This is an optimization exercise on Yosys and OpenROAD, whose aim is small area and a short achievable clock period, not a production implementation. RTL that was checked went through simulation tests only; none was proved equivalent to the original. Not every run is shown, and edits may drop behaviour that the tests do not exercise. For runs 2 to 12 and 14 to 17, only the layout was checked, not whether the RTL still works. No activity file was given, so power comes from the tool's default toggle rates.

--- flow/design.v ---
`timescale 1ns / 100ps
module pre_norm(clk, rmode, add, opa, opb, opa_nan, opb_nan, fracta_out,
		fractb_out, exp_dn_out, sign, nan_sign, result_zero_sign,
		fasu_op);
input		clk;
input	[1:0]	rmode;
input		add;
input	[31:0]	opa, opb;
input		opa_nan, opb_nan;
output	[26:0]	fracta_out, fractb_out;
output	[7:0]	exp_dn_out;
output		sign;
output		nan_sign, result_zero_sign;
output		fasu_op;			 
wire		signa, signb;		 
wire	[7:0]	expa, expb;		 
wire	[22:0]	fracta, fractb;		 
wire		expa_lt_expb;		 
wire		fractb_lt_fracta;	 
reg	[7:0]	exp_dn_out;		 
wire	[7:0]	exp_small, exp_large;
wire	[7:0]	exp_diff;		 
wire	[22:0]	adj_op;			 
wire	[26:0]	adj_op_tmp;
wire	[26:0]	adj_op_out;		 
wire	[26:0]	fracta_n, fractb_n;	 
wire	[26:0]	fracta_s, fractb_s;	 
reg	[26:0]	fracta_out, fractb_out;	 
reg		sign, sign_d;		 
reg		add_d;			 
reg		fasu_op;		 
wire		expa_dn, expb_dn;
reg		sticky;
reg		result_zero_sign;
reg		add_r, signa_r, signb_r;
wire	[4:0]	exp_diff_sft;
wire		exp_lt_27;
wire		op_dn;
wire	[26:0]	adj_op_out_sft;
reg		fracta_lt_fractb, fracta_eq_fractb;
wire		nan_sign1;
reg		nan_sign;
assign  signa = opa[31];
assign  signb = opb[31];
assign   expa = opa[30:23];
assign   expb = opb[30:23];
assign fracta = opa[22:0];
assign fractb = opb[22:0];
assign expa_lt_expb = expa > expb;		 
assign expa_dn = !(|expa);			 
assign expb_dn = !(|expb);			 
wire	[7:0]	exp_diff1, exp_diff1a, exp_diff2;
assign exp_small  = expa_lt_expb ? expb : expa;
assign exp_large  = expa_lt_expb ? expa : expb;
assign exp_diff1  = exp_large - exp_small;
assign exp_diff1a = exp_diff1-1;
assign exp_diff2  = (expa_dn | expb_dn) ? exp_diff1a : exp_diff1;
assign  exp_diff  = (expa_dn & expb_dn) ? 8'h0 : exp_diff2;
always @(posedge clk)	 
	exp_dn_out <= (!add_d & expa==expb & fracta==fractb) ? 8'h0 : exp_large;
assign op_dn	  = expa_lt_expb ? expb_dn : expa_dn;
assign adj_op     = expa_lt_expb ? fractb : fracta;
assign adj_op_tmp = { ~op_dn, adj_op, 3'b0 };	 
assign exp_lt_27	= exp_diff  > 8'd27;
assign exp_diff_sft	= exp_lt_27 ? 5'd27 : exp_diff[4:0];
assign adj_op_out_sft	= adj_op_tmp >> exp_diff_sft;
assign adj_op_out	= {adj_op_out_sft[26:1], adj_op_out_sft[0] | sticky };
always @(exp_diff_sft or adj_op_tmp)
   case(exp_diff_sft)
	00: sticky = 1'h0;
	01: sticky =  adj_op_tmp[0]; 
	02: sticky = |adj_op_tmp[01:0];
	03: sticky = |adj_op_tmp[02:0];
	04: sticky = |adj_op_tmp[03:0];
	05: sticky = |adj_op_tmp[04:0];
	06: sticky = |adj_op_tmp[05:0];
	07: sticky = |adj_op_tmp[06:0];
	08: sticky = |adj_op_tmp[07:0];
	09: sticky = |adj_op_tmp[08:0];
	10: sticky = |adj_op_tmp[09:0];
	11: sticky = |adj_op_tmp[10:0];
	12: sticky = |adj_op_tmp[11:0];
	13: sticky = |adj_op_tmp[12:0];
	14: sticky = |adj_op_tmp[13:0];
	15: sticky = |adj_op_tmp[14:0];
	16: sticky = |adj_op_tmp[15:0];
	17: sticky = |adj_op_tmp[16:0];
	18: sticky = |adj_op_tmp[17:0];
	19: sticky = |adj_op_tmp[18:0];
	20: sticky = |adj_op_tmp[19:0];
	21: sticky = |adj_op_tmp[20:0];
	22: sticky = |adj_op_tmp[21:0];
	23: sticky = |adj_op_tmp[22:0];
	24: sticky = |adj_op_tmp[23:0];
	25: sticky = |adj_op_tmp[24:0];
	26: sticky = |adj_op_tmp[25:0];
	27: sticky = |adj_op_tmp[26:0];
	default: sticky = 1'h0;
   endcase
assign fracta_n = expa_lt_expb ? {~expa_dn, fracta, 3'b0} : adj_op_out;
assign fractb_n = expa_lt_expb ? adj_op_out : {~expb_dn, fractb, 3'b0};
assign fractb_lt_fracta = fractb_n > fracta_n;	 
assign fracta_s = fractb_lt_fracta ? fractb_n : fracta_n;
assign fractb_s = fractb_lt_fracta ? fracta_n : fractb_n;
always @(posedge clk)
	fracta_out <= fracta_s;
always @(posedge clk)
	fractb_out <= fractb_s;
always @(signa or signb or add or fractb_lt_fracta)
   case({signa, signb, add})
	3'b0_0_1: sign_d = 0;
	3'b0_1_1: sign_d = fractb_lt_fracta;
	3'b1_0_1: sign_d = !fractb_lt_fracta;
	3'b1_1_1: sign_d = 1;
	3'b0_0_0: sign_d = fractb_lt_fracta;
	3'b0_1_0: sign_d = 0;
	3'b1_0_0: sign_d = 1;
	3'b1_1_0: sign_d = !fractb_lt_fracta;
   endcase
always @(posedge clk)
	sign <= sign_d;
always @(posedge clk)
	signa_r <= signa;
always @(posedge clk)
	signb_r <= signb;
always @(posedge clk)
	add_r <= add;
always @(posedge clk)
	result_zero_sign <= ( add_r &  signa_r &  signb_r) |
				(!add_r &  signa_r & !signb_r) |
				( add_r & (signa_r |  signb_r) & (rmode==3)) |
				(!add_r & (signa_r == signb_r) & (rmode==3));
always @(posedge clk)
	fracta_lt_fractb <= fracta < fractb;
always @(posedge clk)
	fracta_eq_fractb <= fracta == fractb;
assign nan_sign1 = fracta_eq_fractb ? (signa_r & signb_r) : fracta_lt_fractb ? signb_r : signa_r;
always @(posedge clk)
	nan_sign <= (opa_nan & opb_nan) ? nan_sign1 : opb_nan ? signb_r : signa_r;
always @(signa or signb or add)
   case({signa, signb, add})
	3'b0_0_1: add_d = 1;
	3'b0_1_1: add_d = 0;
	3'b1_0_1: add_d = 0;
	3'b1_1_1: add_d = 1;
	3'b0_0_0: add_d = 0;
	3'b0_1_0: add_d = 1;
	3'b1_0_0: add_d = 1;
	3'b1_1_0: add_d = 0;
   endcase
always @(posedge clk)
	fasu_op <= add_d;
endmodule
--- flow/run.sh ---
#!/bin/bash
# synth_recipe.tcl (not shown) runs the flow's synth.tcl, then flattens the netlist and writes it again
# the make line also repeats each setting of config.mk as NAME=value (left out here)
make -C /OpenROAD-flow-scripts/flow DESIGN_CONFIG=/design/flow/config.mk WORK_HOME=/design/flow/orfs CLKGATE_MAP_FILE= SYNTH_SCRIPT=/design/flow/synth_recipe.tcl finish
--- flow/config.mk ---
export PLATFORM = sky130hd
export DESIGN_NAME = pre_norm
export DESIGN_NICKNAME = pre_norm
export VERILOG_FILES = /design/flow/design.v
export SDC_FILE = /design/flow/constraint.sdc
export NUM_CORES = 4
export LEC_CHECK = 0
export CAP_MARGIN = 20
export CORE_MARGIN = 2
export CORE_UTILIZATION = 40
export SETUP_SLACK_MARGIN = 0.3
export SLEW_MARGIN = 20
--- flow/constraint.sdc ---
create_clock -name core_clock -period 9.5 [get_ports {clk}]
set_input_delay 1.9000 -clock core_clock [delete_from_list [all_inputs] [get_ports {clk}]]
set_output_delay 1.9000 -clock core_clock [all_outputs]
set_load 0.01 [all_outputs]
run_1/m3.png
(3 px per um) Cells faint in the background.
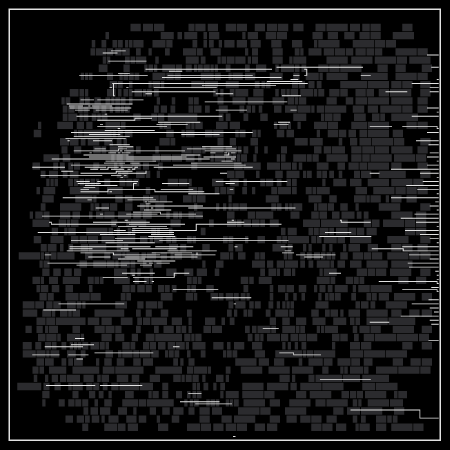
share of all routed wire	9.2%
main direction	horizontal
wire length on this layer	2870 um
nets with wire on the layer	200
longest straight run	64.9 um

run_1/congestion_map.png
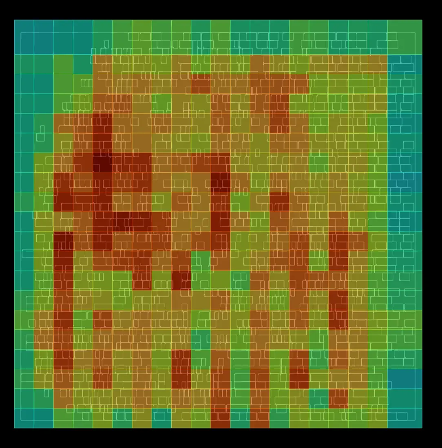
met3 Usage GRT: 6.44%
Finished Core Util: 56.9%
met1 Resource Use GR: 43.4%
gr usage total: 29.6%
GRT busiest layer: met2

run_1/port_trees.png
(2 px per um)
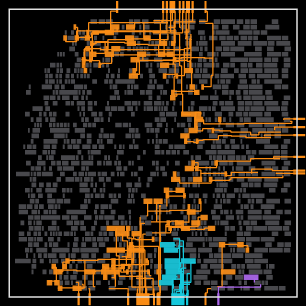
colour	port	direction	edge	end cells	buffers	wire
orange	opa	input	14 bottom, 12 top, 6 right	120	36	2250 um
cyan	exp_dn_out	output	bottom	8	8	171 um
purple	nan_sign	output	bottom	1	1	30.3 um
Port Buffers: 135
# IOs: 136

==> summary.txt, run 1 <==
commonest non-fill, non-tap cells in the layout=clkdlybuf4s50_1 (133), a21oi_1 (117), buf_4 (104); setup_tns=0 ns; NetSw=728 uW; Clock Sinks=71; xor/xnor share of the synthesized area=0.969%; post-synthesis instance total=1055; EDFF count, synth=0; family with the most delay on the worst path=compound AO/OA/AOI/OAI gates; Worst Path Max Fanout=9; vias in the first global route=8276; num rows=50; Num CTS Buffers=9; hpwl dp=24.3 mm; sequential power share=22.0%; status=no timing/DRC/antenna violations; worst setup margin=0.588 ns; final worst path period need=8.91 ns; root buffer cell=clkbuf_16; # DRC=0; die extent in x=143 um; Max power group=combinational logic; fillers=1810; compound-gate portion of the synthesized area=30.5%; Post-Synth Adder-Cell Area=10.2%; Area Growth Syn to Fin=38.3%; vias=9071; initial antenna violation count=0; combinational family with the most area after synthesis=compound AO/OA/AOI/OAI gates; Tightest Pin Transition=0.832 ns; CP peak stage delay=0.53 ns; Logic pwr share=60.3%; hold depth=2; worst endpoint required time=9.71 ns; switching share of power=41.6%; #FFs+latches synth=71; GPL Wtd Cong=1.02; CP Buf/Inv Count=6
-- run 1: cell type report --
cell class	instances	share of cell area [%]
multi-input combinational	861	57.9
inverter	64	2.24
timing repair buffer	246	20.9
tap	260	3.04
clock buffer	11	2.36
clock inverter	5	0.304
sequential	71	13.3
-- run 1: cell usage after synthesis (5+ instances only) --
library cell	number	area [um2]
a21oi_1	121	606
nand2_1	103	387
nor2_1	82	308
dfxtp_1	71	1420
inv_1	64	240
ha_1	63	788
o21ai_0	62	310
mux2i_1	50	500
clkbuf_1	34	128
nor3_1	34	170
nor2b_1	21	131
a21o_1	19	143
nand3_1	19	95.1
nor4_1	19	119
nand4_1	18	113
nand2b_1	15	93.8
a31oi_1	13	81.3
o211ai_1	13	97.6
o22ai_1	13	81.3
mux2_2	12	135
and2_1	11	68.8
and3_1	11	68.8
buf_2	10	50.1
a221oi_1	9	78.8
a211o_1	8	70.1
o31ai_1	8	60.1
a22oi_1	7	52.6
buf_4	7	52.6
mux2_1	7	78.8
or3_1	7	43.8
a211oi_1	6	45.0
a221o_1	6	60.1
o21ai_1	6	30.0
buf_1	5	18.8
o22a_1	5	43.8
-- run 1: stage by stage --
step / instance area [um2] / total power [uW] / utilization (%) / instances
2_1_floorplan: 7900 / 958 / - / 1055
3_3_place_gp: 9980 / 1370 / 53.0 / 1489
3_5_place_dp: 9980 / 1360 / 53.0 / 1489
4_1_cts: 10300 / 1680 / 54.6 / 1508
5_1_grt: 10700 / 1850 / 56.9 / 1518
6_report: 10700 / 1750 / 56.9 / 1518
-- run 1: layer usage --
layer  wire length, um  vias to the layer above  part of all wire [%]  global-route usage (%)
li1                  -                     4330                     -                       -
met1             14500                     4228                    47                    43.4
met2             13200                      455                    42                    44.0
met3              2870                       58                   9.2                    6.44
met4               608                        0                   2.0                    6.57
met5                 0                        -                     0                       0
-- run 1: repair_timing --
action,CTS,global route
gates resized for setup,0,70
gates cloned,0,2
pin swaps,1,16
setup buffers,3,8
setup endpoints to repair,10,55
-- run 1: registers in the layout, indices dropped and copies added (netlist names) --
| name | cells |
|---|---|
| fracta_eq_fractb | 1 |
| nan_sign | 1 |
| fractb_out | 27 |
| sign | 1 |
| signa_r | 1 |
| fracta_lt_fractb | 1 |
| fasu_op | 1 |
| add_r | 1 |
| signb_r | 1 |
| fracta_out | 27 |
| result_zero_sign | 1 |
| exp_dn_out | 8 |
run_1/pinout.png
(3 px per um) Pins as bars across the die edge, other pins in grey.
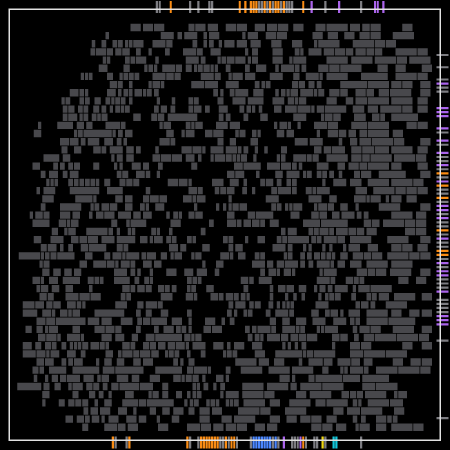

==> inputs of run 2 (changes only) <==
==> flow/design.v (replaced) <==
`timescale 1ns / 100ps
module pre_norm(clk, rmode, add, opa, opb, opa_nan, opb_nan, fracta_out,
		fractb_out, exp_dn_out, sign, nan_sign, result_zero_sign,
		fasu_op);
input		clk;
input	[1:0]	rmode;
input		add;
input	[31:0]	opa, opb;
input		opa_nan, opb_nan;
output	[26:0]	fracta_out, fractb_out;
output	[7:0]	exp_dn_out;
output		sign;
output		nan_sign, result_zero_sign;
output		fasu_op;
reg	[26:0]	fracta_out, fractb_out;
reg	[7:0]	exp_dn_out;
reg		sign, fasu_op, nan_sign, result_zero_sign;
reg		signa_r, signb_r, nan_sign1_r;
wire		signa = opa[31];
wire		signb = opb[31];
wire	[7:0]	expa = opa[30:23];
wire	[7:0]	expb = opb[30:23];
wire	[22:0]	fracta = opa[22:0];
wire	[22:0]	fractb = opb[22:0];
wire		expa_nz = |expa;
wire		expb_nz = |expb;
wire		b_gt_a = opb[30:0] > opa[30:0];
wire		mag_eq = opb[30:0] == opa[30:0];
wire		add_d = add ^ signa ^ signb;	 
wire	[7:0]	ea = {expa[7:1], expa[0] | ~expa_nz};
wire	[7:0]	eb = {expb[7:1], expb[0] | ~expb_nz};
wire	[8:0]	d_ab = {1'b0, ea} - {1'b0, eb};
wire	[8:0]	d_ba = {1'b0, eb} - {1'b0, ea};
wire	[7:0]	exp_diff = d_ab[8] ? d_ba[7:0] : d_ab[7:0];
wire		diff_big = |exp_diff[7:5];
wire	[26:0]	small = b_gt_a ? {expa_nz, fracta, 3'b0} : {expb_nz, fractb, 3'b0};
wire	[26:0]	large = b_gt_a ? {expb_nz, fractb, 3'b0} : {expa_nz, fracta, 3'b0};
wire	[26:0]	small_sft = diff_big ? 27'h0 : small >> exp_diff[4:0];
wire	[31:0]	lowmask = ~(32'hffffffff << exp_diff[4:0]);
wire		sticky = diff_big ? |small : |(small & lowmask[26:0]);
always @(posedge clk) begin
	fracta_out <= large;
	fractb_out <= {small_sft[26:1], small_sft[0] | sticky};
	exp_dn_out <= (!add_d & mag_eq) ? 8'h0 : (b_gt_a ? expb : expa);
	sign       <= b_gt_a ? (signb ^ ~add) : signa;
	fasu_op    <= add_d;
end
always @(posedge clk) begin
	signa_r     <= signa;
	signb_r     <= signb;
	nan_sign1_r <= (fracta == fractb) ? (signa & signb) :
		       (fracta < fractb) ? signb : signa;
end
wire		add_r = fasu_op ^ signa_r ^ signb_r;
wire		rm3 = rmode == 2'd3;
always @(posedge clk) begin
	result_zero_sign <= ( add_r &  signa_r &  signb_r) |
			    (!add_r &  signa_r & !signb_r) |
			    ( add_r & (signa_r |  signb_r) & rm3) |
			    (!add_r & (signa_r == signb_r) & rm3);
	nan_sign <= (opa_nan & opb_nan) ? nan_sign1_r :
		    opb_nan ? signb_r : signa_r;
end
endmodule
run_2/pinout.png
(4 px per um) Pins as bars across the die edge, other pins in grey.
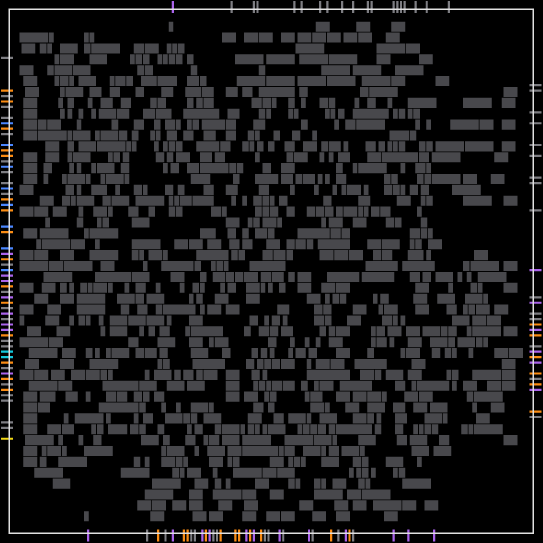
colour	port	pins	direction	edge
cyan	rmode	2	input	left
blue	exp_dn_out	8	output	left
orange	opa	32	input	15 left, 11 bottom, 6 right
purple	fracta_out	27	output	12 bottom, 8 left, 6 right, 1 top
yellow	nan_sign	1	output	left
all pins by edge	55 left, 35 bottom, 27 right, 19 top

==> summary.txt, run 2 <==
Tightest Pin Transition=1.08 ns (+0.252 ns); status=no timing/DRC/antenna violations; post-synthesis instance total=807 (-24%); vias in the first global route=5925 (-28%); top cell type's share of synthesized area=20.6% (+2.2 points); final worst path period need=6.33 ns (-2.59 ns); Top reg by flops=fractb_out; Top Registers=fractb_out: 27 flops, fracta_out: 24 flops, exp_dn_out: 8 flops; commonest non-fill, non-tap cell in the layout=clkdlybuf4s50_1; num rows=46 (-8.0%); Post-CTS Setup Bufs=0 (-3); routed vias/inst=5.60; post-cts resize count=0 (unchanged); Die H=131 um; die extent in x=131 um (-8.8%); Area Growth Syn to Fin=26.1%; # IOs=136 (unchanged); Final setup viols=0; hold depth=1 (-1); commonest non-fill, non-tap cells in the layout=clkdlybuf4s50_1 (132), nand2_1 (84), inv_1 (71), mux2i_1 (71), dfxtp_1 (66); Clock Latency Late Sink=0.34 ns; #FFs+latches synth=66 (-7.0%); grt total ovfl=0; Routed Antenna Nets=0; family with the most delay on the worst path=multiplexers; gr usage total=24.8% (-4.8 points); root buffer cell=clkbuf_16; Num CTS Buffers=9 (unchanged); cell taking the most area after synthesis=dfxtp_1; most instantiated cells after synthesis=nand2_1 (84), inv_1 (71), mux2i_1 (71); hpwl dp=15.9 mm (-35%); setup_tns=0 ns (unchanged); GPL Wtd Cong=0.912 (-10%); Data arrival, critical path=6.54 ns; initial DRC count=592; CP peak stage delay=0.67 ns (+0.14 ns); Worst Path Max Fanout=41 (+32); Antenna Cells=0; synth top area cells=dfxtp_1 (21%), ha_1 (12%), mux2i_1 (11%); max FFs per register=27; Static Leak=0.00357 uW; Clock Sinks=66 (-7.0%); FF-to-FF End=result_zero_sign; worst endpoint required time=9.72 ns (about the same); relative slew slack=27.5%; Worst Setup End Kind=register; Worst path depth=16; CP Buf/Inv Count=2 (-4); initial antenna violation count=0 (unchanged); maximum vdd drop=0.108 mV; pin count of the biggest net entering global routing=69; # DRC=0 (unchanged); fillers=1611 (-11%); EDFF count, synth=0 (unchanged); cell with the most instances after synthesis=nand2_1; Port Buffers=132 (-2.2%)
run_2/m3.png
(4 px per um) Cells faint in the background.
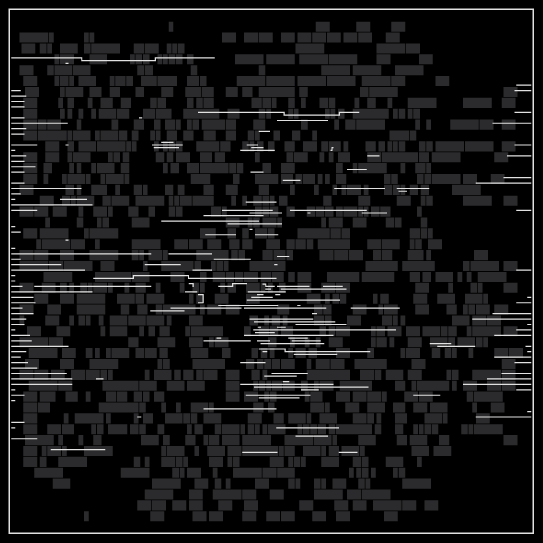
share of all routed wire	7.0%
wire length on this layer	1450 um
nets with wire on the layer	154
total length of routed wires: 20.8 mm
vias: 6344
met3 Usage GRT: 5.01%

-- run 2: changes by cell type in the layout (fill, tap and decap cells not counted), moves of 10 or more --
| cell | before | now |
|---|---|---|
| nor2b_1 | 19 | 8 |
| a211oi_1 | 6 | 19 |
| buf_4 | 104 | 9 |
| mux2i_1 | 49 | 71 |
| o21ai_1 | 13 | 3 |
| o211ai_1 | 13 | 1 |
| a21oi_1 | 117 | 64 |
| mux4_2 | 0 | 14 |
| inv_1 | 61 | 71 |
| nand2_1 | 99 | 84 |
| nor2_1 | 79 | 62 |
-- run 2: report_power, final --
part           internal [uW]  switching, uW  leakage [uW]
sequential               307           8.76      0.000547
combinational            264            366       0.00288
clock                    217            134      0.000145
-- run 2: cell families (layout without fill, tap and decap cells) --
kind of cell / after synthesis / in the layout / synth area share [%]
mux: 94 / 94 / 17.7
xor+xnor: 11 / 11 / 1.62
fa+ha+maj: 66 / 66 / 13.1
buf+inv: 120 / 228 / 8.97
other cells: 1 / 3 / 0.0584
simple gates: 238 / 238 / 17.1
compound gates: 211 / 211 / 20.9
flops: 66 / 66 / 20.6
-- run 2: cell type report --
cell class,count,share of cell area [%]
clock buffer,12,3.17
clock inverter,4,0.619
inverter,71,3.30
multi-input combinational,623,56.1
sequential,66,16.3
tap,216,3.34
timing repair buffer,141,17.2
-- run 2: how the worst min path moves through the flow --
stage,startpoint,to
2_1_floorplan,signa_r,result_zero_sign
3_3_place_gp,fasu_op,result_zero_sign
3_5_place_dp,fasu_op,result_zero_sign
4_1_cts,fasu_op,result_zero_sign
5_1_grt,fasu_op,result_zero_sign
6_report,fasu_op,result_zero_sign
-- run 2: routing by layer --
metal / vias to the layer above / wire (um) / global-route usage [%] / share of wire (%)
li1: 3093 / - / - / -
met1: 2950 / 9420 / 34.0 / 45
met2: 269 / 9380 / 39.2 / 45
met3: 32 / 1450 / 5.01 / 7.0
met4: 0 / 548 / 8.26 / 2.6
met5: - / 0 / 0 / 0
-- run 2: per-stage QoR --
stage / instance area, um2 / cells / total power, uW / worst slack, ns / utilization [%]
after detailed placement: 7780 / 1117 / 941 / 2.85 / 49.3
after CTS: 8090 / 1133 / 1300 / 3.20 / 51.3
final: 8090 / 1133 / 1300 / 3.17 / 51.3
after global placement: 7780 / 1117 / 938 / 2.91 / 49.3
after global routing: 8090 / 1133 / 1380 / 2.76 / 51.3
after floorplan: 6420 / 809 / 749 / 4.03 / -
run_2/ir_map.png
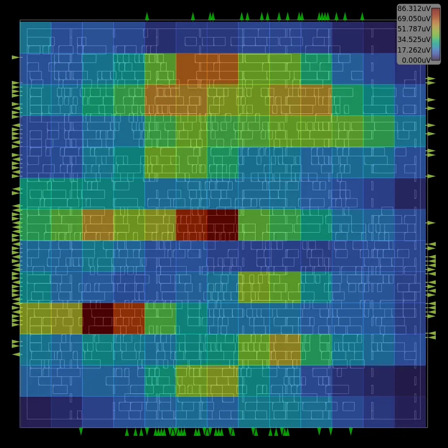

==> inputs of run 3 (changes only) <==
--- a/flow/config.mk
+++ b/flow/config.mk
@@ -9,4 +9,4 @@
 export CORE_MARGIN = 2
 export CORE_UTILIZATION = 40
-export SETUP_SLACK_MARGIN = 0.3
+export SETUP_SLACK_MARGIN = 4.0
 export SLEW_MARGIN = 20
run_3/ir_map.png
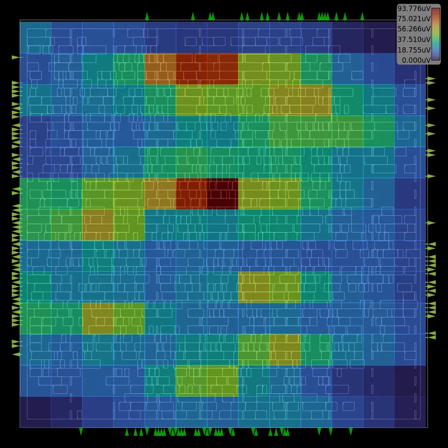
P_int: 894 uW
NetSw: 582 uW

run_3/congestion_map.png
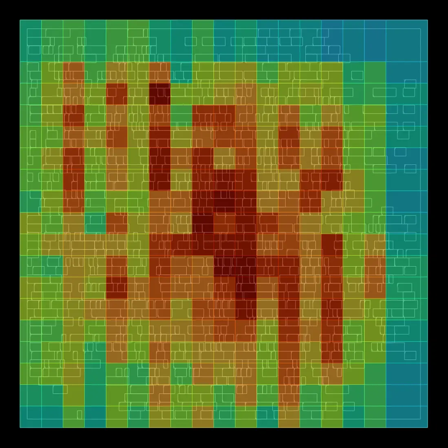
WL per Instance: 19.8 um
met3 Usage GRT: 6.31%
gr usage total: 27.1%

==> summary.txt, run 3 <==
status=no timing/DRC/antenna violations; post-synthesis instance total=807 (unchanged); Overall Power=1480 uW (+14%); hpwl dp=15.9 mm (unchanged); worst endpoint required time=9.69 ns (-0.03 ns); cell taking the most area after synthesis=dfxtp_1; final worst path period need=5.46 ns (-0.864 ns); Port Buffers=132 (unchanged); fillers=1482 (-8.0%); relative slew slack=49.9% (+22 points); # DRC=0 (unchanged); Antenna Cells=0 (unchanged); commonest non-fill, non-tap cell in the layout=clkdlybuf4s50_1; Data arrival, critical path=5.66 ns (-0.88 ns); Tightest Pin Transition=0.751 ns (-0.333 ns); commonest non-fill, non-tap cells in the layout=clkdlybuf4s50_1 (96), nand2_1 (81), inv_1 (70); top cell type's share of synthesized area=20.6% (unchanged); Top reg by flops=fractb_out; FF-to-FF End=result_zero_sign; max FFs per register=27 (unchanged); Final setup viols=0 (unchanged); Top Registers=fractb_out: 27 flops, fracta_out: 24 flops, exp_dn_out: 8 flops; synth top area cells=dfxtp_1 (21%), ha_1 (12%), mux2i_1 (11%); Logic pwr share=54.7% (+6.1 points); setup_tns=0 ns (unchanged); Area Growth Syn to Fin=42.4%; vias=6883 (+8.5%); root buffer cell=clkbuf_16; Worst Setup End Kind=register; num rows=46 (unchanged); maximum vdd drop=0.109 mV (+0.91%)
[run 3: cell counts after synthesis]
Identical to the previous run, type by type.
[run 3: worst max-delay path: cells and delay by family]
family          cells  cell delay [ns]
simple gates        2             0.42
compound gates      5             1.34
mux                 2             0.80
buf+inv             3             0.81
fa+ha+maj           1             0.37
[run 3: logic make-up after synthesis]
logic type / Yosys count / share of synthesized area [%]
AOI/OAI and AO/OA: 211 / 20.9
xor gates and xnor gates: 11 / 1.62
adders and majority gates: 66 / 13.1
buffers and inverters: 120 / 8.97
DFF: 66 / 20.6
muxes: 94 / 17.7
other: 1 / 0.0584
and+or+nand+nor: 238 / 17.1
[run 3: cell type report]
class / count / area share [%]
multi-input cells: 629 / 54.7
repair buffers: 193 / 21.7
flip-flops and latches: 66 / 14.5
well taps: 216 / 2.96
inverters: 71 / 2.92
clock buffers: 12 / 2.81
clock inverters: 4 / 0.548
[run 3: how the worst min path moves through the flow]
stage                       start                to  slack, ns  cells after the start
after floorplan           signa_r  result_zero_sign       0.49                      1
after global placement    fasu_op  result_zero_sign       0.51                      1
after detailed placement  fasu_op  result_zero_sign       0.50                      1
after CTS                 fasu_op  result_zero_sign       0.53                      1
after global routing      fasu_op  result_zero_sign       0.55                      1
final                     fasu_op  result_zero_sign       0.51                      1
[run 3: per-stage QoR]
stage	util, %	setup WS [ns]	instances	hold slack (ns)	cell area, um2
2_1_floorplan	-	4.03	809	0.487	6420
4_1_cts	55.6	3.97	1174	0.529	8780
3_5_place_dp	49.3	2.85	1117	0.501	7780
6_report	57.9	4.04	1191	0.513	9140
5_1_grt	57.9	3.84	1191	0.550	9140
3_3_place_gp	49.3	2.91	1117	0.510	7780
[run 3: per-layer routing]
layer,global-route usage [%],part of all wire [%],vias up
met5,0,0,-
met4,11.6,4.1,0
met3,6.31,8.9,76
met2,42.4,44,396
met1,35.8,43,3192
li1,-,-,3219
[run 3: what timing repair did]
| item | 4_1_cts | 5_1_grt |
|---|---|---|
| gates cloned | 12 | 3 |
| pin swaps | 20 | 23 |
| buffers inserted | 29 | 14 |
| gates resized for setup | 79 | 84 |
| endpoints found under the hold margin | 0 | 0 |
| hold buffers | 0 | 0 |
| setup endpoints to repair | 27 | 27 |
[run 3: power by group through the flow]
stage                     clock network (uW)  registers, uW  logic (uW)
final                                    352            316         808
after global routing                     370            319         861
after CTS                                359            316         738
after detailed placement                   0            322         619
after global placement                     0            323         616
after floorplan                            0            337         412
run_3/route_heat.png
(3 px per um) The die is cut into 26 by 26 equal tiles; black is low, pale yellow is high, scaled to the fullest tile. Values are wire area over tile area, all layers added.
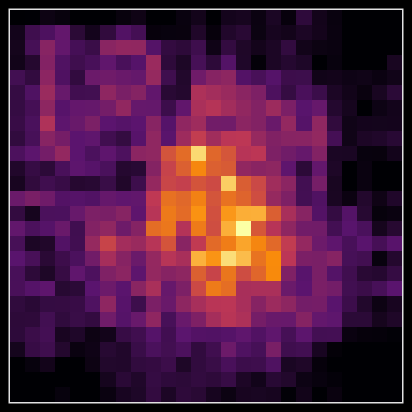

==> inputs of run 4 (changes only) <==
--- a/flow/design.v
+++ b/flow/design.v
@@ -13,5 +13,5 @@
 output		nan_sign, result_zero_sign;
 output		fasu_op;
-reg	[26:0]	fracta_out, fractb_out;
+reg	[26:0]	fracta_out;
 reg	[7:0]	exp_dn_out;
 reg		sign, fasu_op, nan_sign, result_zero_sign;
@@ -34,16 +34,22 @@
 wire	[7:0]	exp_diff = d_ab[8] ? d_ba[7:0] : d_ab[7:0];
 wire		diff_big = |exp_diff[7:5];
-wire	[26:0]	small = b_gt_a ? {expa_nz, fracta, 3'b0} : {expb_nz, fractb, 3'b0};
-wire	[26:0]	large = b_gt_a ? {expb_nz, fractb, 3'b0} : {expa_nz, fracta, 3'b0};
-wire	[26:0]	small_sft = diff_big ? 27'h0 : small >> exp_diff[4:0];
-wire	[31:0]	lowmask = ~(32'hffffffff << exp_diff[4:0]);
-wire		sticky = diff_big ? |small : |(small & lowmask[26:0]);
+wire	[23:0]	small = b_gt_a ? {expa_nz, fracta} : {expb_nz, fractb};
+wire	[23:0]	large = b_gt_a ? {expb_nz, fractb} : {expa_nz, fracta};
+wire	[4:0]	shamt = diff_big ? 5'd31 : exp_diff[4:0];
+reg	[23:0]	small_r;
+reg	[4:0]	shamt_r;
 always @(posedge clk) begin
-	fracta_out <= large;
-	fractb_out <= {small_sft[26:1], small_sft[0] | sticky};
+	fracta_out <= {large, 3'b0};
+	small_r    <= small;
+	shamt_r    <= shamt;
 	exp_dn_out <= (!add_d & mag_eq) ? 8'h0 : (b_gt_a ? expb : expa);
 	sign       <= b_gt_a ? (signb ^ ~add) : signa;
 	fasu_op    <= add_d;
 end
+wire	[26:0]	small_f = {small_r, 3'b0};
+wire	[26:0]	small_sft = small_f >> shamt_r;
+wire	[31:0]	lowmask = ~(32'hffffffff << shamt_r);
+wire		sticky = |(small_f & lowmask[26:0]);
+assign fractb_out = {small_sft[26:1], small_sft[0] | sticky};
 always @(posedge clk) begin
 	signa_r     <= signa;
--- a/flow/config.mk
+++ b/flow/config.mk
@@ -9,4 +9,4 @@
 export CORE_MARGIN = 2
 export CORE_UTILIZATION = 40
-export SETUP_SLACK_MARGIN = 4.0
+export SETUP_SLACK_MARGIN = 0.3
 export SLEW_MARGIN = 20
run_4/route_heat.png
(3 px per um) The die is cut into 24 by 24 equal tiles; black is low, pale yellow is high, scaled to the fullest tile. Values are wire area over tile area, all layers added.
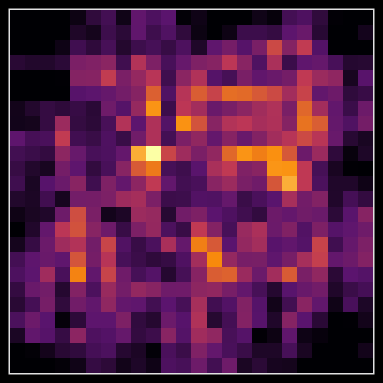
mean over tiles	0.16
nearly empty tiles	10%
emptiest ninth of the die	top left
tiles over half the peak	9.2%
WL per Instance: 15.8 um
gr usage total: 20.3%
total length of routed wires: 14.8 mm

==> summary.txt, run 4 <==
first-pass GRT wire length=23.9 mm; relative slew slack=39.2% (-11 points); Overall Power=1170 uW (-20%); commonest non-fill, non-tap cells in the layout=clkdlybuf4s50_1 (132), mux2i_1 (84), inv_1 (70); hpwl dp=11.7 mm (-26%); hold bufs inserted after CTS=0 (unchanged); cell with the most instances after synthesis=mux2i_1; fillers=1257 (-15%); Antenna Cells=0 (unchanged); Worst Setup End Kind=register; Worst-path clk slew=0.05 ns; Design Area, Final=7240 um2 (-21%); reg2reg setup slack=8.37 ns; PD cells=162 nW/um2; reg2reg path depth=4; die extent in x=121 um; status=no timing/DRC/antenna violations; Post-CTS Setup Bufs=0 (-100%); Port Buffers=132 (unchanged); num rows=42 (-8.7%); worst setup margin=4.36 ns (+0.325 ns); Data arrival, critical path=5.35 ns (-0.31 ns); Tightest Pin Transition=0.912 ns (+0.161 ns); vias=5001 (-27%); # DRC=0 (unchanged); prevailing post-synth register cell=dfxtp_1; GPL Wtd Cong=0.872; clock skew=0.000611 ns; worst endpoint required time=9.71 ns (+0.02 ns); Final setup viols=0 (unchanged); hold depth=1 (unchanged); maximum vdd drop=0.111 mV (+1.7%); EDFF count, synth=0; Place WS=4.01 ns (+1.16 ns); Placed Area=6880 um2 (-12%); nets@finish=893; post-synthesis instance total=644 (-20%); Area Growth Syn to Fin=32.1%; final cell count without fillers=938 (-21%); cell taking the most area after synthesis=dfxtp_1; hold_ws=0.502 ns (-0.0108 ns); pin count of the biggest net entering global routing=58; final worst path period need=5.14 ns (-0.325 ns); Inst Count DP=922 (-17%); Top Registers=fracta_out: 24 flops, small_r: 24 flops, exp_dn_out: 8 flops; post-cts resize count=0 (-100%); synth top area cells=dfxtp_1 (25%), mux2i_1 (15%), ha_1 (15%); FF-to-FF End=result_zero_sign; setup_tns=0 ns (unchanged); top cell type's share of synthesized area=24.8% (+4.3 points); commonest non-fill, non-tap cell in the layout=clkdlybuf4s50_1
run_4/congestion_map.png
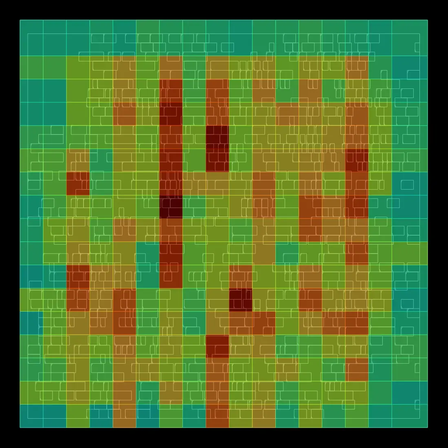
Finished Core Util: 54.4%
GRT met2 Usage: 35.1%
met3 Usage GRT: 3.81%
met1 Resource Use GR: 25.4%

==> run 4: cell types whose count changed after synthesis, moves of 7 or more <==
cell and delta:
nor2_1 -33, nand2_1 -33, mux2i_1 +13, a211oi_1 -12, o21ai_0 -9, nor3_1 -17, nor4_1 -7, nand3_1 -8
a21oi_1 -9, buf_2 -8, o2bb2ai_1 +8
==> run 4: critical path: stages <==
cell and delay [ns]:
clkdlybuf4s50_1 0.53, inv_1 0.09, ha_1 0.35, nand4_1 0.21
nor4_2 0.43, and2_1 0.25, a221o_2 0.63, buf_4 0.57
mux2_1 0.37
==> run 4: power by group <==
group | leakage [uW] | switching (uW) | total (uW) | internal, uW
Combinational | 0.00278 | 217 | 423 | 206
Clock | 0.000176 | 123 | 394 | 271
Sequential | 0.000571 | 33.1 | 356 | 323
Total | 0.00353 | 373 | 1170 | 800
==> run 4: worst min-delay path by stage <==
stage	slack (ns)	startpoint	to
2_1_floorplan	0.49	signa_r	result_zero_sign
3_3_place_gp	0.51	fasu_op	result_zero_sign
3_5_place_dp	0.50	fasu_op	result_zero_sign
4_1_cts	0.51	fasu_op	result_zero_sign
5_1_grt	0.54	fasu_op	result_zero_sign
6_report	0.50	fasu_op	result_zero_sign
==> run 4: final cells by class <==
class / instances / area share, %
tap: 176 / 3.04
multi-input combinational: 471 / 50.7
clock buffer: 11 / 3.49
timing repair buffer: 137 / 18.8
inverter: 70 / 3.63
clock inverter: 5 / 1.49
sequential: 68 / 18.8
==> run 4: layer usage <==
| layer | GRT usage [%] | wire (um) | up-vias | share of wire (%) |
|---|---|---|---|---|
| li1 | - | - | 2517 | - |
| met1 | 25.4 | 6580 | 2311 | 45 |
| met4 | 6.76 | 266 | 0 | 1.8 |
| met5 | 0 | 0 | - | 0 |
| met3 | 3.81 | 679 | 21 | 4.6 |
| met2 | 35.1 | 7260 | 152 | 49 |
==> run 4: cells by family after synthesis <==
group                    Yosys count  synth area share (%)
adder cells (fa/ha/maj)           67                  15.5
flip-flops                        68                  24.8
AO/OA/AOI/OAI                    163                  18.2
buffers and inverters            107                  8.29
AND/OR/NAND/NOR                  129                  11.1
other                              1                0.0684
XOR/XNOR                           9                  1.44
multiplexers                     100                  20.5
run_4/m3.png
(4 px per um) Cells faint in the background.
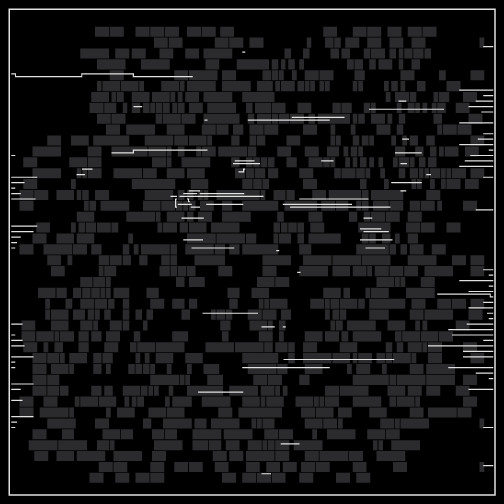

==> inputs of run 5 (changes only) <==
==> flow/flow/run.sh (new file) <==
#!/bin/bash
set -euo pipefail
bash standard.sh "BUFFER_PORTS_ARGS=-buffer_cell sky130_fd_sc_hd__buf_1" finish > standard_make.log 2>&1
==> flow/standard.sh (new file) <==
#!/bin/bash
# synth_recipe.tcl (not shown) runs the flow's synth.tcl, then flattens the netlist and writes it again
# the make line also repeats each setting of config.mk as NAME=value (left out here)
make -C /OpenROAD-flow-scripts/flow DESIGN_CONFIG=/design/flow/config.mk WORK_HOME=/design/flow/orfs CLKGATE_MAP_FILE= SYNTH_SCRIPT=/design/flow/synth_recipe.tcl "${@:-finish}"
removed: flow/run.sh
run_5/m3.png
(4 px per um) Cells faint in the background.
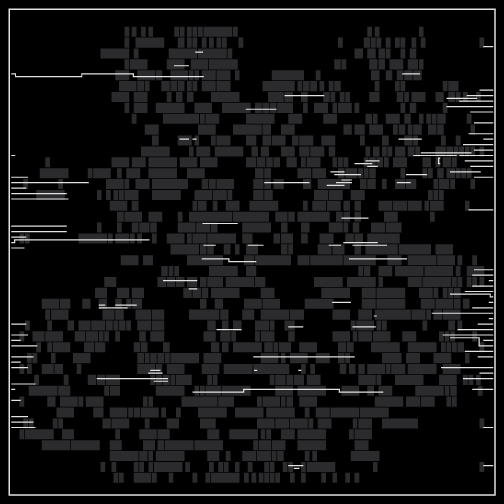
main direction	horizontal
wire length on this layer	792 um
vias: 5040
total length of routed wires: 14.5 mm

==> summary.txt, run 5 <==
status=no timing/DRC/antenna violations; clock skew=0.000569 ns (-0.0000421 ns); CP Buf/Inv Count=3 (unchanged); top cell type's share of synthesized area=24.8% (unchanged); final cell count without fillers=938 (unchanged); Data arrival, critical path=4.92 ns (-0.43 ns); Worst Path Max Fanout=35; Final Hold Fails=0; nets@finish=893 (unchanged); reg2reg setup slack=8.37 ns (about the same); Top Registers=fracta_out: 24 flops, small_r: 24 flops, exp_dn_out: 8 flops; setup_tns=0 ns (unchanged); Slowest-stage cell, CP=a221o_2; EDFF count, synth=0 (unchanged); Synth Warn #=1; first-pass GRT wire length=23.0 mm (-3.6%); fillers=1288 (+2.5%); Final setup viols=0 (unchanged); root buffer cell=clkbuf_16; commonest non-fill, non-tap cells in the layout=buf_1 (132), mux2i_1 (84), inv_1 (70); family with the most delay on the worst path=simple AND/OR/NAND/NOR gates; post-synthesis instance total=644 (unchanged); num rows=42 (unchanged); initial DRC count=342; Place WS=4.44 ns (+0.431 ns); # DRC=0 (unchanged); Worst Setup End Kind=register; GPL Wtd Cong=0.891 (+2.2%); hold bufs inserted after CTS=0 (unchanged); die extent in x=121 um (unchanged); Antenna Cells=0 (unchanged); Inst Count DP=922 (unchanged); Area Growth Syn to Fin=15.8%; worst setup margin=4.79 ns (+0.432 ns); synth top area cells=dfxtp_1 (25%), mux2i_1 (15%), ha_1 (15%); WL per Instance=15.4 um (-2.2%); gr usage total=19.7% (-0.69 points); initial core utilization=41.2%; maximum vdd drop=0.0900 mV (-19%); CP peak stage delay=0.62 ns (about the same); Die Footprint=14600 um2; pin count of the biggest net entering global routing=58 (unchanged); Port Buffers=132 (unchanged); crit path kind=in -> reg; cell taking the most area after synthesis=dfxtp_1; worst path cell trace=buf_1 > inv_1 > ha_1 > nand4_1 > nor4_2 > and2_1 > a221o_2 > buf_4 > mux2_1; Worst-path clk slew=0.05 ns (about the same); hpwl dp=11.5 mm (-2.3%); Post-CTS Setup Bufs=0 (unchanged); cell with the most instances after synthesis=mux2i_1; relative slew slack=39.3% (+0.086 points); worst endpoint required time=9.71 ns (about the same); prevailing post-synth register cell=dfxtp_1; final worst path period need=4.71 ns (-0.432 ns); Clock Sinks=68; commonest non-fill, non-tap cell in the layout=buf_1; Tightest Pin Transition=0.910 ns (-0.00129 ns); routed vias/inst=5.37; post-cts resize count=0 (unchanged)
run_5/ir_map.png
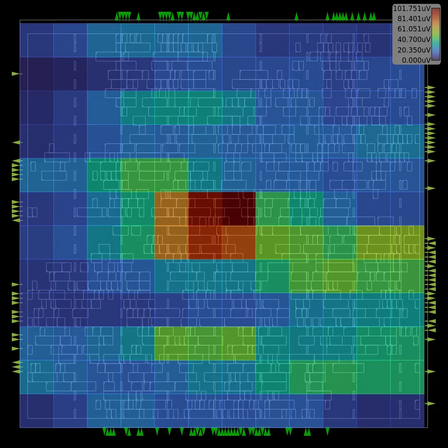
P_int: 686 uW
NetSw: 368 uW
PD cells: 166 nW/um2
Overall Power: 1050 uW

[run 5: cell counts after synthesis]
Identical to the previous run, type by type.
[run 5: path summary, 6_finish.rpt]
| kind | start | to | cells after the start |
|---|---|---|---|
| setup reg to reg | signa_r | result_zero_sign | 4 |
| setup / recovery | opa[21] | small_r[23] | 9 |
| hold / removal | fasu_op | result_zero_sign | 1 |
| hold reg to reg | fasu_op | result_zero_sign | 1 |
[run 5: layout make-up]
| class | instances | area share, % |
|---|---|---|
| clock buffer | 12 | 3.88 |
| clock inverter | 4 | 0.769 |
| inverter | 70 | 4.14 |
| multi-input combinational | 471 | 57.9 |
| sequential | 68 | 21.5 |
| tap | 176 | 3.47 |
| timing repair buffer | 137 | 8.40 |
[run 5: worst reg2reg max path: stages (launching register included)]
cell and delay, ns:
dfxtp_1 0.38, inv_1 0.06, ha_1 0.27, mux2i_1 0.06, a32o_1 0.26
[run 5: cell families after synthesis]
family | share of synthesized area [%]
buffers and inverters | 8.29
AO/OA/AOI/OAI | 18.2
AND/OR/NAND/NOR | 11.1
adder cells (fa/ha/maj) | 15.5
multiplexers | 20.5
flip-flops | 24.8
XOR/XNOR | 1.44
other | 0.0684
[run 5: where the power goes]
| part | switching, uW | internal [uW] | leakage, uW |
|---|---|---|---|
| Sequential | 32.4 | 323 | 0.000571 |
| Combinational | 217 | 153 | 0.00243 |
| Clock | 118 | 210 | 0.000147 |
| Total | 368 | 686 | 0.00315 |
[run 5: through the flow]
| step | instance area (um2) | utilization [%] | power [uW] | hold slack, ns |
|---|---|---|---|---|
| 5_1_grt | 6350 | 47.7 | 1120 | 0.525 |
| 3_5_place_dp | 6050 | 45.5 | 730 | 0.501 |
| 2_1_floorplan | 5490 | - | 632 | 0.487 |
| 3_3_place_gp | 6050 | 45.5 | 724 | 0.489 |
| 6_report | 6350 | 47.7 | 1050 | 0.517 |
| 4_1_cts | 6350 | 47.7 | 1060 | 0.515 |
[run 5: metal layers]
layer | vias up | share of wire (%) | GRT usage, %
li1 | 2510 | - | -
met1 | 2351 | 44 | 24.2
met2 | 160 | 49 | 34.2
met3 | 19 | 5.5 | 3.95
met4 | 0 | 1.6 | 6.32
met5 | - | 0 | 0
run_5/congestion_map.png
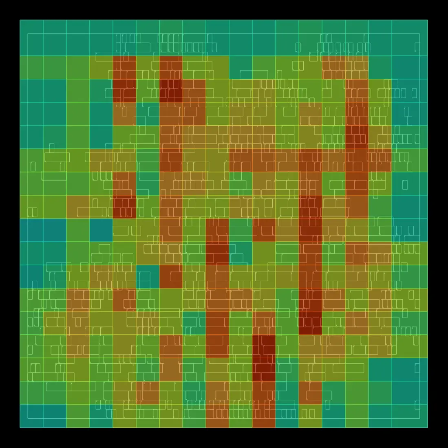

==> inputs of run 6 (changes only) <==
--- a/flow/design.v
+++ b/flow/design.v
@@ -25,6 +25,25 @@
 wire		expa_nz = |expa;
 wire		expb_nz = |expb;
-wire		b_gt_a = opb[30:0] > opa[30:0];
-wire		mag_eq = opb[30:0] == opa[30:0];
+function [1:0] cmp_gt_eq;	 
+	input [31:0] x, y;
+	integer i, w;
+	reg [31:0] g, e;
+	begin
+		g = x & ~y;
+		e = ~(x ^ y);
+		for (w = 1; w < 32; w = w * 2)
+			for (i = 0; i < 32; i = i + 2 * w) begin
+				g[i] = g[i + w] | (e[i + w] & g[i]);
+				e[i] = e[i + w] & e[i];
+			end
+		cmp_gt_eq = {g[0], e[0]};
+	end
+endfunction
+wire	[1:0]	f_cmp = cmp_gt_eq({9'b0, fractb}, {9'b0, fracta});
+wire	[1:0]	e_cmp = cmp_gt_eq({24'b0, expb}, {24'b0, expa});
+wire		fb_gt_fa = f_cmp[1];
+wire		f_eq = f_cmp[0];
+wire		b_gt_a = e_cmp[1] | (e_cmp[0] & fb_gt_fa);
+wire		mag_eq = e_cmp[0] & f_eq;
 wire		add_d = add ^ signa ^ signb;	 
 wire	[7:0]	ea = {expa[7:1], expa[0] | ~expa_nz};
@@ -55,6 +74,5 @@
 	signa_r     <= signa;
 	signb_r     <= signb;
-	nan_sign1_r <= (fracta == fractb) ? (signa & signb) :
-		       (fracta < fractb) ? signb : signa;
+	nan_sign1_r <= f_eq ? (signa & signb) : fb_gt_fa ? signb : signa;
 end
 wire		add_r = fasu_op ^ signa_r ^ signb_r;
run_6/congestion_map.png
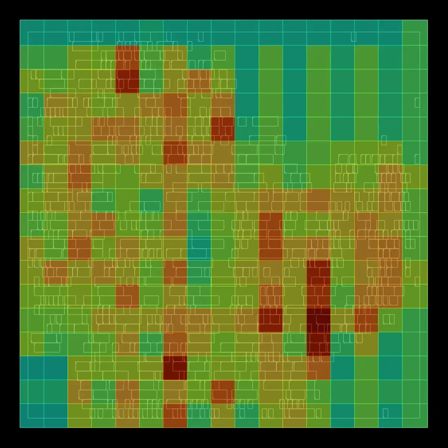
GRT met2 Usage: 29.7%
Finished Core Util: 47.9%
gr usage total: 18.9%
met3 Usage GRT: 3.73%
WL per Instance: 15.0 um

==> summary.txt, run 6 <==
status=no timing/DRC/antenna violations; sequential power share=34.9% (+1.1 points); # DRC=0 (unchanged); worst flop-to-flop path startpoint=signa_r; Final setup viols=0 (unchanged); total length of routed wires=13.4 mm (-7.4%); Clock Sinks=68 (unchanged); Area Growth Syn to Fin=16.8%; final worst path period need=4.70 ns (-0.00304 ns); Top Registers=fracta_out: 24 flops, small_r: 24 flops, exp_dn_out: 8 flops; Worst Path Max Fanout=37 (+5.7%); Data arrival, critical path=4.91 ns (about the same); vias=4716 (-6.4%); NetSw=351 uW (-4.5%); post-synthesis instance total=606 (-5.9%); setup_tns=0 ns (unchanged); Worst-path clk slew=0.05 ns (about the same); fillers=1296 (+0.62%); Post-CTS Setup Bufs=0 (unchanged); PD cells=169 nW/um2 (+1.9%); post-cts resize count=0 (unchanged); prevailing post-synth register cell=dfxtp_1; synth top area cells=dfxtp_1 (26%), ha_1 (9.9%), mux2i_1 (8.7%); switching share of power=34.4% (-0.55 points); Tightest Pin Transition=0.931 ns (+0.0211 ns); critical hold path startpoint=fasu_op; Final Hold Fails=0 (unchanged)
run_6/port_trees.png
(3 px per um)
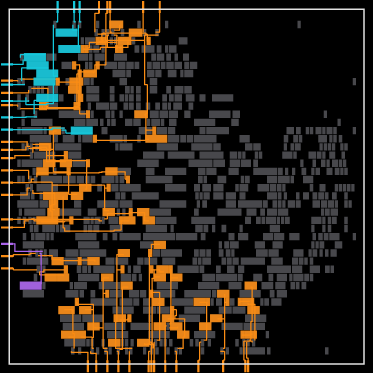
colour	port	direction	edge	end cells	buffers	wire
orange	opa	input	14 bottom, 13 left, 5 top	99	32	1190 um
purple	nan_sign	output	left	1	1	23.6 um
cyan	exp_dn_out	output	5 left, 3 top	8	8	149 um

## run 6: cell types whose count changed after synthesis, sizes merged, moves of 9 or more
cell | before | now
mux2 | 7 | 56
inv | 70 | 50
mux2i | 84 | 45
nor2 | 29 | 38
ha | 64 | 41
## run 6: layout make-up
type | count | area [um2] | share of cell area (%)
Multi-Input combinational cell | 451 | 3450 | 57.1
Sequential cell | 68 | 1360 | 22.6
Timing Repair Buffer | 137 | 537 | 8.88
Clock buffer | 9 | 225 | 3.73
Tap cell | 172 | 215 | 3.56
Inverter | 50 | 188 | 3.11
Clock inverter | 7 | 66.3 | 1.10
## run 6: cell families (layout without fill, tap and decap cells)
family | Yosys count | count (layout) | synth area share [%]
AND/OR/NAND/NOR | 146 | 146 | 12.8
AO/OA/AOI/OAI | 140 | 140 | 16.6
XOR/XNOR | 9 | 9 | 1.52
adder cells (fa/ha/maj) | 44 | 44 | 10.9
buffers and inverters | 89 | 203 | 7.33
other | 1 | 3 | 0.0725
flip-flops | 68 | 68 | 26.3
multiplexers | 109 | 109 | 24.4
## run 6: worst register-to-register path, cell delays in order (launching register included)
cell and delay, ns:
dfxtp_1 0.39, inv_1 0.06, ha_1 0.27, mux2i_1 0.07, a32o_1 0.26
## run 6: through the flow
stage	total power [uW]	setup WS [ns]	utilization [%]	area [um2]	hold slack (ns)
after global routing	1080	4.58	47.9	6040	0.578
after detailed placement	701	3.98	45.5	5740	0.531
after global placement	694	4.05	45.5	5740	0.529
after CTS	1030	4.31	47.8	6030	0.550
final	1020	4.80	47.9	6040	0.541
after floorplan	609	5.21	-	5180	0.487
## run 6: final timing paths
kind | endpoint | cells after the start
hold reg to reg | result_zero_sign | 1
hold / removal | result_zero_sign | 1
setup reg to reg | result_zero_sign | 4
setup / recovery | small_r[18] | 10
## run 6: routing by layer
metal | part of all wire (%) | track usage, % | vias to the layer above
li1 | - | - | 2378
met5 | 0 | 0 | -
met3 | 5.8 | 3.73 | 19
met2 | 44 | 29.7 | 147
met4 | 1.5 | 6.17 | 0
met1 | 48 | 26.0 | 2172
## run 6: power groups by stage
stage                     clock network, uW  registers (uW)  logic (uW)
final                                   323             357         343
after CTS                               330             356         342
after global placement                    0             360         333
after detailed placement                  0             361         339
after floorplan                           0             350         258
after global routing                    343             361         380
run_6/ir_map.png
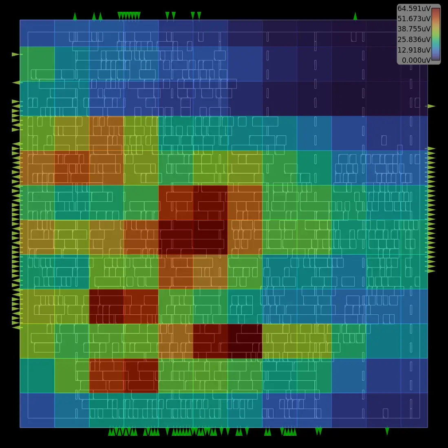

==> inputs of run 7 (changes only) <==
--- a/flow/config.mk
+++ b/flow/config.mk
@@ -9,4 +9,4 @@
 export CORE_MARGIN = 2
 export CORE_UTILIZATION = 40
-export SETUP_SLACK_MARGIN = 0.3
+export SETUP_SLACK_MARGIN = 5.0
 export SLEW_MARGIN = 20
run_7/ir_map.png
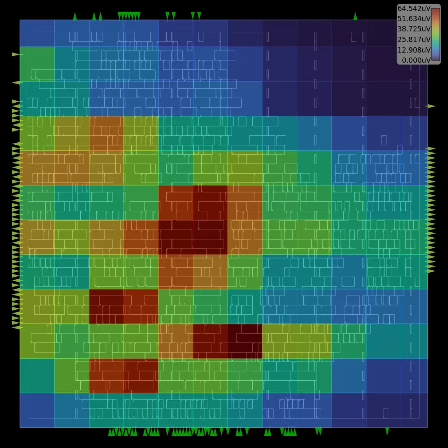
NetSw: 358 uW
PD cells: 168 nW/um2
Overall Power: 1030 uW
P_int: 676 uW

==> summary.txt, run 7 <==
status=no timing/DRC/antenna violations; relative slew slack=35.7%; Worst Path Max Fanout=10 (-73%); final worst path period need=4.39 ns (-0.308 ns); Tightest Pin Transition=0.954 ns (+0.0223 ns); Register Area=1370 um2 (+0.37%); fillers=1276 (-1.5%); grt total ovfl=0; Final setup viols=0 (unchanged); # DRC=0 (unchanged); synth top area cells=dfxtp_1 (26%), ha_1 (9.9%), mux2i_1 (8.7%); Area Growth Syn to Fin=19.2%; root buffer cell=clkbuf_16; CP startpoint kind=input pin; vias=4790 (+1.6%); setup_tns=0 ns (unchanged); prevailing post-synth register cell=dfxtp_1; routed vias/inst=5.33; Clock Sinks=68 (unchanged); total length of routed wires=13.7 mm (+2.4%); Final Hold Fails=0 (unchanged); maximum vdd drop=0.108 mV; Worst-path clk slew=0.05 ns (about the same); Placed Area=5740 um2 (unchanged); max_cap viols=0; Top Registers=fracta_out: 24 flops, small_r: 24 flops, exp_dn_out: 8 flops; Routed Antenna Nets=0; Multi-input gate area=3530 um2 (+2.5%); worst setup margin=5.11 ns (+0.308 ns); Clock Latency Late Sink=0.32 ns; cell taking the most area after synthesis=dfxtp_1; Design Area, Final=6170 um2 (+2.1%); Data arrival, critical path=4.60 ns (-0.31 ns); Place WS=3.98 ns (unchanged); post-synthesis instance total=606 (unchanged)
run_7/congestion_map.png
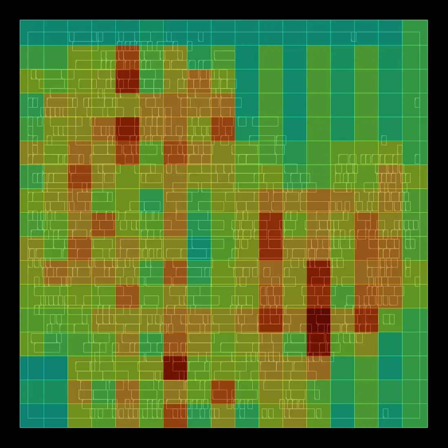
met3 Usage GRT: 3.44%
WL per Instance: 15.3 um
Finished Core Util: 48.9%
gr usage total: 19.1%

==> run 7: cell type report <==
cell class	instances	area share (%)
clock buffers	9	3.65
multi-input cells	452	57.3
repair inverters	1	0.0812
flip-flops and latches	68	22.2
clock inverters	7	1.08
repair buffers	139	9.13
inverters	50	3.10
well taps	172	3.49
==> run 7: per-layer routing <==
layer	up-vias	wire length, um	track usage (%)
li1	2388	-	-
met1	2221	6620	26.3
met2	162	6120	30.3
met3	19	775	3.44
met4	0	209	6.33
met5	-	0	0
==> run 7: power breakdown <==
group          internal, uW  switching, uW
clock                   202            120
sequential              320           35.2
combinational           155            202
total                   676            358
==> run 7: path summary, 6_finish.rpt <==
path                            startpoint          endpoint  slack, ns  depth (start not counted)
worst max-delay path                opa[6]    fracta_out[25]       5.11                          9
worst min-delay path               fasu_op  result_zero_sign       0.54                          1
worst max register to register     signa_r  result_zero_sign       8.35                          4
worst min register to register     fasu_op  result_zero_sign       0.54                          1
==> run 7: timing repair <==
| action | CTS | global route |
|---|---|---|
| hold buffers | 0 | 0 |
| pin swaps | 1 | 5 |
| setup endpoints to repair | 76 | 76 |
| cloned | 1 | 1 |
| setup buffers | 1 | 2 |
| gates resized for setup | 7 | 14 |
==> run 7: worst max-delay path, stage by stage <==
cell and delay, ns:
buf_1 0.12, inv_1 0.06, ha_1 0.31, a21o_1 0.16
a221o_1 0.34, a221o_1 0.38, o211a_1 0.31, a211oi_4 0.63
mux2_1 0.38
==> run 7: kinds of logic after synthesis <==
group           Yosys count  share of synthesized area (%)
compound gates          140                           16.6
other cells               1                         0.0725
mux                     109                           24.4
simple gates            146                           12.8
fa+ha+maj                44                           10.9
flops                    68                           26.3
xor+xnor                  9                           1.52
buf+inv                  89                           7.33
==> run 7: stage by stage <==
step / power, uW / hold slack, ns / std cells / utilization, %
2_1_floorplan: 609 / 0.487 / 608 / -
3_3_place_gp: 694 / 0.529 / 877 / 45.5
3_5_place_dp: 701 / 0.531 / 877 / 45.5
4_1_cts: 1030 / 0.550 / 895 / 48.1
5_1_grt: 1100 / 0.578 / 898 / 48.9
6_report: 1030 / 0.541 / 898 / 48.9
run_7/pinout.png
(4 px per um) Pins as bars across the die edge, other pins in grey.
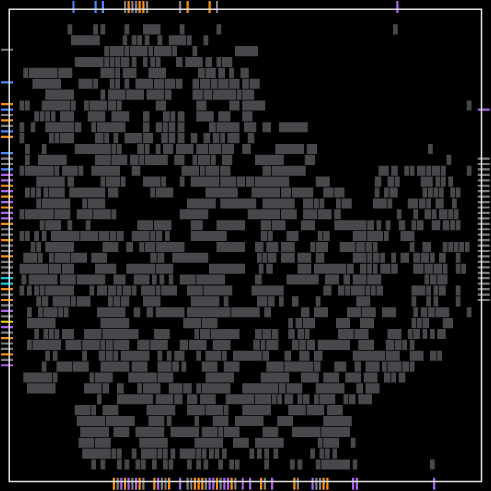

==> inputs of run 8 (changes only) <==
--- a/flow/config.mk
+++ b/flow/config.mk
@@ -9,4 +9,6 @@
 export CORE_MARGIN = 2
 export CORE_UTILIZATION = 40
+export CTS_BUF_LIST = sky130_fd_sc_hd__clkbuf_8
+export CTS_CLUSTER_SIZE = 40
 export SETUP_SLACK_MARGIN = 5.0
 export SLEW_MARGIN = 20
run_8/pinout.png
(4 px per um) Pins as bars across the die edge, other pins in grey.
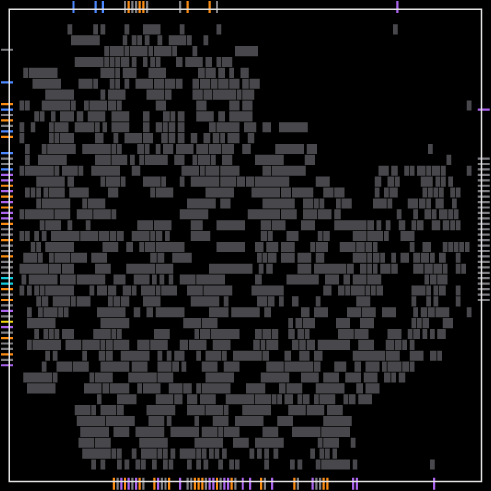
colour	port	pins	direction	edge
yellow	nan_sign	1	output	left
cyan	rmode	2	input	left
orange	opa	32	input	14 bottom, 13 left, 5 top
purple	fracta_out	27	output	16 bottom, 9 left, 1 right, 1 top
blue	exp_dn_out	8	output	5 left, 3 top
die extent in x: 118 um
Port Buffers: 132
Die H: 118 um

==> summary.txt, run 8 <==
root buffer cell=clkbuf_8; Top Registers=fracta_out: 24 flops, small_r: 24 flops, exp_dn_out: 8 flops; Worst Setup SP=opa[6]; post-synthesis instance total=606 (unchanged); FF-to-FF End=result_zero_sign; Routed Antenna Nets=0 (unchanged); reg2reg setup slack=8.34 ns (about the same); # DRC=0 (unchanged); prevailing post-synth register cell=dfxtp_1; worst path cell trace=buf_1 > inv_1 > ha_1 > a21o_1 > a221o_1 > a221o_1 > o211a_1 > a211oi_4 > buf_6 > mux2_2; Final setup viols=0 (unchanged); Slowest-stage cell, CP=mux2_2; family with the most delay on the worst path=compound AO/OA/AOI/OAI gates; fillers=1290 (+1.1%); hold bufs inserted after CTS=0 (unchanged); status=no timing/DRC/antenna violations; setup_tns=0 ns (unchanged); xor/xnor share of the synthesized area=1.52% (unchanged); final cell count without fillers=898 (unchanged); Area Growth Syn to Fin=17.0%; Clock Sinks=68 (unchanged); cell taking the most area after synthesis=dfxtp_1; compound-gate portion of the synthesized area=16.6% (unchanged); Final Hold Fails=0 (unchanged); vias=4742 (-1.0%); relative slew slack=38.0% (+2.2 points); maximum vdd drop=0.0897 mV (-17%); grt total ovfl=0 (unchanged)
run_8/congestion_map.png
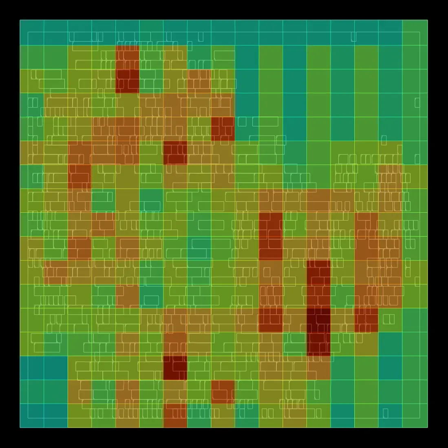
Finished Core Util: 48.0%
WL per Instance: 15.1 um
gr usage total: 18.9%

-- run 8: worst min-delay path by stage --
stage                             to  cells past startpoint     from
floorplan           result_zero_sign                      1  signa_r
CTS                 result_zero_sign                      1  signa_r
detailed placement  result_zero_sign                      1  fasu_op
global placement    result_zero_sign                      1  fasu_op
global route        result_zero_sign                      1  signa_r
finish              result_zero_sign                      1  fasu_op
-- run 8: cell type report --
cell class,count,area [um2],area share [%]
timing repair buffer,139,559,9.24
timing repair inverter,1,5.00,0.0827
inverter,50,191,3.16
sequential,68,1370,22.6
tap,172,215,3.56
clock inverter,7,66.3,1.10
clock buffer,9,124,2.05
multi-input combinational,452,3520,58.2
-- run 8: worst reg2reg max path, stage by stage (launching register included) --
cell,delay (ns)
dfxtp_1,0.39
inv_1,0.06
ha_1,0.27
mux2i_1,0.07
a32o_1,0.26
-- run 8: logic make-up (layout without fill, tap and decap cells) --
| group | Yosys count | in the layout |
|---|---|---|
| buffers and inverters | 89 | 206 |
| and+or+nand+nor | 146 | 146 |
| AOI/OAI and AO/OA | 140 | 141 |
| other | 1 | 3 |
| DFF | 68 | 68 |
| muxes | 109 | 109 |
| xor gates and xnor gates | 9 | 9 |
| adders and majority gates | 44 | 44 |
-- run 8: timing repair --
action                                  4_1_cts  5_1_grt
cloned                                        1        1
endpoints found under the setup margin       76       77
setup buffers                                 1        2
pin swaps                                     1        3
gates resized for setup                       6       10
-- run 8: power by group --
part	switching, uW	total [uW]	internal [uW]
Sequential	35.1	354	319
Combinational	201	355	154
Clock	108	229	120
Total	344	937	593
-- run 8: metal layers --
layer	up-vias	wire length (um)	track usage, %
met2	151	6090	29.9
met5	-	0	0
met1	2187	6480	26.1
li1	2389	-	-
met4	0	189	6.10
met3	15	835	3.44
-- run 8: metrics by stage --
| step | utilization [%] | total power [uW] | hold WS [ns] | setup slack (ns) | area, um2 |
|---|---|---|---|---|---|
| final | 48.0 | 937 | 0.547 | 5.11 | 6050 |
| after global routing | 48.0 | 1000 | 0.582 | 4.98 | 6050 |
| after CTS | 47.3 | 937 | 0.555 | 4.93 | 5970 |
| after detailed placement | 45.5 | 701 | 0.531 | 3.98 | 5740 |
| after global placement | 45.5 | 694 | 0.529 | 4.05 | 5740 |
| after floorplan | - | 609 | 0.487 | 5.21 | 5180 |
run_8/port_trees.png
(3 px per um)
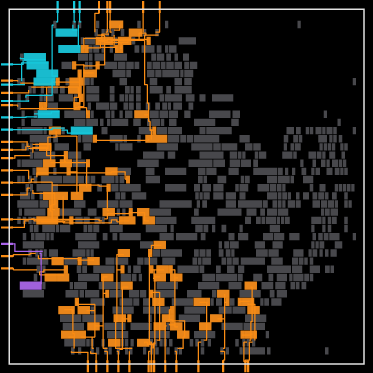

==> inputs of run 9 (changes only) <==
--- a/flow/config.mk
+++ b/flow/config.mk
@@ -8,7 +8,7 @@
 export CAP_MARGIN = 20
 export CORE_MARGIN = 2
-export CORE_UTILIZATION = 40
+export CORE_UTILIZATION = 70
 export CTS_BUF_LIST = sky130_fd_sc_hd__clkbuf_8
-export CTS_CLUSTER_SIZE = 40
+export PLACE_DENSITY = 0.8
 export SETUP_SLACK_MARGIN = 5.0
 export SLEW_MARGIN = 20
run_9/port_trees.png
(4 px per um)
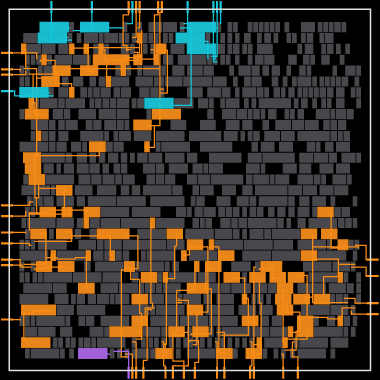
colour	port	direction	edge	end cells	buffers	wire
orange	opa	input	13 bottom, 10 left, 5 top, 4 right	99	32	1110 um
cyan	exp_dn_out	output	7 top, 1 left	8	8	115 um
purple	nan_sign	output	bottom	1	1	9.50 um

run_9/ir_map.png
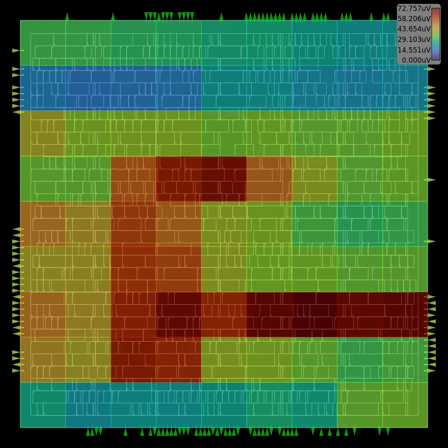
P_int: 609 uW
Overall Power: 956 uW
PD cells: 161 nW/um2

==> summary.txt, run 9 <==
setup_tns=0 ns (unchanged); Final setup viols=0 (unchanged); worst endpoint required time=7.60 ns; root buffer cell=clkbuf_8; CTS Buffer Depth=2; Routed Antenna Nets=0 (unchanged); Tightest Pin Transition=0.748 ns; hold_ws=0.524 ns (-0.0228 ns); synthesized area per cell=8.54 um2; worst path cell trace=mux4_2 > nor2_1 > a21oi_1 > a22o_1 > o22ai_1 > nand2_1 > buf_1; Clock Sinks=68 (unchanged); hold depth=2 (+1); CP peak stage delay=0.70 ns; hold bufs inserted after CTS=0 (unchanged); post-synthesis instance total=606 (unchanged); reg2reg setup slack=8.35 ns (about the same); vias=5003 (+5.5%); Async SR Flop Fraction=0%; Synth Warn #=1; Worst-path clk slew=0.08 ns; Slowest-stage cell, CP=dfxtp_4; pin count of the biggest net entering global routing=60; Final Hold Fails=0 (unchanged); Data arrival, critical path=2.49 ns; grt total ovfl=0 (unchanged); # DRC=0 (unchanged); #FFs+latches synth=68; commonest non-fill, non-tap cells in the layout=buf_1 (132), dfxtp_1 (67), nand2_1 (59); nets@finish=834; synth top area cells=dfxtp_1 (26%), ha_1 (9.9%), mux2i_1 (8.7%); reg2reg path depth=4; status=no timing/DRC/antenna violations; prevailing post-synth register cell=dfxtp_1; top cell type's share of synthesized area=26.3%; Num CTS Buffers=9; hpwl dp=9.77 mm; Die Footprint=8090 um2; die extent in x=90.0 um (-24%); relative slew slack=50.1% (+12 points); Port Buffers=132 (unchanged); vias in the first global route=4889; cell taking the most area after synthesis=dfxtp_1; WL per Instance=16.1 um (+6.2%); num rows=31; Top Registers=fracta_out: 24 flops, small_r: 24 flops, exp_dn_out: 8 flops; max_cap viols=0; maximum vdd drop=0.114 mV (+27%); Static Leak=0.00275 uW; gr usage total=32.4% (+13 points); Area Growth Syn to Fin=14.7%; Design Area, Final=5930 um2 (-2.0%); CTS tree=built; initial core utilization=71.7%; Die H=90.0 um (-24%); Placed Area=5650 um2 (-1.5%)
==> run 9: per-stage QoR <==
stage / setup WS, ns / instances / util, %
detailed placement: 4.07 / 805 / 78.4
CTS: 5.01 / 823 / 81.7
finish: 5.11 / 825 / 82.2
global route: 5.00 / 825 / 82.2
global placement: 4.23 / 805 / 78.4
floorplan: 5.21 / 608 / -
==> run 9: cell type report <==
type / instances / area, um2
clock buffer: 11 / 151
clock inverter: 5 / 60.1
fill: 521 / 1280
inverter: 50 / 188
multi-input combinational: 451 / 3480
sequential: 68 / 1370
tap: 99 / 124
timing repair buffer: 141 / 567
==> run 9: what timing repair did <==
| action | 4_1_cts | 5_1_grt |
|---|---|---|
| setup endpoints to repair | 54 | 40 |
| pin swaps | 2 | 3 |
| setup buffers | 2 | 2 |
| gates resized for setup | 4 | 6 |
==> run 9: path summary, 6_finish.rpt <==
path / end / startpoint
worst min-delay path: nan_sign / signa_r
worst max register to register: result_zero_sign / signa_r
worst min register to register: nan_sign / signa_r
worst max-delay path: fractb_out[0] / shamt_r[0]
==> run 9: kinds of logic (layout without fill, tap and decap cells) <==
group	Yosys count	after routing	synth area share, %
flip-flops	68	68	26.3
adder cells (fa/ha/maj)	44	44	10.9
multiplexers	109	109	24.4
XOR/XNOR	9	9	1.52
buffers and inverters	89	207	7.33
other	1	3	0.0725
AO/OA/AOI/OAI	140	140	16.6
AND/OR/NAND/NOR	146	146	12.8
==> run 9: where the power goes <==
part / switching [uW] / internal [uW] / total (uW)
logic: 201 / 154 / 355
registers: 29.9 / 319 / 349
clock network: 116 / 136 / 252
total: 347 / 609 / 956
==> run 9: worst max-delay path: cells and delay by family (launching register included) <==
family | cells | cell delay, ns
AOI/OAI and AO/OA | 3 | 0.51
DFF | 1 | 0.70
buffers and inverters | 1 | 0.12
and+or+nand+nor | 2 | 0.18
muxes | 1 | 0.62
==> run 9: layer usage <==
metal / GRT usage [%] / up-vias / share of wire, %
li1: - / 2380 / -
met1: 38.3 / 2386 / 41
met2: 58.6 / 186 / 51
met3: 4.44 / 51 / 5.0
met4: 14.4 / 0 / 3.4
met5: 0 / - / 0
==> inputs of run 10 (changes only) <==
--- a/flow/config.mk
+++ b/flow/config.mk
@@ -9,5 +9,4 @@
 export CORE_MARGIN = 2
 export CORE_UTILIZATION = 70
-export CTS_BUF_LIST = sky130_fd_sc_hd__clkbuf_8
 export PLACE_DENSITY = 0.8
 export SETUP_SLACK_MARGIN = 5.0
run_10/route_heat.png
(4 px per um) The die is cut into 18 by 18 equal tiles; black is low, pale yellow is high, scaled to the fullest tile. Values are wire area over tile area, all layers added.
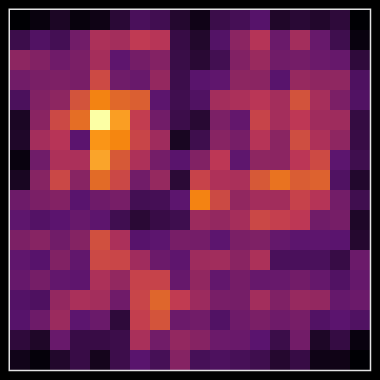
nearly empty tiles	1.2%
tiles over half the peak	14%
mean over tiles	0.27

run_10/pinout.png
(6 px per um) Pins as bars across the die edge, other pins in grey.
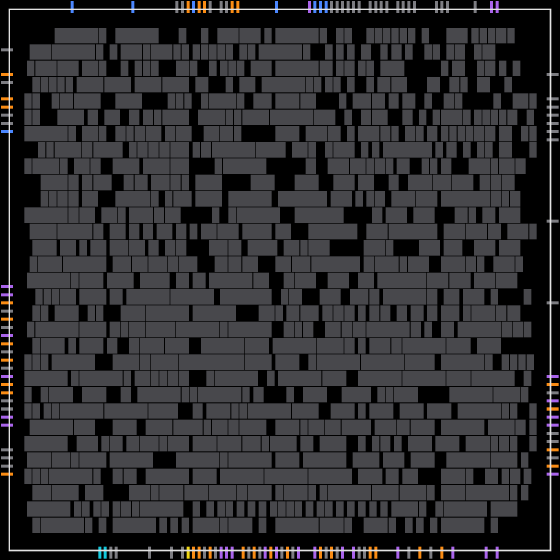
colour	port	pins	direction	edge
blue	exp_dn_out	8	output	7 top, 1 left
orange	opa	32	input	13 bottom, 10 left, 5 top, 4 right
yellow	nan_sign	1	output	bottom
cyan	rmode	2	input	bottom
purple	fracta_out	27	output	13 bottom, 6 left, 5 right, 3 top
all pins by edge	46 bottom, 38 top, 30 left, 22 right
Die H: 90.0 um
die extent in x: 90.0 um

==> summary.txt, run 10 <==
worst path cell trace=mux4_2 > nor2_1 > a21oi_1 > a22o_1 > o22ai_1 > nand2_1 > buf_1; Tightest Pin Transition=0.748 ns (unchanged); num rows=31 (unchanged); worst flop-to-flop path startpoint=signa_r; Synth Warn #=1 (unchanged); commonest non-fill, non-tap cells in the layout=buf_1 (132), dfxtp_1 (67), nand2_1 (59); reg2reg path depth=4 (unchanged); Routed Antenna Nets=0 (unchanged); CTS tree=built; WL per Instance=16.1 um (unchanged); Post-Synth Simple-Gate Area=12.8% (unchanged); Port Buffers=132 (unchanged); root buffer cell=clkbuf_8; Data arrival, critical path=2.49 ns (about the same); Num CTS Buffers=9 (unchanged); Area Growth Syn to Fin=14.7% (unchanged); status=no timing/DRC/antenna violations; setup_tns=0 ns (unchanged); synth top area cells=dfxtp_1 (26%), ha_1 (9.9%), mux2i_1 (8.7%); grt total ovfl=0 (unchanged); post-synthesis mux area share=24.4% (unchanged); prevailing post-synth register cell=dfxtp_1; vias in the first global route=4889 (unchanged); post-synthesis instance total=606 (unchanged); reg2reg setup slack=8.35 ns (about the same); compound-gate portion of the synthesized area=16.6% (unchanged); CP peak stage delay=0.70 ns (about the same); PD cells=161 nW/um2 (unchanged)
-- run 10: layout make-up --
cell class / count / area (um2)
clock buffers: 11 / 151
clock inverters: 5 / 60.1
fillers: 521 / 1280
inverters: 50 / 188
multi-input cells: 451 / 3480
flip-flops and latches: 68 / 1370
well taps: 99 / 124
repair buffers: 141 / 567
-- run 10: power breakdown --
part,internal [uW],leakage [uW],switching [uW],total [uW]
sequential,319,0.000572,29.9,349
clock,136,0.000106,116,252
combinational,154,0.00208,201,355
total,609,0.00275,347,956
-- run 10: kinds of logic after synthesis --
family                     count (synthesis)
and+or+nand+nor                          146
AOI/OAI and AO/OA                        140
xor gates and xnor gates                   9
other                                      1
DFF                                       68
adders and majority gates                 44
muxes                                    109
buffers and inverters                     89
-- run 10: worst max-delay path: cells and delay by family, from the launching register on --
family          cells  cell delay, ns
simple gates        2            0.18
buf+inv             1            0.12
mux                 1            0.62
compound gates      3            0.51
flops               1            0.70
-- run 10: worst min path at each step --
stage	depth (start not counted)	from	slack [ns]	to
after floorplan	1	signa_r	0.49	result_zero_sign
after global placement	1	fasu_op	0.49	result_zero_sign
after detailed placement	2	signa_r	0.51	nan_sign
after CTS	2	signa_r	0.52	nan_sign
after global routing	2	nan_sign1_r	0.57	nan_sign
final	2	signa_r	0.52	nan_sign
-- run 10: per-stage QoR --
stage	total power (uW)	hold WS, ns	instance area, um2	cells
floorplan	609	0.487	5180	608
global route	1010	0.568	5930	825
global placement	683	0.487	5650	805
detailed placement	696	0.512	5650	805
CTS	950	0.519	5890	823
finish	956	0.524	5930	825
-- run 10: metal layers --
| metal | track usage [%] | share of wire, % |
|---|---|---|
| met5 | 0 | 0 |
| met4 | 14.4 | 3.4 |
| met3 | 4.44 | 5.0 |
| met2 | 58.6 | 51 |
| met1 | 38.3 | 41 |
-- run 10: repair_timing --
item                       4_1_cts  5_1_grt
buffers inserted                 2        2
hold buffers                     0        0
setup endpoints to repair       54       40
pin swaps                        2        3
resized for setup                4        6
run_10/m3.png
(6 px per um) Cells faint in the background.
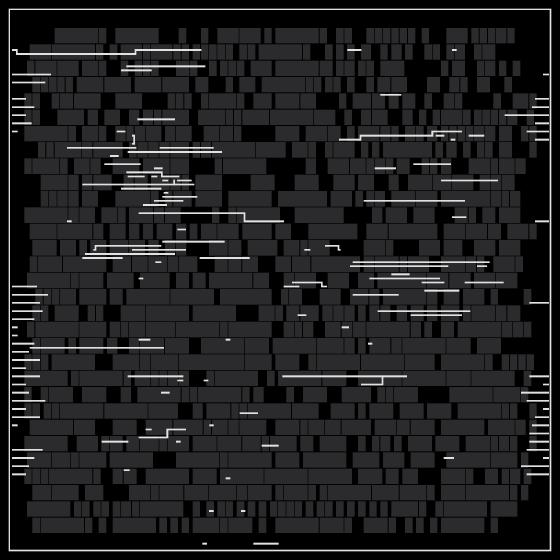

==> inputs of run 11 (changes only) <==
==> flow/flow/run.sh (replaced) <==
#!/bin/bash
set -euo pipefail
bash standard.sh "BUFFER_PORTS_ARGS=-buffer_cell sky130_fd_sc_hd__buf_1" SETUP_SLACK_MARGIN=6.0 finish > standard_make.log 2>&1
--- a/flow/config.mk
+++ b/flow/config.mk
@@ -8,6 +8,5 @@
 export CAP_MARGIN = 20
 export CORE_MARGIN = 2
-export CORE_UTILIZATION = 70
-export PLACE_DENSITY = 0.8
+export CORE_UTILIZATION = 40
 export SETUP_SLACK_MARGIN = 5.0
 export SLEW_MARGIN = 20
run_11/m3.png
(4 px per um) Cells faint in the background.
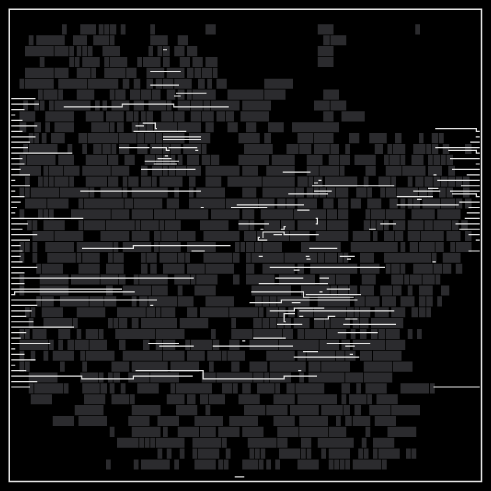
wire length on this layer	1230 um
nets with wire on the layer	136
main direction	horizontal
share of all routed wire	7.4%
longest straight run	45.3 um
met3 Usage GRT: 5.77%
vias: 5281

run_11/congestion_map.png
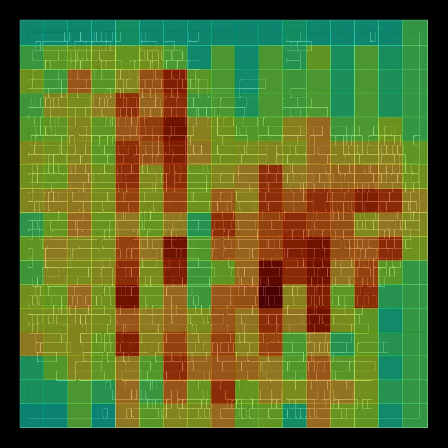
met1 Resource Use GR: 28.6%
gr usage total: 23.3%
Finished Core Util: 63.0%
GRT met2 Usage: 39.8%
WL per Instance: 17.4 um

==> summary.txt, run 11 <==
Register Area=1370 um2 (+0.37%); Port Buffers=132 (unchanged); maximum vdd drop=0.136 mV; Data arrival, critical path=2.28 ns (-0.21 ns); CTS tree=built; DRT met1 WL=6.96 mm (+29%); Worst Setup End Kind=primary output; grt total ovfl=0 (unchanged); Die H=118 um (+31%); setup_tns=0 ns (unchanged); worst setup margin=5.32 ns; die extent in x=118 um (+31%); Tightest Pin Transition=0.514 ns (-0.234 ns); Worst-path clk slew=0.05 ns; hpwl dp=10.4 mm; highest routed layer=met4; Area Growth Syn to Fin=53.7%; met3 WL=1.23 mm (+85%); num rows=41 (+32%); most instantiated cells after synthesis=dfxtp_1 (68), nand2_1 (59), inv_1 (50); clock skew=0.00327 ns; commonest non-fill, non-tap cells in the layout=buf_1 (91), dfxtp_1 (65), mux2_4 (52); cell taking the most area after synthesis=dfxtp_1; #FFs+latches synth=68; PD cells=157 nW/um2 (-2.6%); Multi-input gate area=4190 um2 (+21%); CTS Buffer Depth=2; metal2 WL=8.08 mm (+20%); Top Registers=fracta_out: 24 flops, small_r: 24 flops, exp_dn_out: 8 flops; Final Hold Fails=0; vias in the first global route=5165 (+5.6%); routed vias/inst=5.51; EDFF count, synth=0; Synth Warn #=1 (unchanged); initial core utilization=41.0%; Num CTS Buffers=9 (unchanged); root buffer cell=clkbuf_16; status=no timing/DRC/antenna violations; DR pass1 iterations=4; H-tree levels=3; final worst path period need=4.18 ns; Overall Power=1250 uW (+30%); # DRC=0; post-synthesis instance total=606 (unchanged); initial antenna violation count=0; prevailing post-synth register cell=dfxtp_1; synth top area cells=dfxtp_1 (26%), ha_1 (9.9%), mux2i_1 (8.7%); fillers=1053 (+100%); Routed Antenna Nets=0 (unchanged); Antenna Cells=0; # IOs=136
-- run 11: cell type report --
type,count,area share (%)
inverter,50,2.50
clock buffer,11,3.18
multi-input combinational,451,52.7
timing repair inverter,1,0.0945
sequential,68,17.2
tap,172,2.71
timing repair buffer,204,21.4
clock inverter,2,0.157
-- run 11: critical path: stages, from the launching register on --
cell	delay (ns)
dfxtp_4	0.43
mux4_2	0.57
nor2_1	0.13
a21oi_1	0.06
a22o_1	0.32
o22ai_4	0.21
nand2_2	0.10
buf_6	0.13
-- run 11: cells by family after synthesis --
family	after synthesis	share of synthesized area, %
and+or+nand+nor	146	12.8
DFF	68	26.3
muxes	109	24.4
adders and majority gates	44	10.9
buffers and inverters	89	7.33
xor gates and xnor gates	9	1.52
AOI/OAI and AO/OA	140	16.6
other	1	0.0725
-- run 11: metal layers --
layer,global-route usage (%),up-vias
li1,-,2519
met1,28.6,2491
met2,39.8,235
met3,5.77,36
met4,7.53,0
met5,0,-
-- run 11: per-stage QoR --
step | area (um2) | instances | hold WS (ns)
2_1_floorplan | 5380 | 608 | 0.487
3_3_place_gp | 5920 | 878 | 0.508
3_5_place_dp | 5920 | 878 | 0.505
4_1_cts | 7480 | 946 | 0.520
5_1_grt | 7950 | 959 | 0.537
6_report | 7950 | 959 | 0.513
-- run 11: final timing paths --
kind | slack [ns] | from | depth (start not counted) | endpoint
setup / recovery | 5.32 | shamt_r[0] | 7 | fractb_out[0]
hold / removal | 0.51 | fasu_op | 1 | result_zero_sign
setup reg to reg | 8.37 | signa_r | 4 | result_zero_sign
hold reg to reg | 0.51 | fasu_op | 1 | result_zero_sign
-- run 11: repair_timing --
item,in CTS,in global routing
endpoints found under the setup margin,89,90
pin swaps,33,30
hold buffers,0,0
resized for setup,171,103
gates cloned,13,1
buffers inserted,42,12
-- run 11: where the power goes --
group	internal (uW)	switching (uW)
Clock	186	117
Sequential	320	32.0
Combinational	310	282
Total	815	432
run_11/port_trees.png
(3 px per um)
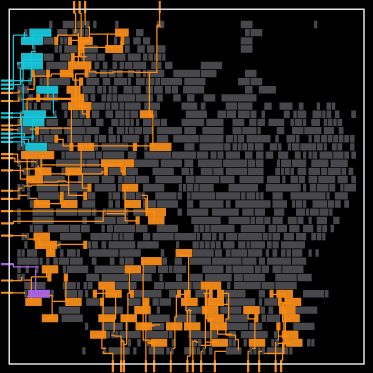

==> inputs of run 12 (changes only) <==
==> flow/flow/run.sh (replaced) <==
#!/bin/bash
set -euo pipefail
bash standard.sh "BUFFER_PORTS_ARGS=-buffer_cell sky130_fd_sc_hd__buf_1" SETUP_SLACK_MARGIN=7.0 finish > standard_make.log 2>&1
run_12/port_trees.png
(3 px per um)
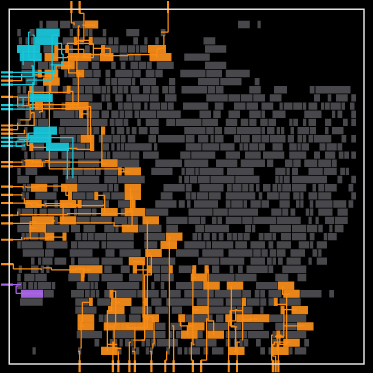
colour	port	direction	edge	end cells	buffers	wire
purple	nan_sign	output	left	1	1	15.4 um
orange	opa	input	15 bottom, 14 left, 3 top	99	33	1260 um
cyan	exp_dn_out	output	left	8	8	231 um

run_12/ir_map.png
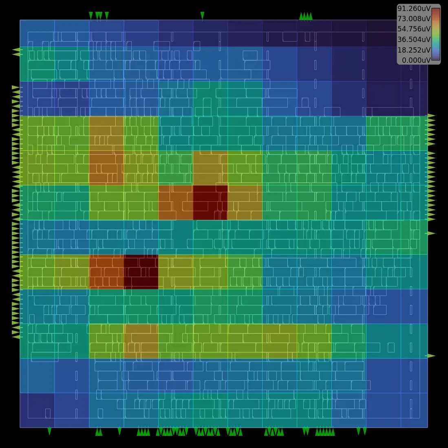
P_int: 852 uW
PD cells: 159 nW/um2

==> summary.txt, run 12 <==
Data arrival, critical path=4.41 ns (+2.13 ns); final worst path period need=4.15 ns (-0.0369 ns); Register Area=1400 um2 (+2.5%); gr usage total=22.9% (-0.39 points); vias=5226 (-1.0%); CTS tree=built; Final Hold Fails=0 (unchanged); #FFs+latches synth=68 (unchanged); H-tree levels=3 (unchanged); hold bufs inserted after CTS=0 (unchanged); EDFF count, synth=0 (unchanged); Multi-input gate area=4250 um2 (+1.4%); Worst Setup End Kind=register; prevailing post-synth register cell=dfxtp_1; post-synthesis instance total=606 (unchanged); maximum vdd drop=0.112 mV (-18%); setup_tns=0 ns (unchanged); initial antenna violation count=0 (unchanged); DR pass1 iterations=5 (+1); clock skew=0.00210 ns (-0.00117 ns); Tightest Pin Transition=0.646 ns (+0.132 ns); status=no timing/DRC/antenna violations; Die H=118 um (unchanged); Antenna Cells=0 (unchanged); most instantiated cells after synthesis=dfxtp_1 (68), nand2_1 (59), inv_1 (50); Slowest-stage cell, CP=a221o_1; reg2reg path depth=6 (+2); synth top area cells=dfxtp_1 (26%), ha_1 (9.9%), mux2i_1 (8.7%); Num CTS Buffers=9 (unchanged); Worst-path clk slew=0.06 ns (about the same); die extent in x=118 um (unchanged); Area Growth Syn to Fin=58.2%; Port Buffers=132 (unchanged); cell taking the most area after synthesis=dfxtp_1; num rows=41 (unchanged)
## run 12: final cells by class
type                    count  area share (%)
multi-input cells         451            52.0
repair buffers            206            22.1
flip-flops and latches     68            17.2
clock buffers               9            2.75
well taps                 172            2.63
inverters                  50            2.40
clock inverters             7           0.918
repair inverters            1          0.0918
## run 12: kinds of logic (layout without fill, tap and decap cells)
logic type | after synthesis | in the layout | synth area share, %
AO/OA/AOI/OAI | 140 | 140 | 16.6
XOR/XNOR | 9 | 9 | 1.52
adder cells (fa/ha/maj) | 44 | 44 | 10.9
buffers and inverters | 89 | 273 | 7.33
flip-flops | 68 | 68 | 26.3
multiplexers | 109 | 109 | 24.4
other | 1 | 3 | 0.0725
AND/OR/NAND/NOR | 146 | 146 | 12.8
## run 12: routing by layer
layer | part of all wire, % | global-route usage, %
met1 | 43 | 29.2
met2 | 50 | 40.2
met3 | 5.6 | 4.02
met4 | 1.3 | 5.12
met5 | 0 | 0
## run 12: through the flow
step                utilization [%]  instances  hold WS, ns  instance area, um2  total power, uW
finish                         64.8        964        0.530                8180             1300
CTS                            60.5        945        0.534                7640             1230
global route                   64.8        964        0.578                8180             1370
detailed placement             48.4        877        0.527                6110              747
global placement               48.4        877        0.514                6110              741
floorplan                         -        608        0.487                5690              668
## run 12: critical path: cells and delay by family
kind / cells / cell delay [ns]
AO/OA/AOI/OAI: 5 / 1.34
adder cells (fa/ha/maj): 1 / 0.20
buffers and inverters: 7 / 0.78
multiplexers: 1 / 0.17
## run 12: power breakdown
part | switching, uW | internal (uW) | total (uW) | leakage, uW
sequential | 42.2 | 322 | 364 | 0.000571
combinational | 282 | 325 | 607 | 0.00310
clock | 129 | 204 | 333 | 0.000138
total | 453 | 852 | 1300 | 0.00381
## run 12: repair_timing
item | 4_1_cts | 5_1_grt
pin swaps | 36 | 20
gates cloned | 8 | 3
setup buffers | 44 | 16
endpoints found under the setup margin | 126 | 126
resized for setup | 199 | 96
## run 12: worst paths after layout
kind,start,end,slack [ns]
max reg2reg,fasu_op,result_zero_sign,8.17
min reg2reg,signa_r,nan_sign,0.53
min,signa_r,nan_sign,0.53
max,opa[6],exp_dn_out[5],5.35
run_12/route_heat.png
(3 px per um) The die is cut into 24 by 24 equal tiles; black is low, pale yellow is high, scaled to the fullest tile. Values are wire area over tile area, all layers added.
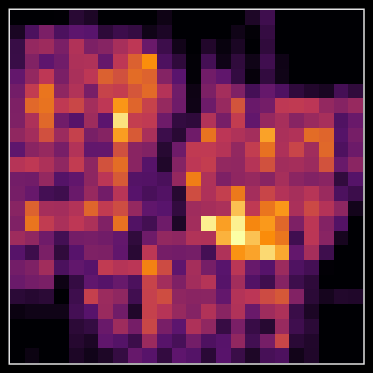

==> inputs of run 13 (changes only) <==
--- a/flow/design.v
+++ b/flow/design.v
@@ -53,12 +53,12 @@
 wire	[7:0]	exp_diff = d_ab[8] ? d_ba[7:0] : d_ab[7:0];
 wire		diff_big = |exp_diff[7:5];
-wire	[23:0]	small = b_gt_a ? {expa_nz, fracta} : {expb_nz, fractb};
-wire	[23:0]	large = b_gt_a ? {expb_nz, fractb} : {expa_nz, fracta};
+wire	[23:0]	op_small = b_gt_a ? {expa_nz, fracta} : {expb_nz, fractb};
+wire	[23:0]	op_large = b_gt_a ? {expb_nz, fractb} : {expa_nz, fracta};
 wire	[4:0]	shamt = diff_big ? 5'd31 : exp_diff[4:0];
 reg	[23:0]	small_r;
 reg	[4:0]	shamt_r;
 always @(posedge clk) begin
-	fracta_out <= {large, 3'b0};
-	small_r    <= small;
+	fracta_out <= {op_large, 3'b0};
+	small_r    <= op_small;
 	shamt_r    <= shamt;
 	exp_dn_out <= (!add_d & mag_eq) ? 8'h0 : (b_gt_a ? expb : expa);
==> flow/flow/run.sh (replaced) <==
#!/bin/bash
set -euo pipefail
bash standard.sh "BUFFER_PORTS_ARGS=-buffer_cell sky130_fd_sc_hd__buf_1" finish > standard_make.log 2>&1
--- a/flow/config.mk
+++ b/flow/config.mk
@@ -8,5 +8,7 @@
 export CAP_MARGIN = 20
 export CORE_MARGIN = 2
-export CORE_UTILIZATION = 40
+export CORE_UTILIZATION = 70
+export CTS_BUF_LIST = sky130_fd_sc_hd__clkbuf_8
+export PLACE_DENSITY = 0.8
 export SETUP_SLACK_MARGIN = 5.0
 export SLEW_MARGIN = 20
run_13/route_heat.png
(4 px per um) The die is cut into 18 by 18 equal tiles; black is low, pale yellow is high, scaled to the fullest tile. Values are wire area over tile area, all layers added.
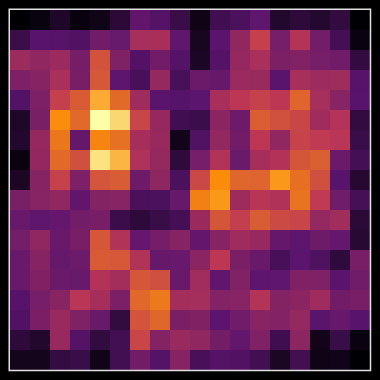
mean over tiles	0.26
tiles over half the peak	18%
emptiest ninth of the die	bottom right
nearly empty tiles	0.90%
total length of routed wires: 13.2 mm
WL per Instance: 16.0 um
vias: 4961
gr usage total: 32.4%

run_13/congestion_map.png
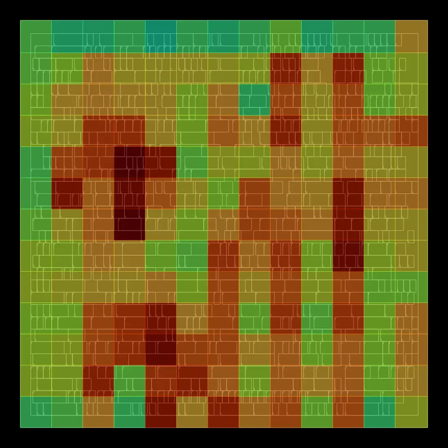
Finished Core Util: 82.2%
GRT met2 Usage: 58.6%
met3 Usage GRT: 4.44%
met1 Resource Use GR: 38.3%

==> summary.txt, run 13 <==
Area Growth Syn to Fin=14.7%; hold bufs inserted after CTS=0 (unchanged); critical hold path startpoint=nan_sign1_r; NetSw=346 uW (-24%); synth top area cells=dfxtp_1 (26%), ha_1 (9.9%), mux2i_1 (8.7%); CTS tree=built; Antenna Cells=0 (unchanged); maximum vdd drop=0.114 mV (+2.2%); DR pass1 iterations=5 (unchanged); sequential power share=36.5% (+8.6 points); EDFF count, synth=0 (unchanged); cell taking the most area after synthesis=dfxtp_1; final cell count without fillers=825 (-14%); prevailing post-synth register cell=dfxtp_1; Inst Count DP=805 (-8.2%); H-tree levels=3 (unchanged); Die H=90.0 um (-24%); status=no timing/DRC/antenna violations; setup_tns=0 ns (unchanged); Data arrival, critical path=4.62 ns (+0.21 ns); Tightest Pin Transition=0.748 ns (+0.102 ns); Port Buffers=132 (unchanged); Logic pwr share=37.2% (-9.4 points); GPL Wtd Cong=0.959; post-synthesis instance total=606 (unchanged); initial antenna violation count=0 (unchanged); Worst Setup SP=opa[6]; switching share of power=36.2% (+1.5 points); P_int=609 uW (-28%); Slowest-stage cell, CP=a221o_1; clock power share=26.3% (+0.8 points); Worst-path clk slew=0.08 ns (+0.02 ns); clock skew=0.00104 ns (-0.00107 ns); Max Clock Freq=0.228 GHz; Worst Setup End Kind=register; # DRC=0; final worst path period need=4.38 ns (+0.237 ns); Num CTS Buffers=9 (unchanged); Min-Delay Path Class=reg -> reg; most instantiated cells after synthesis=dfxtp_1 (68), nand2_1 (59), inv_1 (50)
==> run 13: cell families (layout without fill, tap and decap cells) <==
family | Yosys count | in the layout | synth area share, %
simple gates | 146 | 146 | 12.8
compound gates | 140 | 140 | 16.6
fa+ha+maj | 44 | 44 | 10.9
flops | 68 | 68 | 26.3
other cells | 1 | 3 | 0.0725
mux | 109 | 109 | 24.4
xor+xnor | 9 | 9 | 1.52
buf+inv | 89 | 207 | 7.33
==> run 13: power groups by stage <==
stage / logic (uW) / clock network, uW / registers (uW)
6_report: 355 / 251 / 349
5_1_grt: 393 / 265 / 352
4_1_cts: 348 / 254 / 348
3_5_place_dp: 342 / 0 / 354
3_3_place_gp: 330 / 0 / 353
2_1_floorplan: 258 / 0 / 350
==> run 13: metrics by stage <==
step | util [%] | total power (uW) | area (um2)
finish | 82.2 | 955 | 5930
global route | 82.2 | 1010 | 5930
CTS | 81.7 | 950 | 5890
detailed placement | 78.4 | 696 | 5650
global placement | 78.4 | 683 | 5650
floorplan | - | 609 | 5180
==> run 13: per-layer routing <==
layer	wire length (um)	global-route usage [%]	share of wire (%)
met1	5430	38.3	41
met5	0	0	0
met3	572	4.44	4.3
met4	459	14.4	3.5
met2	6720	58.6	51
==> run 13: cell type report <==
cell class | instances | area, um2
multi-input cells | 451 | 3480
clock buffers | 11 | 151
inverters | 50 | 188
fillers | 521 | 1280
repair buffers | 141 | 567
flip-flops and latches | 68 | 1370
clock inverters | 5 | 60.1
well taps | 99 | 124
==> run 13: critical path: cells and delay by family <==
| family | cells | cell delay, ns |
|---|---|---|
| buffers and inverters | 3 | 0.55 |
| AO/OA/AOI/OAI | 5 | 1.42 |
| adder cells (fa/ha/maj) | 1 | 0.32 |
| multiplexers | 1 | 0.40 |
==> run 13: repair_timing <==
item | CTS | global route
setup buffers | 2 | 2
setup endpoints to repair | 54 | 40
gates resized for setup | 4 | 6
pin swaps | 2 | 3
==> run 13: worst paths after layout <==
path              cells after the start  slack [ns]               end
setup / recovery                     10        5.12       small_r[22]
hold / removal                        2        0.53          nan_sign
hold reg to reg                       2        0.53          nan_sign
setup reg to reg                      4        8.34  result_zero_sign
run_13/port_trees.png
(4 px per um)
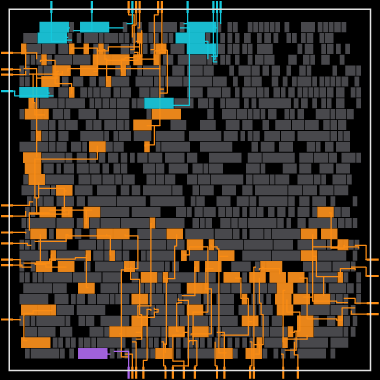

==> inputs of run 14 (changes only) <==
--- a/flow/design.v
+++ b/flow/design.v
@@ -53,12 +53,12 @@
 wire	[7:0]	exp_diff = d_ab[8] ? d_ba[7:0] : d_ab[7:0];
 wire		diff_big = |exp_diff[7:5];
-wire	[23:0]	op_small = b_gt_a ? {expa_nz, fracta} : {expb_nz, fractb};
-wire	[23:0]	op_large = b_gt_a ? {expb_nz, fractb} : {expa_nz, fracta};
+wire	[23:0]	small = b_gt_a ? {expa_nz, fracta} : {expb_nz, fractb};
+wire	[23:0]	large = b_gt_a ? {expb_nz, fractb} : {expa_nz, fracta};
 wire	[4:0]	shamt = diff_big ? 5'd31 : exp_diff[4:0];
 reg	[23:0]	small_r;
 reg	[4:0]	shamt_r;
 always @(posedge clk) begin
-	fracta_out <= {op_large, 3'b0};
-	small_r    <= op_small;
+	fracta_out <= {large, 3'b0};
+	small_r    <= small;
 	shamt_r    <= shamt;
 	exp_dn_out <= (!add_d & mag_eq) ? 8'h0 : (b_gt_a ? expb : expa);
==> flow/flow/run.sh (replaced) <==
#!/bin/bash
# The standard layout (standard.sh), with three changes:
#  - synthesis maps the logic with flow/abc_map.script in place of ORFS's
#    abc_speed.script (same Yosys script otherwise, so the same registers);
#  - the port buffers are buf_1 cells;
#  - repair aims at the setup margin given below.
# Each tool's full output goes to ORFS's own logs under orfs/logs/, and
# make's output to standard_make.log here.
set -euo pipefail
here=$(pwd)
sed "s#log_cmd abc {\*}\$abc_args#log_cmd abc -script $here/flow/abc_map.script {*}[lrange \$abc_args 2 end]#" \
  "$FLOW_HOME/scripts/synth.tcl" > "$here/synth_own.tcl"
grep -q "flow/abc_map.script" "$here/synth_own.tcl"
sed "s#\$::env(SCRIPTS_DIR)/synth.tcl#$here/synth_own.tcl#" synth_recipe.tcl > "$here/synth_recipe_own.tcl"
grep -q "synth_own.tcl" "$here/synth_recipe_own.tcl"
bash standard.sh SYNTH_SCRIPT="$here/synth_recipe_own.tcl" \
  "BUFFER_PORTS_ARGS=-buffer_cell sky130_fd_sc_hd__buf_1" \
  SETUP_SLACK_MARGIN=${OWN_SETUP_MARGIN:-5.0} finish > standard_make.log 2>&1
==> flow/flow/abc_map.script (new file) <==
strash
dch
map
topo
stime -c
buffer -c
upsize -c
dnsize -c
run_14/port_trees.png
(4 px per um)
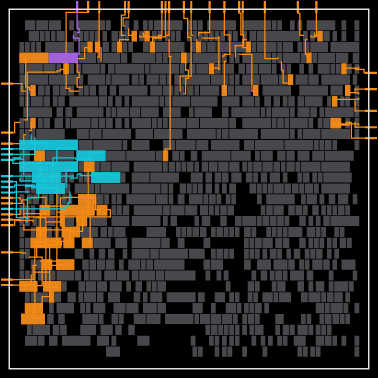
colour	port	direction	edge	end cells	buffers	wire
orange	opa	input	16 top, 11 left, 5 right	52	32	729 um
cyan	exp_dn_out	output	left	8	8	203 um
purple	nan_sign	output	top	1	1	13.0 um

run_14/pinout.png
(6 px per um) Pins as bars across the die edge, other pins in grey.
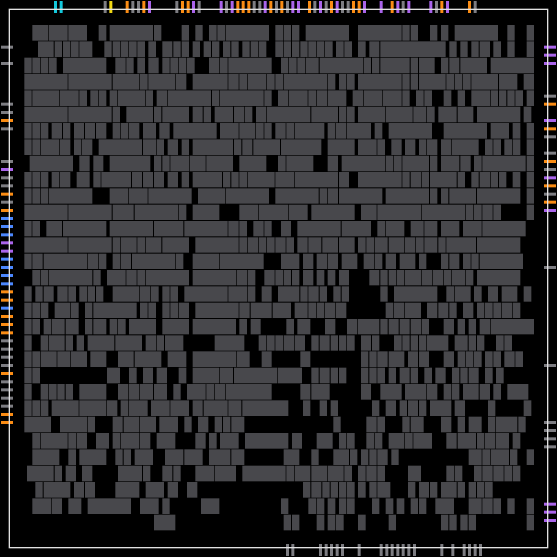
colour	port	pins	direction	edge
yellow	nan_sign	1	output	top
blue	exp_dn_out	8	output	left
orange	opa	32	input	16 top, 11 left, 5 right
cyan	rmode	2	input	top
purple	fracta_out	27	output	15 top, 9 right, 3 left
Die H: 89.5 um
die extent in x: 89.5 um

==> summary.txt, run 14 <==
final cell count without fillers=931 (+13%); Worst Setup End Kind=register; worst path cell trace=buf_1 > inv_1 > ha_1 > a21o_1 > a21oi_1 > nand2_1 > o21bai_4 > a21oi_4 > o21a_2 > nand2_1 > o21ai_2; gr usage total=36.6% (+4.2 points); Worst-path clk slew=0.09 ns (about the same); Data arrival, critical path=4.80 ns (+0.18 ns); prevailing post-synth register cell=dfxtp_1; critical hold path startpoint=signb_r; EDFF count, synth=0 (unchanged); maximum vdd drop=0.144 mV (+26%); setup_tns=0 ns (unchanged); Num CTS Buffers=9 (unchanged); cell taking the most area after synthesis=dfxtp_1; H-tree levels=3 (unchanged); # DRC=0 (unchanged); post-synthesis instance total=718 (+18%); Inst Count DP=913 (+13%); FF-to-FF End=result_zero_sign; reg2reg path depth=5 (+1); CP peak stage delay=0.90 ns; commonest non-fill, non-tap cell in the layout=nand2_1; Max Clock Freq=0.221 GHz (-3.2%); hold depth=2 (unchanged); Finished Core Util=80.2% (-2.0 points); DR pass1 iterations=5 (unchanged); synth top area cells=dfxtp_1 (27%), nand2_1 (11%), ha_1 (10%); reg2reg setup slack=8.23 ns (-0.11 ns); commonest non-fill, non-tap cells in the layout=nand2_1 (150), buf_1 (132), inv_1 (75); WL per Instance=16.5 um (+3.5%); GPL Wtd Cong=0.987 (+2.9%); Tightest Pin Transition=1.05 ns (+0.304 ns); Min-Delay Path Class=reg -> reg; Worst Setup SP=opa[15]; Worst Hold Endpoint=nan_sign; status=no timing/DRC/antenna violations; clock skew=0.000496 ns (-0.000540 ns); CP Buf/Inv Count=2 (-1); top cell type's share of synthesized area=26.6%; total length of routed wires=15.4 mm (+17%); CTS tree=built; hold_ws=0.549 ns; Area Growth Syn to Fin=12.5%; final worst path period need=4.53 ns (+0.147 ns); most instantiated cells after synthesis=nand2_1 (150), inv_1 (76), dfxtp_1 (68); sequential fraction of the synthesis area=26.6%; Antenna Cells=0 (unchanged); vias=5714 (+15%); family with the most delay on the worst path=compound AO/OA/AOI/OAI gates; Overall Power=994 uW (+4.1%); initial antenna violation count=0 (unchanged); Port Buffers=132 (unchanged); Slowest-stage cell, CP=o21a_2
[run 14: cell families after synthesis]
| group | synth area share (%) |
|---|---|
| other cells | 0.0733 |
| flops | 26.6 |
| mux | 2.57 |
| buf+inv | 10.6 |
| compound gates | 26.5 |
| simple gates | 20.1 |
| xor+xnor | 2.74 |
| fa+ha+maj | 10.8 |
[run 14: per-stage QoR]
step | instance area (um2) | setup WS, ns
finish | 5750 | 4.97
detailed placement | 5510 | 4.64
global placement | 5510 | 4.82
global route | 5750 | 4.89
floorplan | 5120 | 5.45
CTS | 5730 | 5.01
[run 14: tightest hold or removal path, stage by stage (launching register included)]
cell	delay [ns]
dfxtp_1	0.34
nor2_1	0.06
o22ai_1	0.11
[run 14: cell type report]
type | count | area [um2]
tap | 99 | 124
sequential | 68 | 1360
multi-input combinational | 533 | 3240
inverter | 81 | 308
timing repair buffer | 134 | 514
fill | 501 | 1420
clock inverter | 7 | 82.6
clock buffer | 9 | 124
[run 14: how the worst max path moves through the flow]
stage,end,cells past startpoint
floorplan,shamt_r[0],11
global placement,small_r[23],9
detailed placement,fracta_out[22],9
CTS,fracta_out[19],8
global route,small_r[16],11
finish,small_r[15],11
[run 14: power by group]
group | total (uW) | internal, uW | switching, uW
logic | 381 | 128 | 253
clock network | 252 | 126 | 127
registers | 360 | 326 | 34.3
total | 994 | 580 | 414
[run 14: per-layer routing]
layer  GRT usage (%)  routed length [um]
met1            41.3                5620
met2            64.8                7730
met3            7.29                1330
met4            19.3                 720
met5               0                   0
[run 14: repair_timing]
action,4_1_cts,5_1_grt
pin swaps,1,0
setup buffers,0,1
gates resized for setup,1,4
hold buffers,0,0
cloned,1,0
endpoints found under the hold margin,0,0
setup endpoints to repair,12,34
run_14/m3.png
(6 px per um) Cells faint in the background.
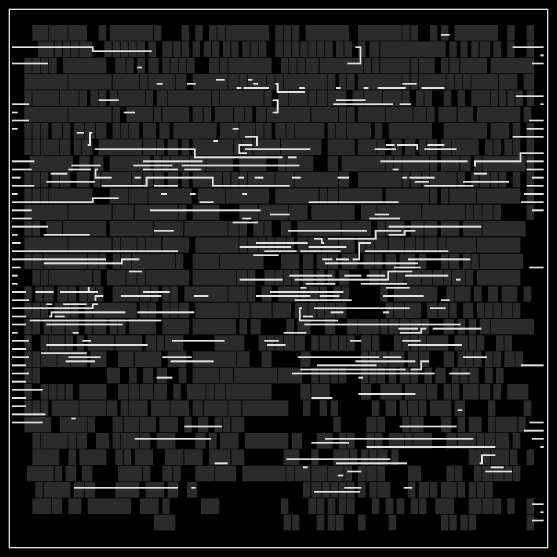

==> inputs of run 15 (changes only) <==
--- a/flow/design.v
+++ b/flow/design.v
@@ -49,16 +49,34 @@
 wire	[7:0]	ea = {expa[7:1], expa[0] | ~expa_nz};
 wire	[7:0]	eb = {expb[7:1], expb[0] | ~expb_nz};
-wire	[8:0]	d_ab = {1'b0, ea} - {1'b0, eb};
-wire	[8:0]	d_ba = {1'b0, eb} - {1'b0, ea};
+function [8:0] sub8;
+	input [7:0] x, y;
+	integer i, w;
+	reg [7:0] g, p, c;
+	begin
+		g = ~x & y;		 
+		p = ~(x ^ y);		 
+		c = g;
+		for (w = 1; w < 8; w = w * 2)
+			for (i = 7; i >= w; i = i - 1) begin
+				c[i] = c[i] | (p[i] & c[i - w]);
+				p[i] = p[i] & p[i - w];
+			end
+		sub8 = {c[7], (x ^ y) ^ {c[6:0], 1'b0}};
+	end
+endfunction
+wire	[8:0]	d_ab = sub8(ea, eb);
+wire	[8:0]	d_ba = sub8(eb, ea);
 wire	[7:0]	exp_diff = d_ab[8] ? d_ba[7:0] : d_ab[7:0];
 wire		diff_big = |exp_diff[7:5];
 wire	[23:0]	small = b_gt_a ? {expa_nz, fracta} : {expb_nz, fractb};
 wire	[23:0]	large = b_gt_a ? {expb_nz, fractb} : {expa_nz, fracta};
-wire	[4:0]	shamt = diff_big ? 5'd31 : exp_diff[4:0];
-reg	[23:0]	small_r;
-reg	[4:0]	shamt_r;
+wire	[1:0]	sh_lo = b_gt_a ? d_ba[1:0] : d_ab[1:0];
+wire	[2:0]	shamt = diff_big ? 3'd7 : exp_diff[4:2];
+wire	[26:0]	small_p = {small, 3'b0} >> sh_lo;
+reg	[26:0]	small_r;
+reg	[2:0]	shamt_r;
 always @(posedge clk) begin
 	fracta_out <= {large, 3'b0};
-	small_r    <= small;
+	small_r    <= small_p;
 	shamt_r    <= shamt;
 	exp_dn_out <= (!add_d & mag_eq) ? 8'h0 : (b_gt_a ? expb : expa);
@@ -66,8 +84,11 @@
 	fasu_op    <= add_d;
 end
-wire	[26:0]	small_f = {small_r, 3'b0};
-wire	[26:0]	small_sft = small_f >> shamt_r;
-wire	[31:0]	lowmask = ~(32'hffffffff << shamt_r);
-wire		sticky = |(small_f & lowmask[26:0]);
+wire	[26:0]	sft0 = small_r;
+wire	[26:0]	sft1 = shamt_r[2] ? {16'b0, sft0[26:16]} : sft0;
+wire		stk1 = shamt_r[2] & |sft0[15:0];
+wire	[26:0]	sft2 = shamt_r[1] ? {8'b0, sft1[26:8]} : sft1;
+wire		stk2 = stk1 | (shamt_r[1] & |sft1[7:0]);
+wire	[26:0]	small_sft = shamt_r[0] ? {4'b0, sft2[26:4]} : sft2;
+wire		sticky = stk2 | (shamt_r[0] & |sft2[3:0]);
 assign fractb_out = {small_sft[26:1], small_sft[0] | sticky};
 always @(posedge clk) begin
run_15/m3.png
(6 px per um) Cells faint in the background.
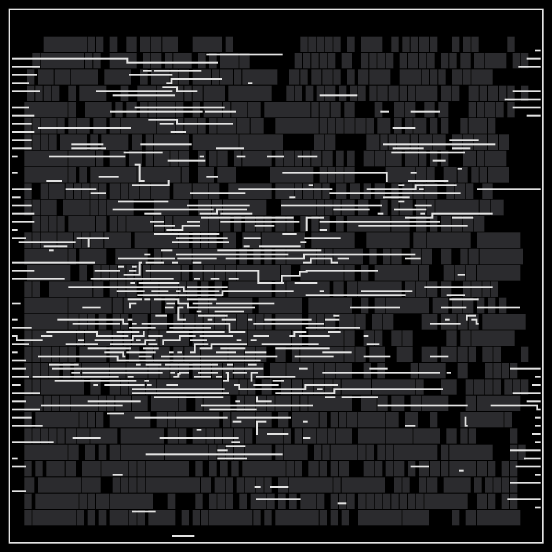
longest straight run	35.0 um
share of all routed wire	12%
vias: 6163
total length of routed wires: 17.1 mm
met3 Usage GRT: 7.84%

==> summary.txt, run 15 <==
worst path cell trace=buf_1 > inv_1 > ha_1 > nand2_1 > o21a_1 > o211ai_1 > a21oi_4 > o21bai_4 > clkbuf_16 > nand2_1 > o21ai_4 > nand3_1 > nand2_1; switching share of power=42.7% (+1.0 points); initial antenna violation count=0 (unchanged); Place WS=4.01 ns (-0.632 ns); Tightest Pin Transition=0.977 ns (-0.0747 ns); die extent in x=88.7 um (-0.91%); Max Clock Freq=0.221 GHz (about the same); cell taking the most area after synthesis=dfxtp_1; status=no timing/DRC/antenna violations; maximum vdd drop=0.114 mV (-21%); CP startpoint kind=input pin; sequential fraction of the synthesis area=27.5% (+0.91 points); commonest non-fill, non-tap cell in the layout=nand2_1; prevailing post-synth register cell=dfxtp_1; Slowest-stage cell, CP=o211ai_1; P_int=602 uW (+3.9%); family with the most delay on the worst path=compound AO/OA/AOI/OAI gates; Worst-path clk slew=0.09 ns (about the same); NetSw=449 uW (+8.3%); Num CTS Buffers=9 (unchanged); synth top area cells=dfxtp_1 (28%), nand2_1 (10%), ha_1 (10%); CP peak stage delay=0.57 ns (-0.33 ns); setup_tns=0 ns (unchanged); clock skew=0.000728 ns (+0.000233 ns); Min-Delay Path Class=reg -> reg; sequential power share=37.4% (+1.1 points); Die H=88.7 um (-0.91%); Finished Core Util=84.8% (+4.7 points); EDFF count, synth=0 (unchanged); DR pass1 iterations=7 (+2); H-tree levels=3 (unchanged); max_cap viols=0; commonest non-fill, non-tap cells in the layout=nand2_1 (140), buf_1 (132), nand3_1 (100); GPL Wtd Cong=0.912 (-7.6%); clock power share=24.2% (-1.2 points); CP Buf/Inv Count=3 (+1); Worst Setup End Kind=register; Area Growth Syn to Fin=16.1%; RSZ-0062 raised after global routing=true; most instantiated cells after synthesis=nand2_1 (140), nand3_1 (100), inv_1 (80); top cell type's share of synthesized area=27.5% (+0.91 points); CTS tree=built; Data arrival, critical path=4.83 ns (+0.03 ns); Port Buffers=132 (unchanged); cell repeated most along the worst path=nand2_1; # DRC=0 (unchanged); gr usage total=37.9% (+1.3 points); Die Footprint=7860 um2; CTS Buffer Depth=2; worst setup margin=4.97 ns (+0.00223 ns)
run_15/port_trees.png
(4 px per um)
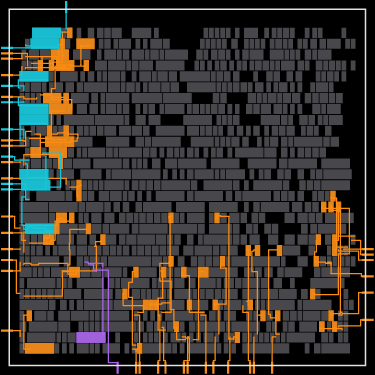
colour	port	direction	edge	end cells	buffers	wire
purple	nan_sign	output	bottom	1	1	55.0 um
orange	opa	input	14 left, 12 bottom, 6 right	71	32	932 um
cyan	exp_dn_out	output	7 left, 1 top	8	8	137 um

run 15: per-stage QoR:
stage               area, um2  hold WS [ns]  cells  power (uW)
floorplan                5030         0.458    733         647
global placement         5440         0.460    921         727
detailed placement       5440         0.479    921         743
CTS                      5680         0.491    939         995
global route             5830         0.518    947        1100
finish                   5830         0.498    947        1050
run 15: power by group through the flow:
stage | logic [uW] | clock network [uW] | registers, uW
floorplan | 263 | 0 | 384
global placement | 334 | 0 | 393
detailed placement | 348 | 0 | 395
CTS | 361 | 246 | 389
global route | 438 | 263 | 397
finish | 404 | 254 | 393
run 15: area by class of cell:
| cell class | instances | area [um2] |
|---|---|---|
| Clock buffer | 9 | 124 |
| Clock inverter | 7 | 75.1 |
| Fill cell | 427 | 1040 |
| Inverter | 86 | 328 |
| Multi-Input combinational cell | 542 | 3220 |
| Sequential cell | 69 | 1380 |
| Tap cell | 96 | 120 |
| Timing Repair Buffer | 138 | 574 |
run 15: kinds of logic (layout without fill, tap and decap cells):
family | count (synthesis) | in the layout | synth area share (%)
compound gates | 159 | 163 | 19.4
xor+xnor | 11 | 11 | 1.92
fa+ha+maj | 42 | 42 | 10.8
buf+inv | 127 | 240 | 10.6
flops | 69 | 69 | 27.5
mux | 9 | 9 | 1.79
other cells | 1 | 3 | 0.0747
simple gates | 313 | 314 | 27.9
run 15: timing repair:
item / in CTS / in global routing
gates cloned: 2 / 4
gates resized for setup: 6 / 13
buffers inserted: 0 / 4
pin swaps: 2 / 5
hold buffers: 0 / 0
setup endpoints to repair: 28 / 50
run 15: layer usage:
metal / vias up / wire length, um / track usage [%]
li1: 2738 / - / -
met2: 509 / 7950 / 66.6
met4: 0 / 1170 / 17.2
met5: - / 0 / 0
met1: 2738 / 5970 / 44.1
met3: 178 / 1970 / 7.84
run 15: path summary, 6_finish.rpt:
kind | from | to | slack [ns] | cells after the start
max | opa[19] | small_r[16] | 4.97 | 13
min | fasu_op | result_zero_sign | 0.50 | 2
max reg2reg | fasu_op | result_zero_sign | 8.42 | 5
min reg2reg | fasu_op | result_zero_sign | 0.50 | 2
run 15: worst min-delay path, delay by kind of cell (launching register included):
kind	cells	cell delay, ns
simple gates	2	0.12
flops	1	0.34
run_15/ir_map.png
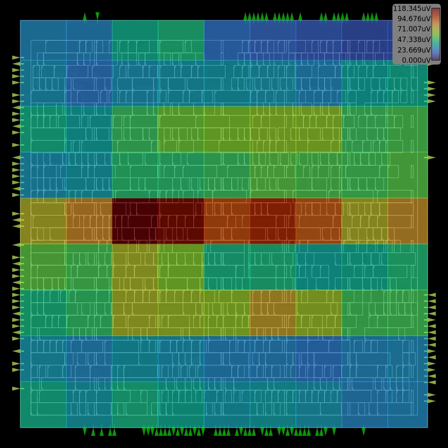

==> inputs of run 16 (changes only) <==
==> flow/flow/run.sh (replaced) <==
#!/bin/bash
set -euo pipefail
bash standard.sh "BUFFER_PORTS_ARGS=-buffer_cell sky130_fd_sc_hd__buf_1" finish > standard_make.log 2>&1
removed: flow/flow/abc_map.script
run_16/ir_map.png
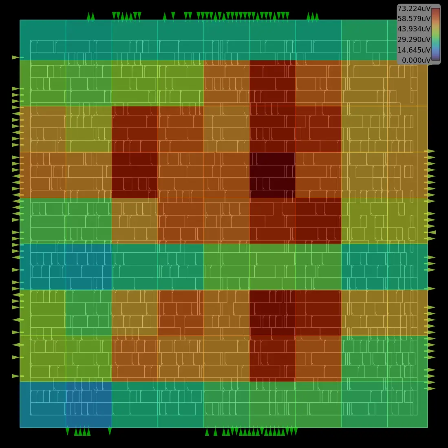
P_int: 698 uW
NetSw: 375 uW
PD cells: 178 nW/um2
Overall Power: 1070 uW

run_16/port_trees.png
(4 px per um)
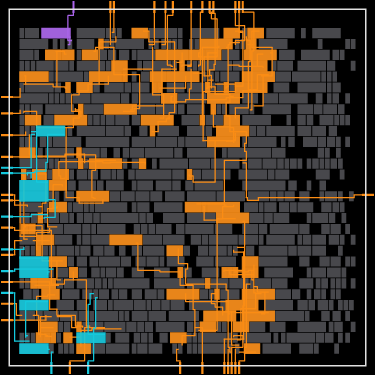
colour	port	direction	edge	end cells	buffers	wire
cyan	exp_dn_out	output	6 left, 2 bottom	8	8	170 um
orange	opa	input	12 top, 11 left, 8 bottom, 1 right	96	32	1540 um
purple	nan_sign	output	top	1	1	12.2 um

==> summary.txt, run 16 <==
status=no timing/DRC/antenna violations; cell taking the most area after synthesis=dfxtp_1; Data arrival, critical path=4.89 ns (+0.06 ns); sequential fraction of the synthesis area=27.5% (-0.034 points); CP startpoint kind=input pin; EDFF count, synth=0 (unchanged); Num CTS Buffers=9 (unchanged); critical hold path startpoint=fasu_op; max_cap viols=0 (unchanged); worst flop-to-flop path startpoint=signb_r; worst setup margin=4.84 ns (-0.130 ns); Placed Area=5510 um2 (+1.4%); prevailing post-synth register cell=dfxtp_1; Port Buffers=132 (unchanged); switching share of power=35.0% (-7.7 points); # DRC=0 (unchanged); synth top area cells=dfxtp_1 (27%), mux4_2 (10%), ha_1 (10%); Min-Delay Path Class=reg -> reg; family with the most delay on the worst path=compound AO/OA/AOI/OAI gates; CTS tree=built; Tightest Pin Transition=1.04 ns (+0.0632 ns); H-tree levels=3 (unchanged); Worst Hold Endpoint=result_zero_sign; hold depth=1 (-1); Design Area, Final=6040 um2 (+3.7%); worst path cell trace=clkbuf_2 > inv_2 > nand4_1 > nor2_2 > inv_2 > nand2_2 > inv_2 > ha_4 > fa_2 > a21o_1 > a21o_1 > a21o_4 > mux2_4 > a221o_1 > a211oi_2 > nand4_1; Inst Count DP=727 (-21%); commonest non-fill, non-tap cell in the layout=buf_1; Worst path depth=16 (+3); FF-to-FF End=result_zero_sign; Max Clock Freq=0.215 GHz (-2.8%); reg2reg path depth=4 (-1); vias=5175 (-16%); Die H=88.7 um (about the same); Area Growth Syn to Fin=20.2%; Slowest-stage cell, CP=fa_2; reg2reg setup slack=8.35 ns (-0.07 ns); top cell type's share of synthesized area=27.5% (-0.034 points); maximum vdd drop=0.132 mV (+16%); sequential power share=37.3% (about the same); die extent in x=88.7 um (about the same); clock skew=0.000434 ns (-0.000294 ns); Place WS=4.39 ns (+0.383 ns); RSZ-0062 raised after global routing=true; gr usage total=37.5% (-0.36 points); clock power share=28.5% (+4.3 points); initial antenna violation count=0 (unchanged); CP Buf/Inv Count=4 (+1)
## run 16: cell type report
type / count / area [um2] / share of cell area [%]
Inverter: 50 / 196 / 3.25
Tap cell: 96 / 120 / 1.99
Multi-Input combinational cell: 379 / 3360 / 55.7
Clock inverter: 6 / 110 / 1.82
Sequential cell: 69 / 1380 / 22.9
Clock buffer: 10 / 138 / 2.28
Timing Repair Buffer: 151 / 731 / 12.1
## run 16: metal layers
layer | GRT usage [%] | routed length, um | vias to the layer above
li1 | - | - | 2181
met1 | 41.6 | 5730 | 2410
met2 | 65.9 | 8110 | 435
met3 | 8.21 | 1580 | 149
met4 | 21.8 | 1200 | 0
met5 | 0 | 0 | -
## run 16: logic make-up after synthesis
family | count (synthesis) | synth area share [%]
AND/OR/NAND/NOR | 118 | 11.9
AO/OA/AOI/OAI | 108 | 14.0
multiplexers | 102 | 28.0
buffers and inverters | 77 | 6.77
flip-flops | 69 | 27.5
adder cells (fa/ha/maj) | 42 | 10.8
XOR/XNOR | 6 | 1.05
other | 1 | 0.0746
## run 16: stage by stage
step / hold WS [ns] / util, %
floorplan: 0.486 / -
global placement: 0.505 / 80.3
detailed placement: 0.513 / 80.3
CTS: 0.535 / 84.7
global route: 0.551 / 88.0
finish: 0.531 / 88.0
## run 16: power by group through the flow
stage | Clock (uW) | Sequential, uW | Combinational (uW)
after floorplan | 0 | 382 | 250
after global placement | 0 | 400 | 314
after detailed placement | 0 | 401 | 325
after CTS | 302 | 396 | 336
after global routing | 317 | 403 | 391
final | 306 | 400 | 367
## run 16: worst max-delay path by stage
stage	start	endpoint	slack, ns
CTS	opa[29]	shamt_r[2]	4.98
floorplan	opa[24]	shamt_r[0]	4.97
detailed placement	opa[24]	small_r[23]	4.39
finish	opa[25]	shamt_r[2]	4.84
global placement	opa[24]	small_r[23]	4.45
global route	opa[25]	shamt_r[2]	4.71
## run 16: timing repair
item,4_1_cts,5_1_grt
gates resized for setup,7,47
endpoints found under the setup margin,38,28
pin swaps,4,11
buffers inserted,5,12
hold buffers,0,0
gates cloned,0,1
run_16/m3.png
(6 px per um) Cells faint in the background.
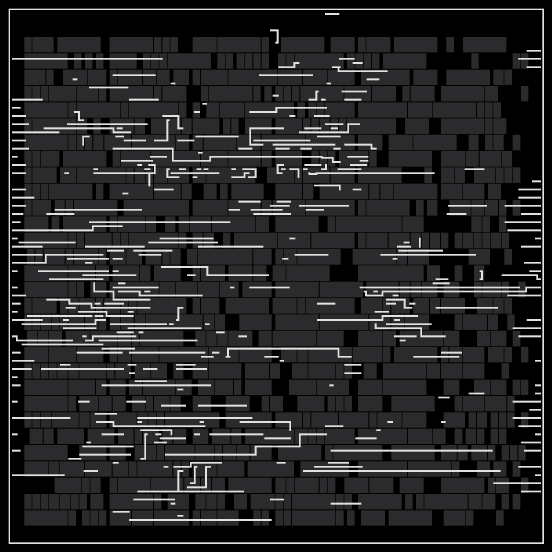

==> inputs of run 17 (changes only) <==
--- a/flow/design.v
+++ b/flow/design.v
@@ -69,13 +69,13 @@
 wire	[7:0]	exp_diff = d_ab[8] ? d_ba[7:0] : d_ab[7:0];
 wire		diff_big = |exp_diff[7:5];
-wire	[23:0]	small = b_gt_a ? {expa_nz, fracta} : {expb_nz, fractb};
-wire	[23:0]	large = b_gt_a ? {expb_nz, fractb} : {expa_nz, fracta};
-wire	[1:0]	sh_lo = b_gt_a ? d_ba[1:0] : d_ab[1:0];
-wire	[2:0]	shamt = diff_big ? 3'd7 : exp_diff[4:2];
-wire	[26:0]	small_p = {small, 3'b0} >> sh_lo;
-reg	[26:0]	small_r;
-reg	[2:0]	shamt_r;
+wire	[23:0]	op_small = b_gt_a ? {expa_nz, fracta} : {expb_nz, fractb};
+wire	[23:0]	op_large = b_gt_a ? {expb_nz, fractb} : {expa_nz, fracta};
+wire		sh0 = b_gt_a ? d_ba[0] : d_ab[0];
+wire	[3:0]	shamt = diff_big ? 4'd15 : exp_diff[4:1];
+wire	[24:0]	small_p = sh0 ? {1'b0, op_small} : {op_small, 1'b0};
+reg	[24:0]	small_r;
+reg	[3:0]	shamt_r;
 always @(posedge clk) begin
-	fracta_out <= {large, 3'b0};
+	fracta_out <= {op_large, 3'b0};
 	small_r    <= small_p;
 	shamt_r    <= shamt;
@@ -84,11 +84,13 @@
 	fasu_op    <= add_d;
 end
-wire	[26:0]	sft0 = small_r;
-wire	[26:0]	sft1 = shamt_r[2] ? {16'b0, sft0[26:16]} : sft0;
-wire		stk1 = shamt_r[2] & |sft0[15:0];
-wire	[26:0]	sft2 = shamt_r[1] ? {8'b0, sft1[26:8]} : sft1;
-wire		stk2 = stk1 | (shamt_r[1] & |sft1[7:0]);
-wire	[26:0]	small_sft = shamt_r[0] ? {4'b0, sft2[26:4]} : sft2;
-wire		sticky = stk2 | (shamt_r[0] & |sft2[3:0]);
+wire	[26:0]	sft0 = {small_r, 2'b0};
+wire	[26:0]	sft1 = shamt_r[3] ? {16'b0, sft0[26:16]} : sft0;
+wire		stk1 = shamt_r[3] & |sft0[15:0];
+wire	[26:0]	sft2 = shamt_r[2] ? {8'b0, sft1[26:8]} : sft1;
+wire		stk2 = stk1 | (shamt_r[2] & |sft1[7:0]);
+wire	[26:0]	sft3 = shamt_r[1] ? {4'b0, sft2[26:4]} : sft2;
+wire		stk3 = stk2 | (shamt_r[1] & |sft2[3:0]);
+wire	[26:0]	small_sft = shamt_r[0] ? {2'b0, sft3[26:2]} : sft3;
+wire		sticky = stk3 | (shamt_r[0] & |sft3[1:0]);
 assign fractb_out = {small_sft[26:1], small_sft[0] | sticky};
 always @(posedge clk) begin
==> flow/flow/run.sh (replaced) <==
#!/bin/bash
# The standard layout (standard.sh), with three changes:
#  - synthesis maps the logic with flow/abc_map.script in place of ORFS's
#    abc_speed.script (same Yosys script otherwise, so the same registers);
#  - the port buffers are buf_1 cells;
#  - repair aims at the setup margin given below.
# Each tool's full output goes to ORFS's own logs under orfs/logs/, and
# make's output to standard_make.log here.
set -euo pipefail
here=$(pwd)
sed "s#log_cmd abc {\*}\$abc_args#log_cmd abc -script $here/flow/abc_map.script {*}[lrange \$abc_args 2 end]#" \
  "$FLOW_HOME/scripts/synth.tcl" > "$here/synth_own.tcl"
grep -q "flow/abc_map.script" "$here/synth_own.tcl"
sed "s#\$::env(SCRIPTS_DIR)/synth.tcl#$here/synth_own.tcl#" synth_recipe.tcl > "$here/synth_recipe_own.tcl"
grep -q "synth_own.tcl" "$here/synth_recipe_own.tcl"
bash standard.sh SYNTH_SCRIPT="$here/synth_recipe_own.tcl" \
  "BUFFER_PORTS_ARGS=-buffer_cell sky130_fd_sc_hd__buf_1" \
  SETUP_SLACK_MARGIN=${OWN_SETUP_MARGIN:-5.0} finish > standard_make.log 2>&1
==> flow/flow/abc_map.script (new file) <==
strash
dch
map
topo
stime -c
buffer -c
upsize -c
dnsize -c
run_17/m3.png
(6 px per um) Cells faint in the background.
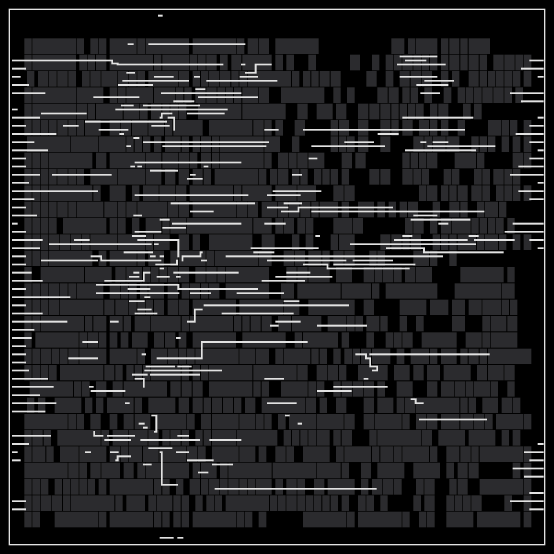
nets with wire on the layer	200
main direction	horizontal
wire length on this layer	1420 um
longest straight run	35.9 um
share of all routed wire	9.5%

run_17/route_heat.png
(4 px per um) The die is cut into 18 by 18 equal tiles; black is low, pale yellow is high, scaled to the fullest tile. Values are wire area over tile area, all layers added.
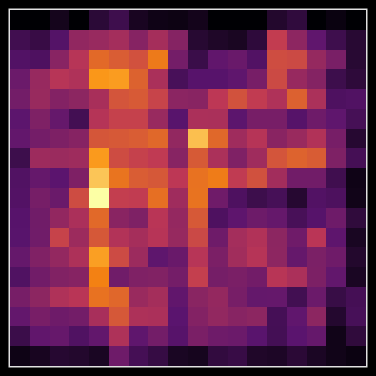
emptiest ninth of the die	bottom right
nearly empty tiles	2.5%
densest ninth of the die	middle
mean over tiles	0.32
fullest tile	0.95
tiles over half the peak	18%
total length of routed wires: 14.9 mm
vias: 5814

==> summary.txt, run 17 <==
status=no timing/DRC/antenna violations; die extent in x=89 um (+0.30%); maximum vdd drop=0.110 mV (-17%); Max Clock Freq=0.227 GHz (+5.8%); Inst Count DP=952 (+31%); initial antenna violation count=0 (unchanged); top cell type's share of synthesized area=26.9% (-0.57 points); # IOs=136; Port Buffers=132 (unchanged); commonest non-fill, non-tap cell in the layout=nand2_1; Data arrival, critical path=4.69 ns (-0.20 ns); switching share of power=38.1% (+3.1 points); Multi-input gate area=3130 um2 (-6.9%); clock power share=28.6% (about the same); CTS tree=built; Register Area=1370 um2 (-1.3%); gr usage total=36.3% (-1.3 points); RSZ-0062 raised after global routing=true; final period utilization=46.4%; EDFF count, synth=0 (unchanged); max_cap viols=0 (unchanged); prevailing post-synth register cell=dfxtp_1; hold bufs inserted after CTS=0 (unchanged); Min-Delay Path Class=reg -> reg; H-tree levels=3 (unchanged); Die H=89 um (+0.30%); Place WS=4.19 ns (-0.203 ns); Design Area, Final=5750 um2 (-4.8%); clock skew=0.000796 ns (+0.000361 ns); sequential power share=39.6% (+2.3 points); PD cells=157 nW/um2 (-12%); Tightest Pin Transition=0.815 ns (-0.225 ns); Worst Setup SP=opa[5]; most instantiated cells after synthesis=nand2_1 (178), inv_1 (103), o21ai_0 (79); Num CTS Buffers=9 (unchanged); synth top area cells=dfxtp_1 (27%), nand2_1 (13%), ha_1 (9.9%); NetSw=344 uW (-8.4%); worst setup margin=5.10 ns (+0.255 ns); worst flop-to-flop path startpoint=signa_r; Placed Area=5470 um2 (-0.86%); crit path kind=in -> reg; critical hold path startpoint=fasu_op; Synth cell types=48; sequential fraction of the synthesis area=26.9% (-0.57 points); # DRC=0 (unchanged); cell taking the most area after synthesis=dfxtp_1; P_int=559 uW (-20%); hpwl dp=10.2 mm
run 17: changes by cell type after synthesis, moves of 31 or more:
cell / change
nand2_1: +152
mux2_2: -43
o211ai_1: +31
o21ai_0: +63
inv_1: +53
nand3_1: +65
run 17: cell families (layout without fill, tap and decap cells):
kind of cell               count (synthesis)  in the layout  share of synthesized area [%]
and+or+nand+nor                          312            313                           26.9
AOI/OAI and AO/OA                        185            186                           21.8
buffers and inverters                    149            256                           12.4
DFF                                       68             68                           26.9
adders and majority gates                 40             40                           9.90
xor gates and xnor gates                   6              6                           1.04
muxes                                      5              5                          0.990
other                                      1              3                         0.0741
run 17: repair_timing:
item | in CTS | in global routing
pin swaps | 1 | 2
setup endpoints to repair | 49 | 39
gates resized for setup | 5 | 3
gates cloned | 1 | 2
buffers inserted | 0 | 2
run 17: path summary, 6_finish.rpt:
check                endpoint  slack (ns)  cells after the start
min          result_zero_sign        0.53                      2
min reg2reg  result_zero_sign        0.53                      2
max reg2reg  result_zero_sign        8.30                      7
max               small_r[18]        5.10                     13
run 17: through the flow:
step | util [%] | hold WS [ns] | power, uW
3_3_place_gp | 79.1 | 0.488 | 616
2_1_floorplan | - | 0.477 | 556
4_1_cts | 82.7 | 0.529 | 886
6_report | 83.3 | 0.533 | 903
5_1_grt | 83.3 | 0.539 | 947
3_5_place_dp | 79.1 | 0.499 | 627
run 17: power by group through the flow:
stage               Sequential [uW]  Combinational (uW)  Clock (uW)
detailed placement              360                 267           0
global route                    360                 319         268
CTS                             355                 276         256
finish                          357                 288         258
global placement                360                 256           0
floorplan                       360                 196           0
run 17: final cells by class:
cell class	instances	area share, %
multi-input combinational	553	54.4
sequential	68	23.8
timing repair buffer	136	9.20
inverter	103	6.79
clock buffer	11	2.63
tap	96	2.09
clock inverter	5	1.02
timing repair inverter	1	0.0870
run 17: worst max-delay path, stage by stage:
cell and delay [ns]:
buf_1 0.11, inv_1 0.10, ha_1 0.32, a21oi_1 0.16, o21ai_0 0.14, a21oi_1 0.24
o21bai_1 0.16, a21oi_4 0.68, o21bai_4 0.15, buf_6 0.26, nand2_1 0.16, nand3_1 0.14
nand2_1 0.14
run 17: metal layers:
layer	track usage, %	share of wire, %	vias up
met2	60.2	46	388
met3	7.20	9.5	72
met5	0	0	-
li1	-	-	2790
met4	15.7	3.9	0
met1	45.9	41	2564

## re-timing with driven ports
Ports are ideal in the flow. The routed layouts listed here were re-timed in OpenROAD. Step 1, drivers: a clkbuf_16 drives clk and a buf_2 each remaining input, both assumed. Step 2, shift: input delay + t, output delay - t, t = (earliest + latest rising clock arrival at the registers) / 2. This alone moves slack from input paths to output paths. a / b / c = no drivers / after step 1 / after step 2; a / b = the first two.
run	shift t [ns]	setup slack, ns
run 1	0.368	0.588 / 0.600 / 0.232
run 2	0.388	3.174 / 3.196 / 2.808
run 3	0.394	4.038 / 4.057 / 3.663
run 4	0.363	4.362 / 4.377 / 4.014
run 5	0.364	4.794 / 4.812 / 4.447
run 6	0.357	4.797 / 4.793 / 4.455
run 7	0.356	5.106 / 5.121 / 4.765
run 8	0.367	5.107 / 5.117 / 4.750
run 9	0.376	5.114 / 5.082 / 4.752
run 10	0.376	5.114 / 5.082 / 4.752
run 11	0.371	5.316 / 5.279 / 4.987
run 12	0.361	5.353 / 5.333 / 4.972
run 13	0.371	5.116 / 5.086 / 4.751
run 14	0.383	4.969 / 4.969 / 4.586
run 15	0.386	4.971 / 4.971 / 4.585
run 16	0.395	4.842 / 4.838 / 4.443
run 17	0.381	5.097 / 5.075 / 4.694
After both steps setup and hold are still met in every run listed.
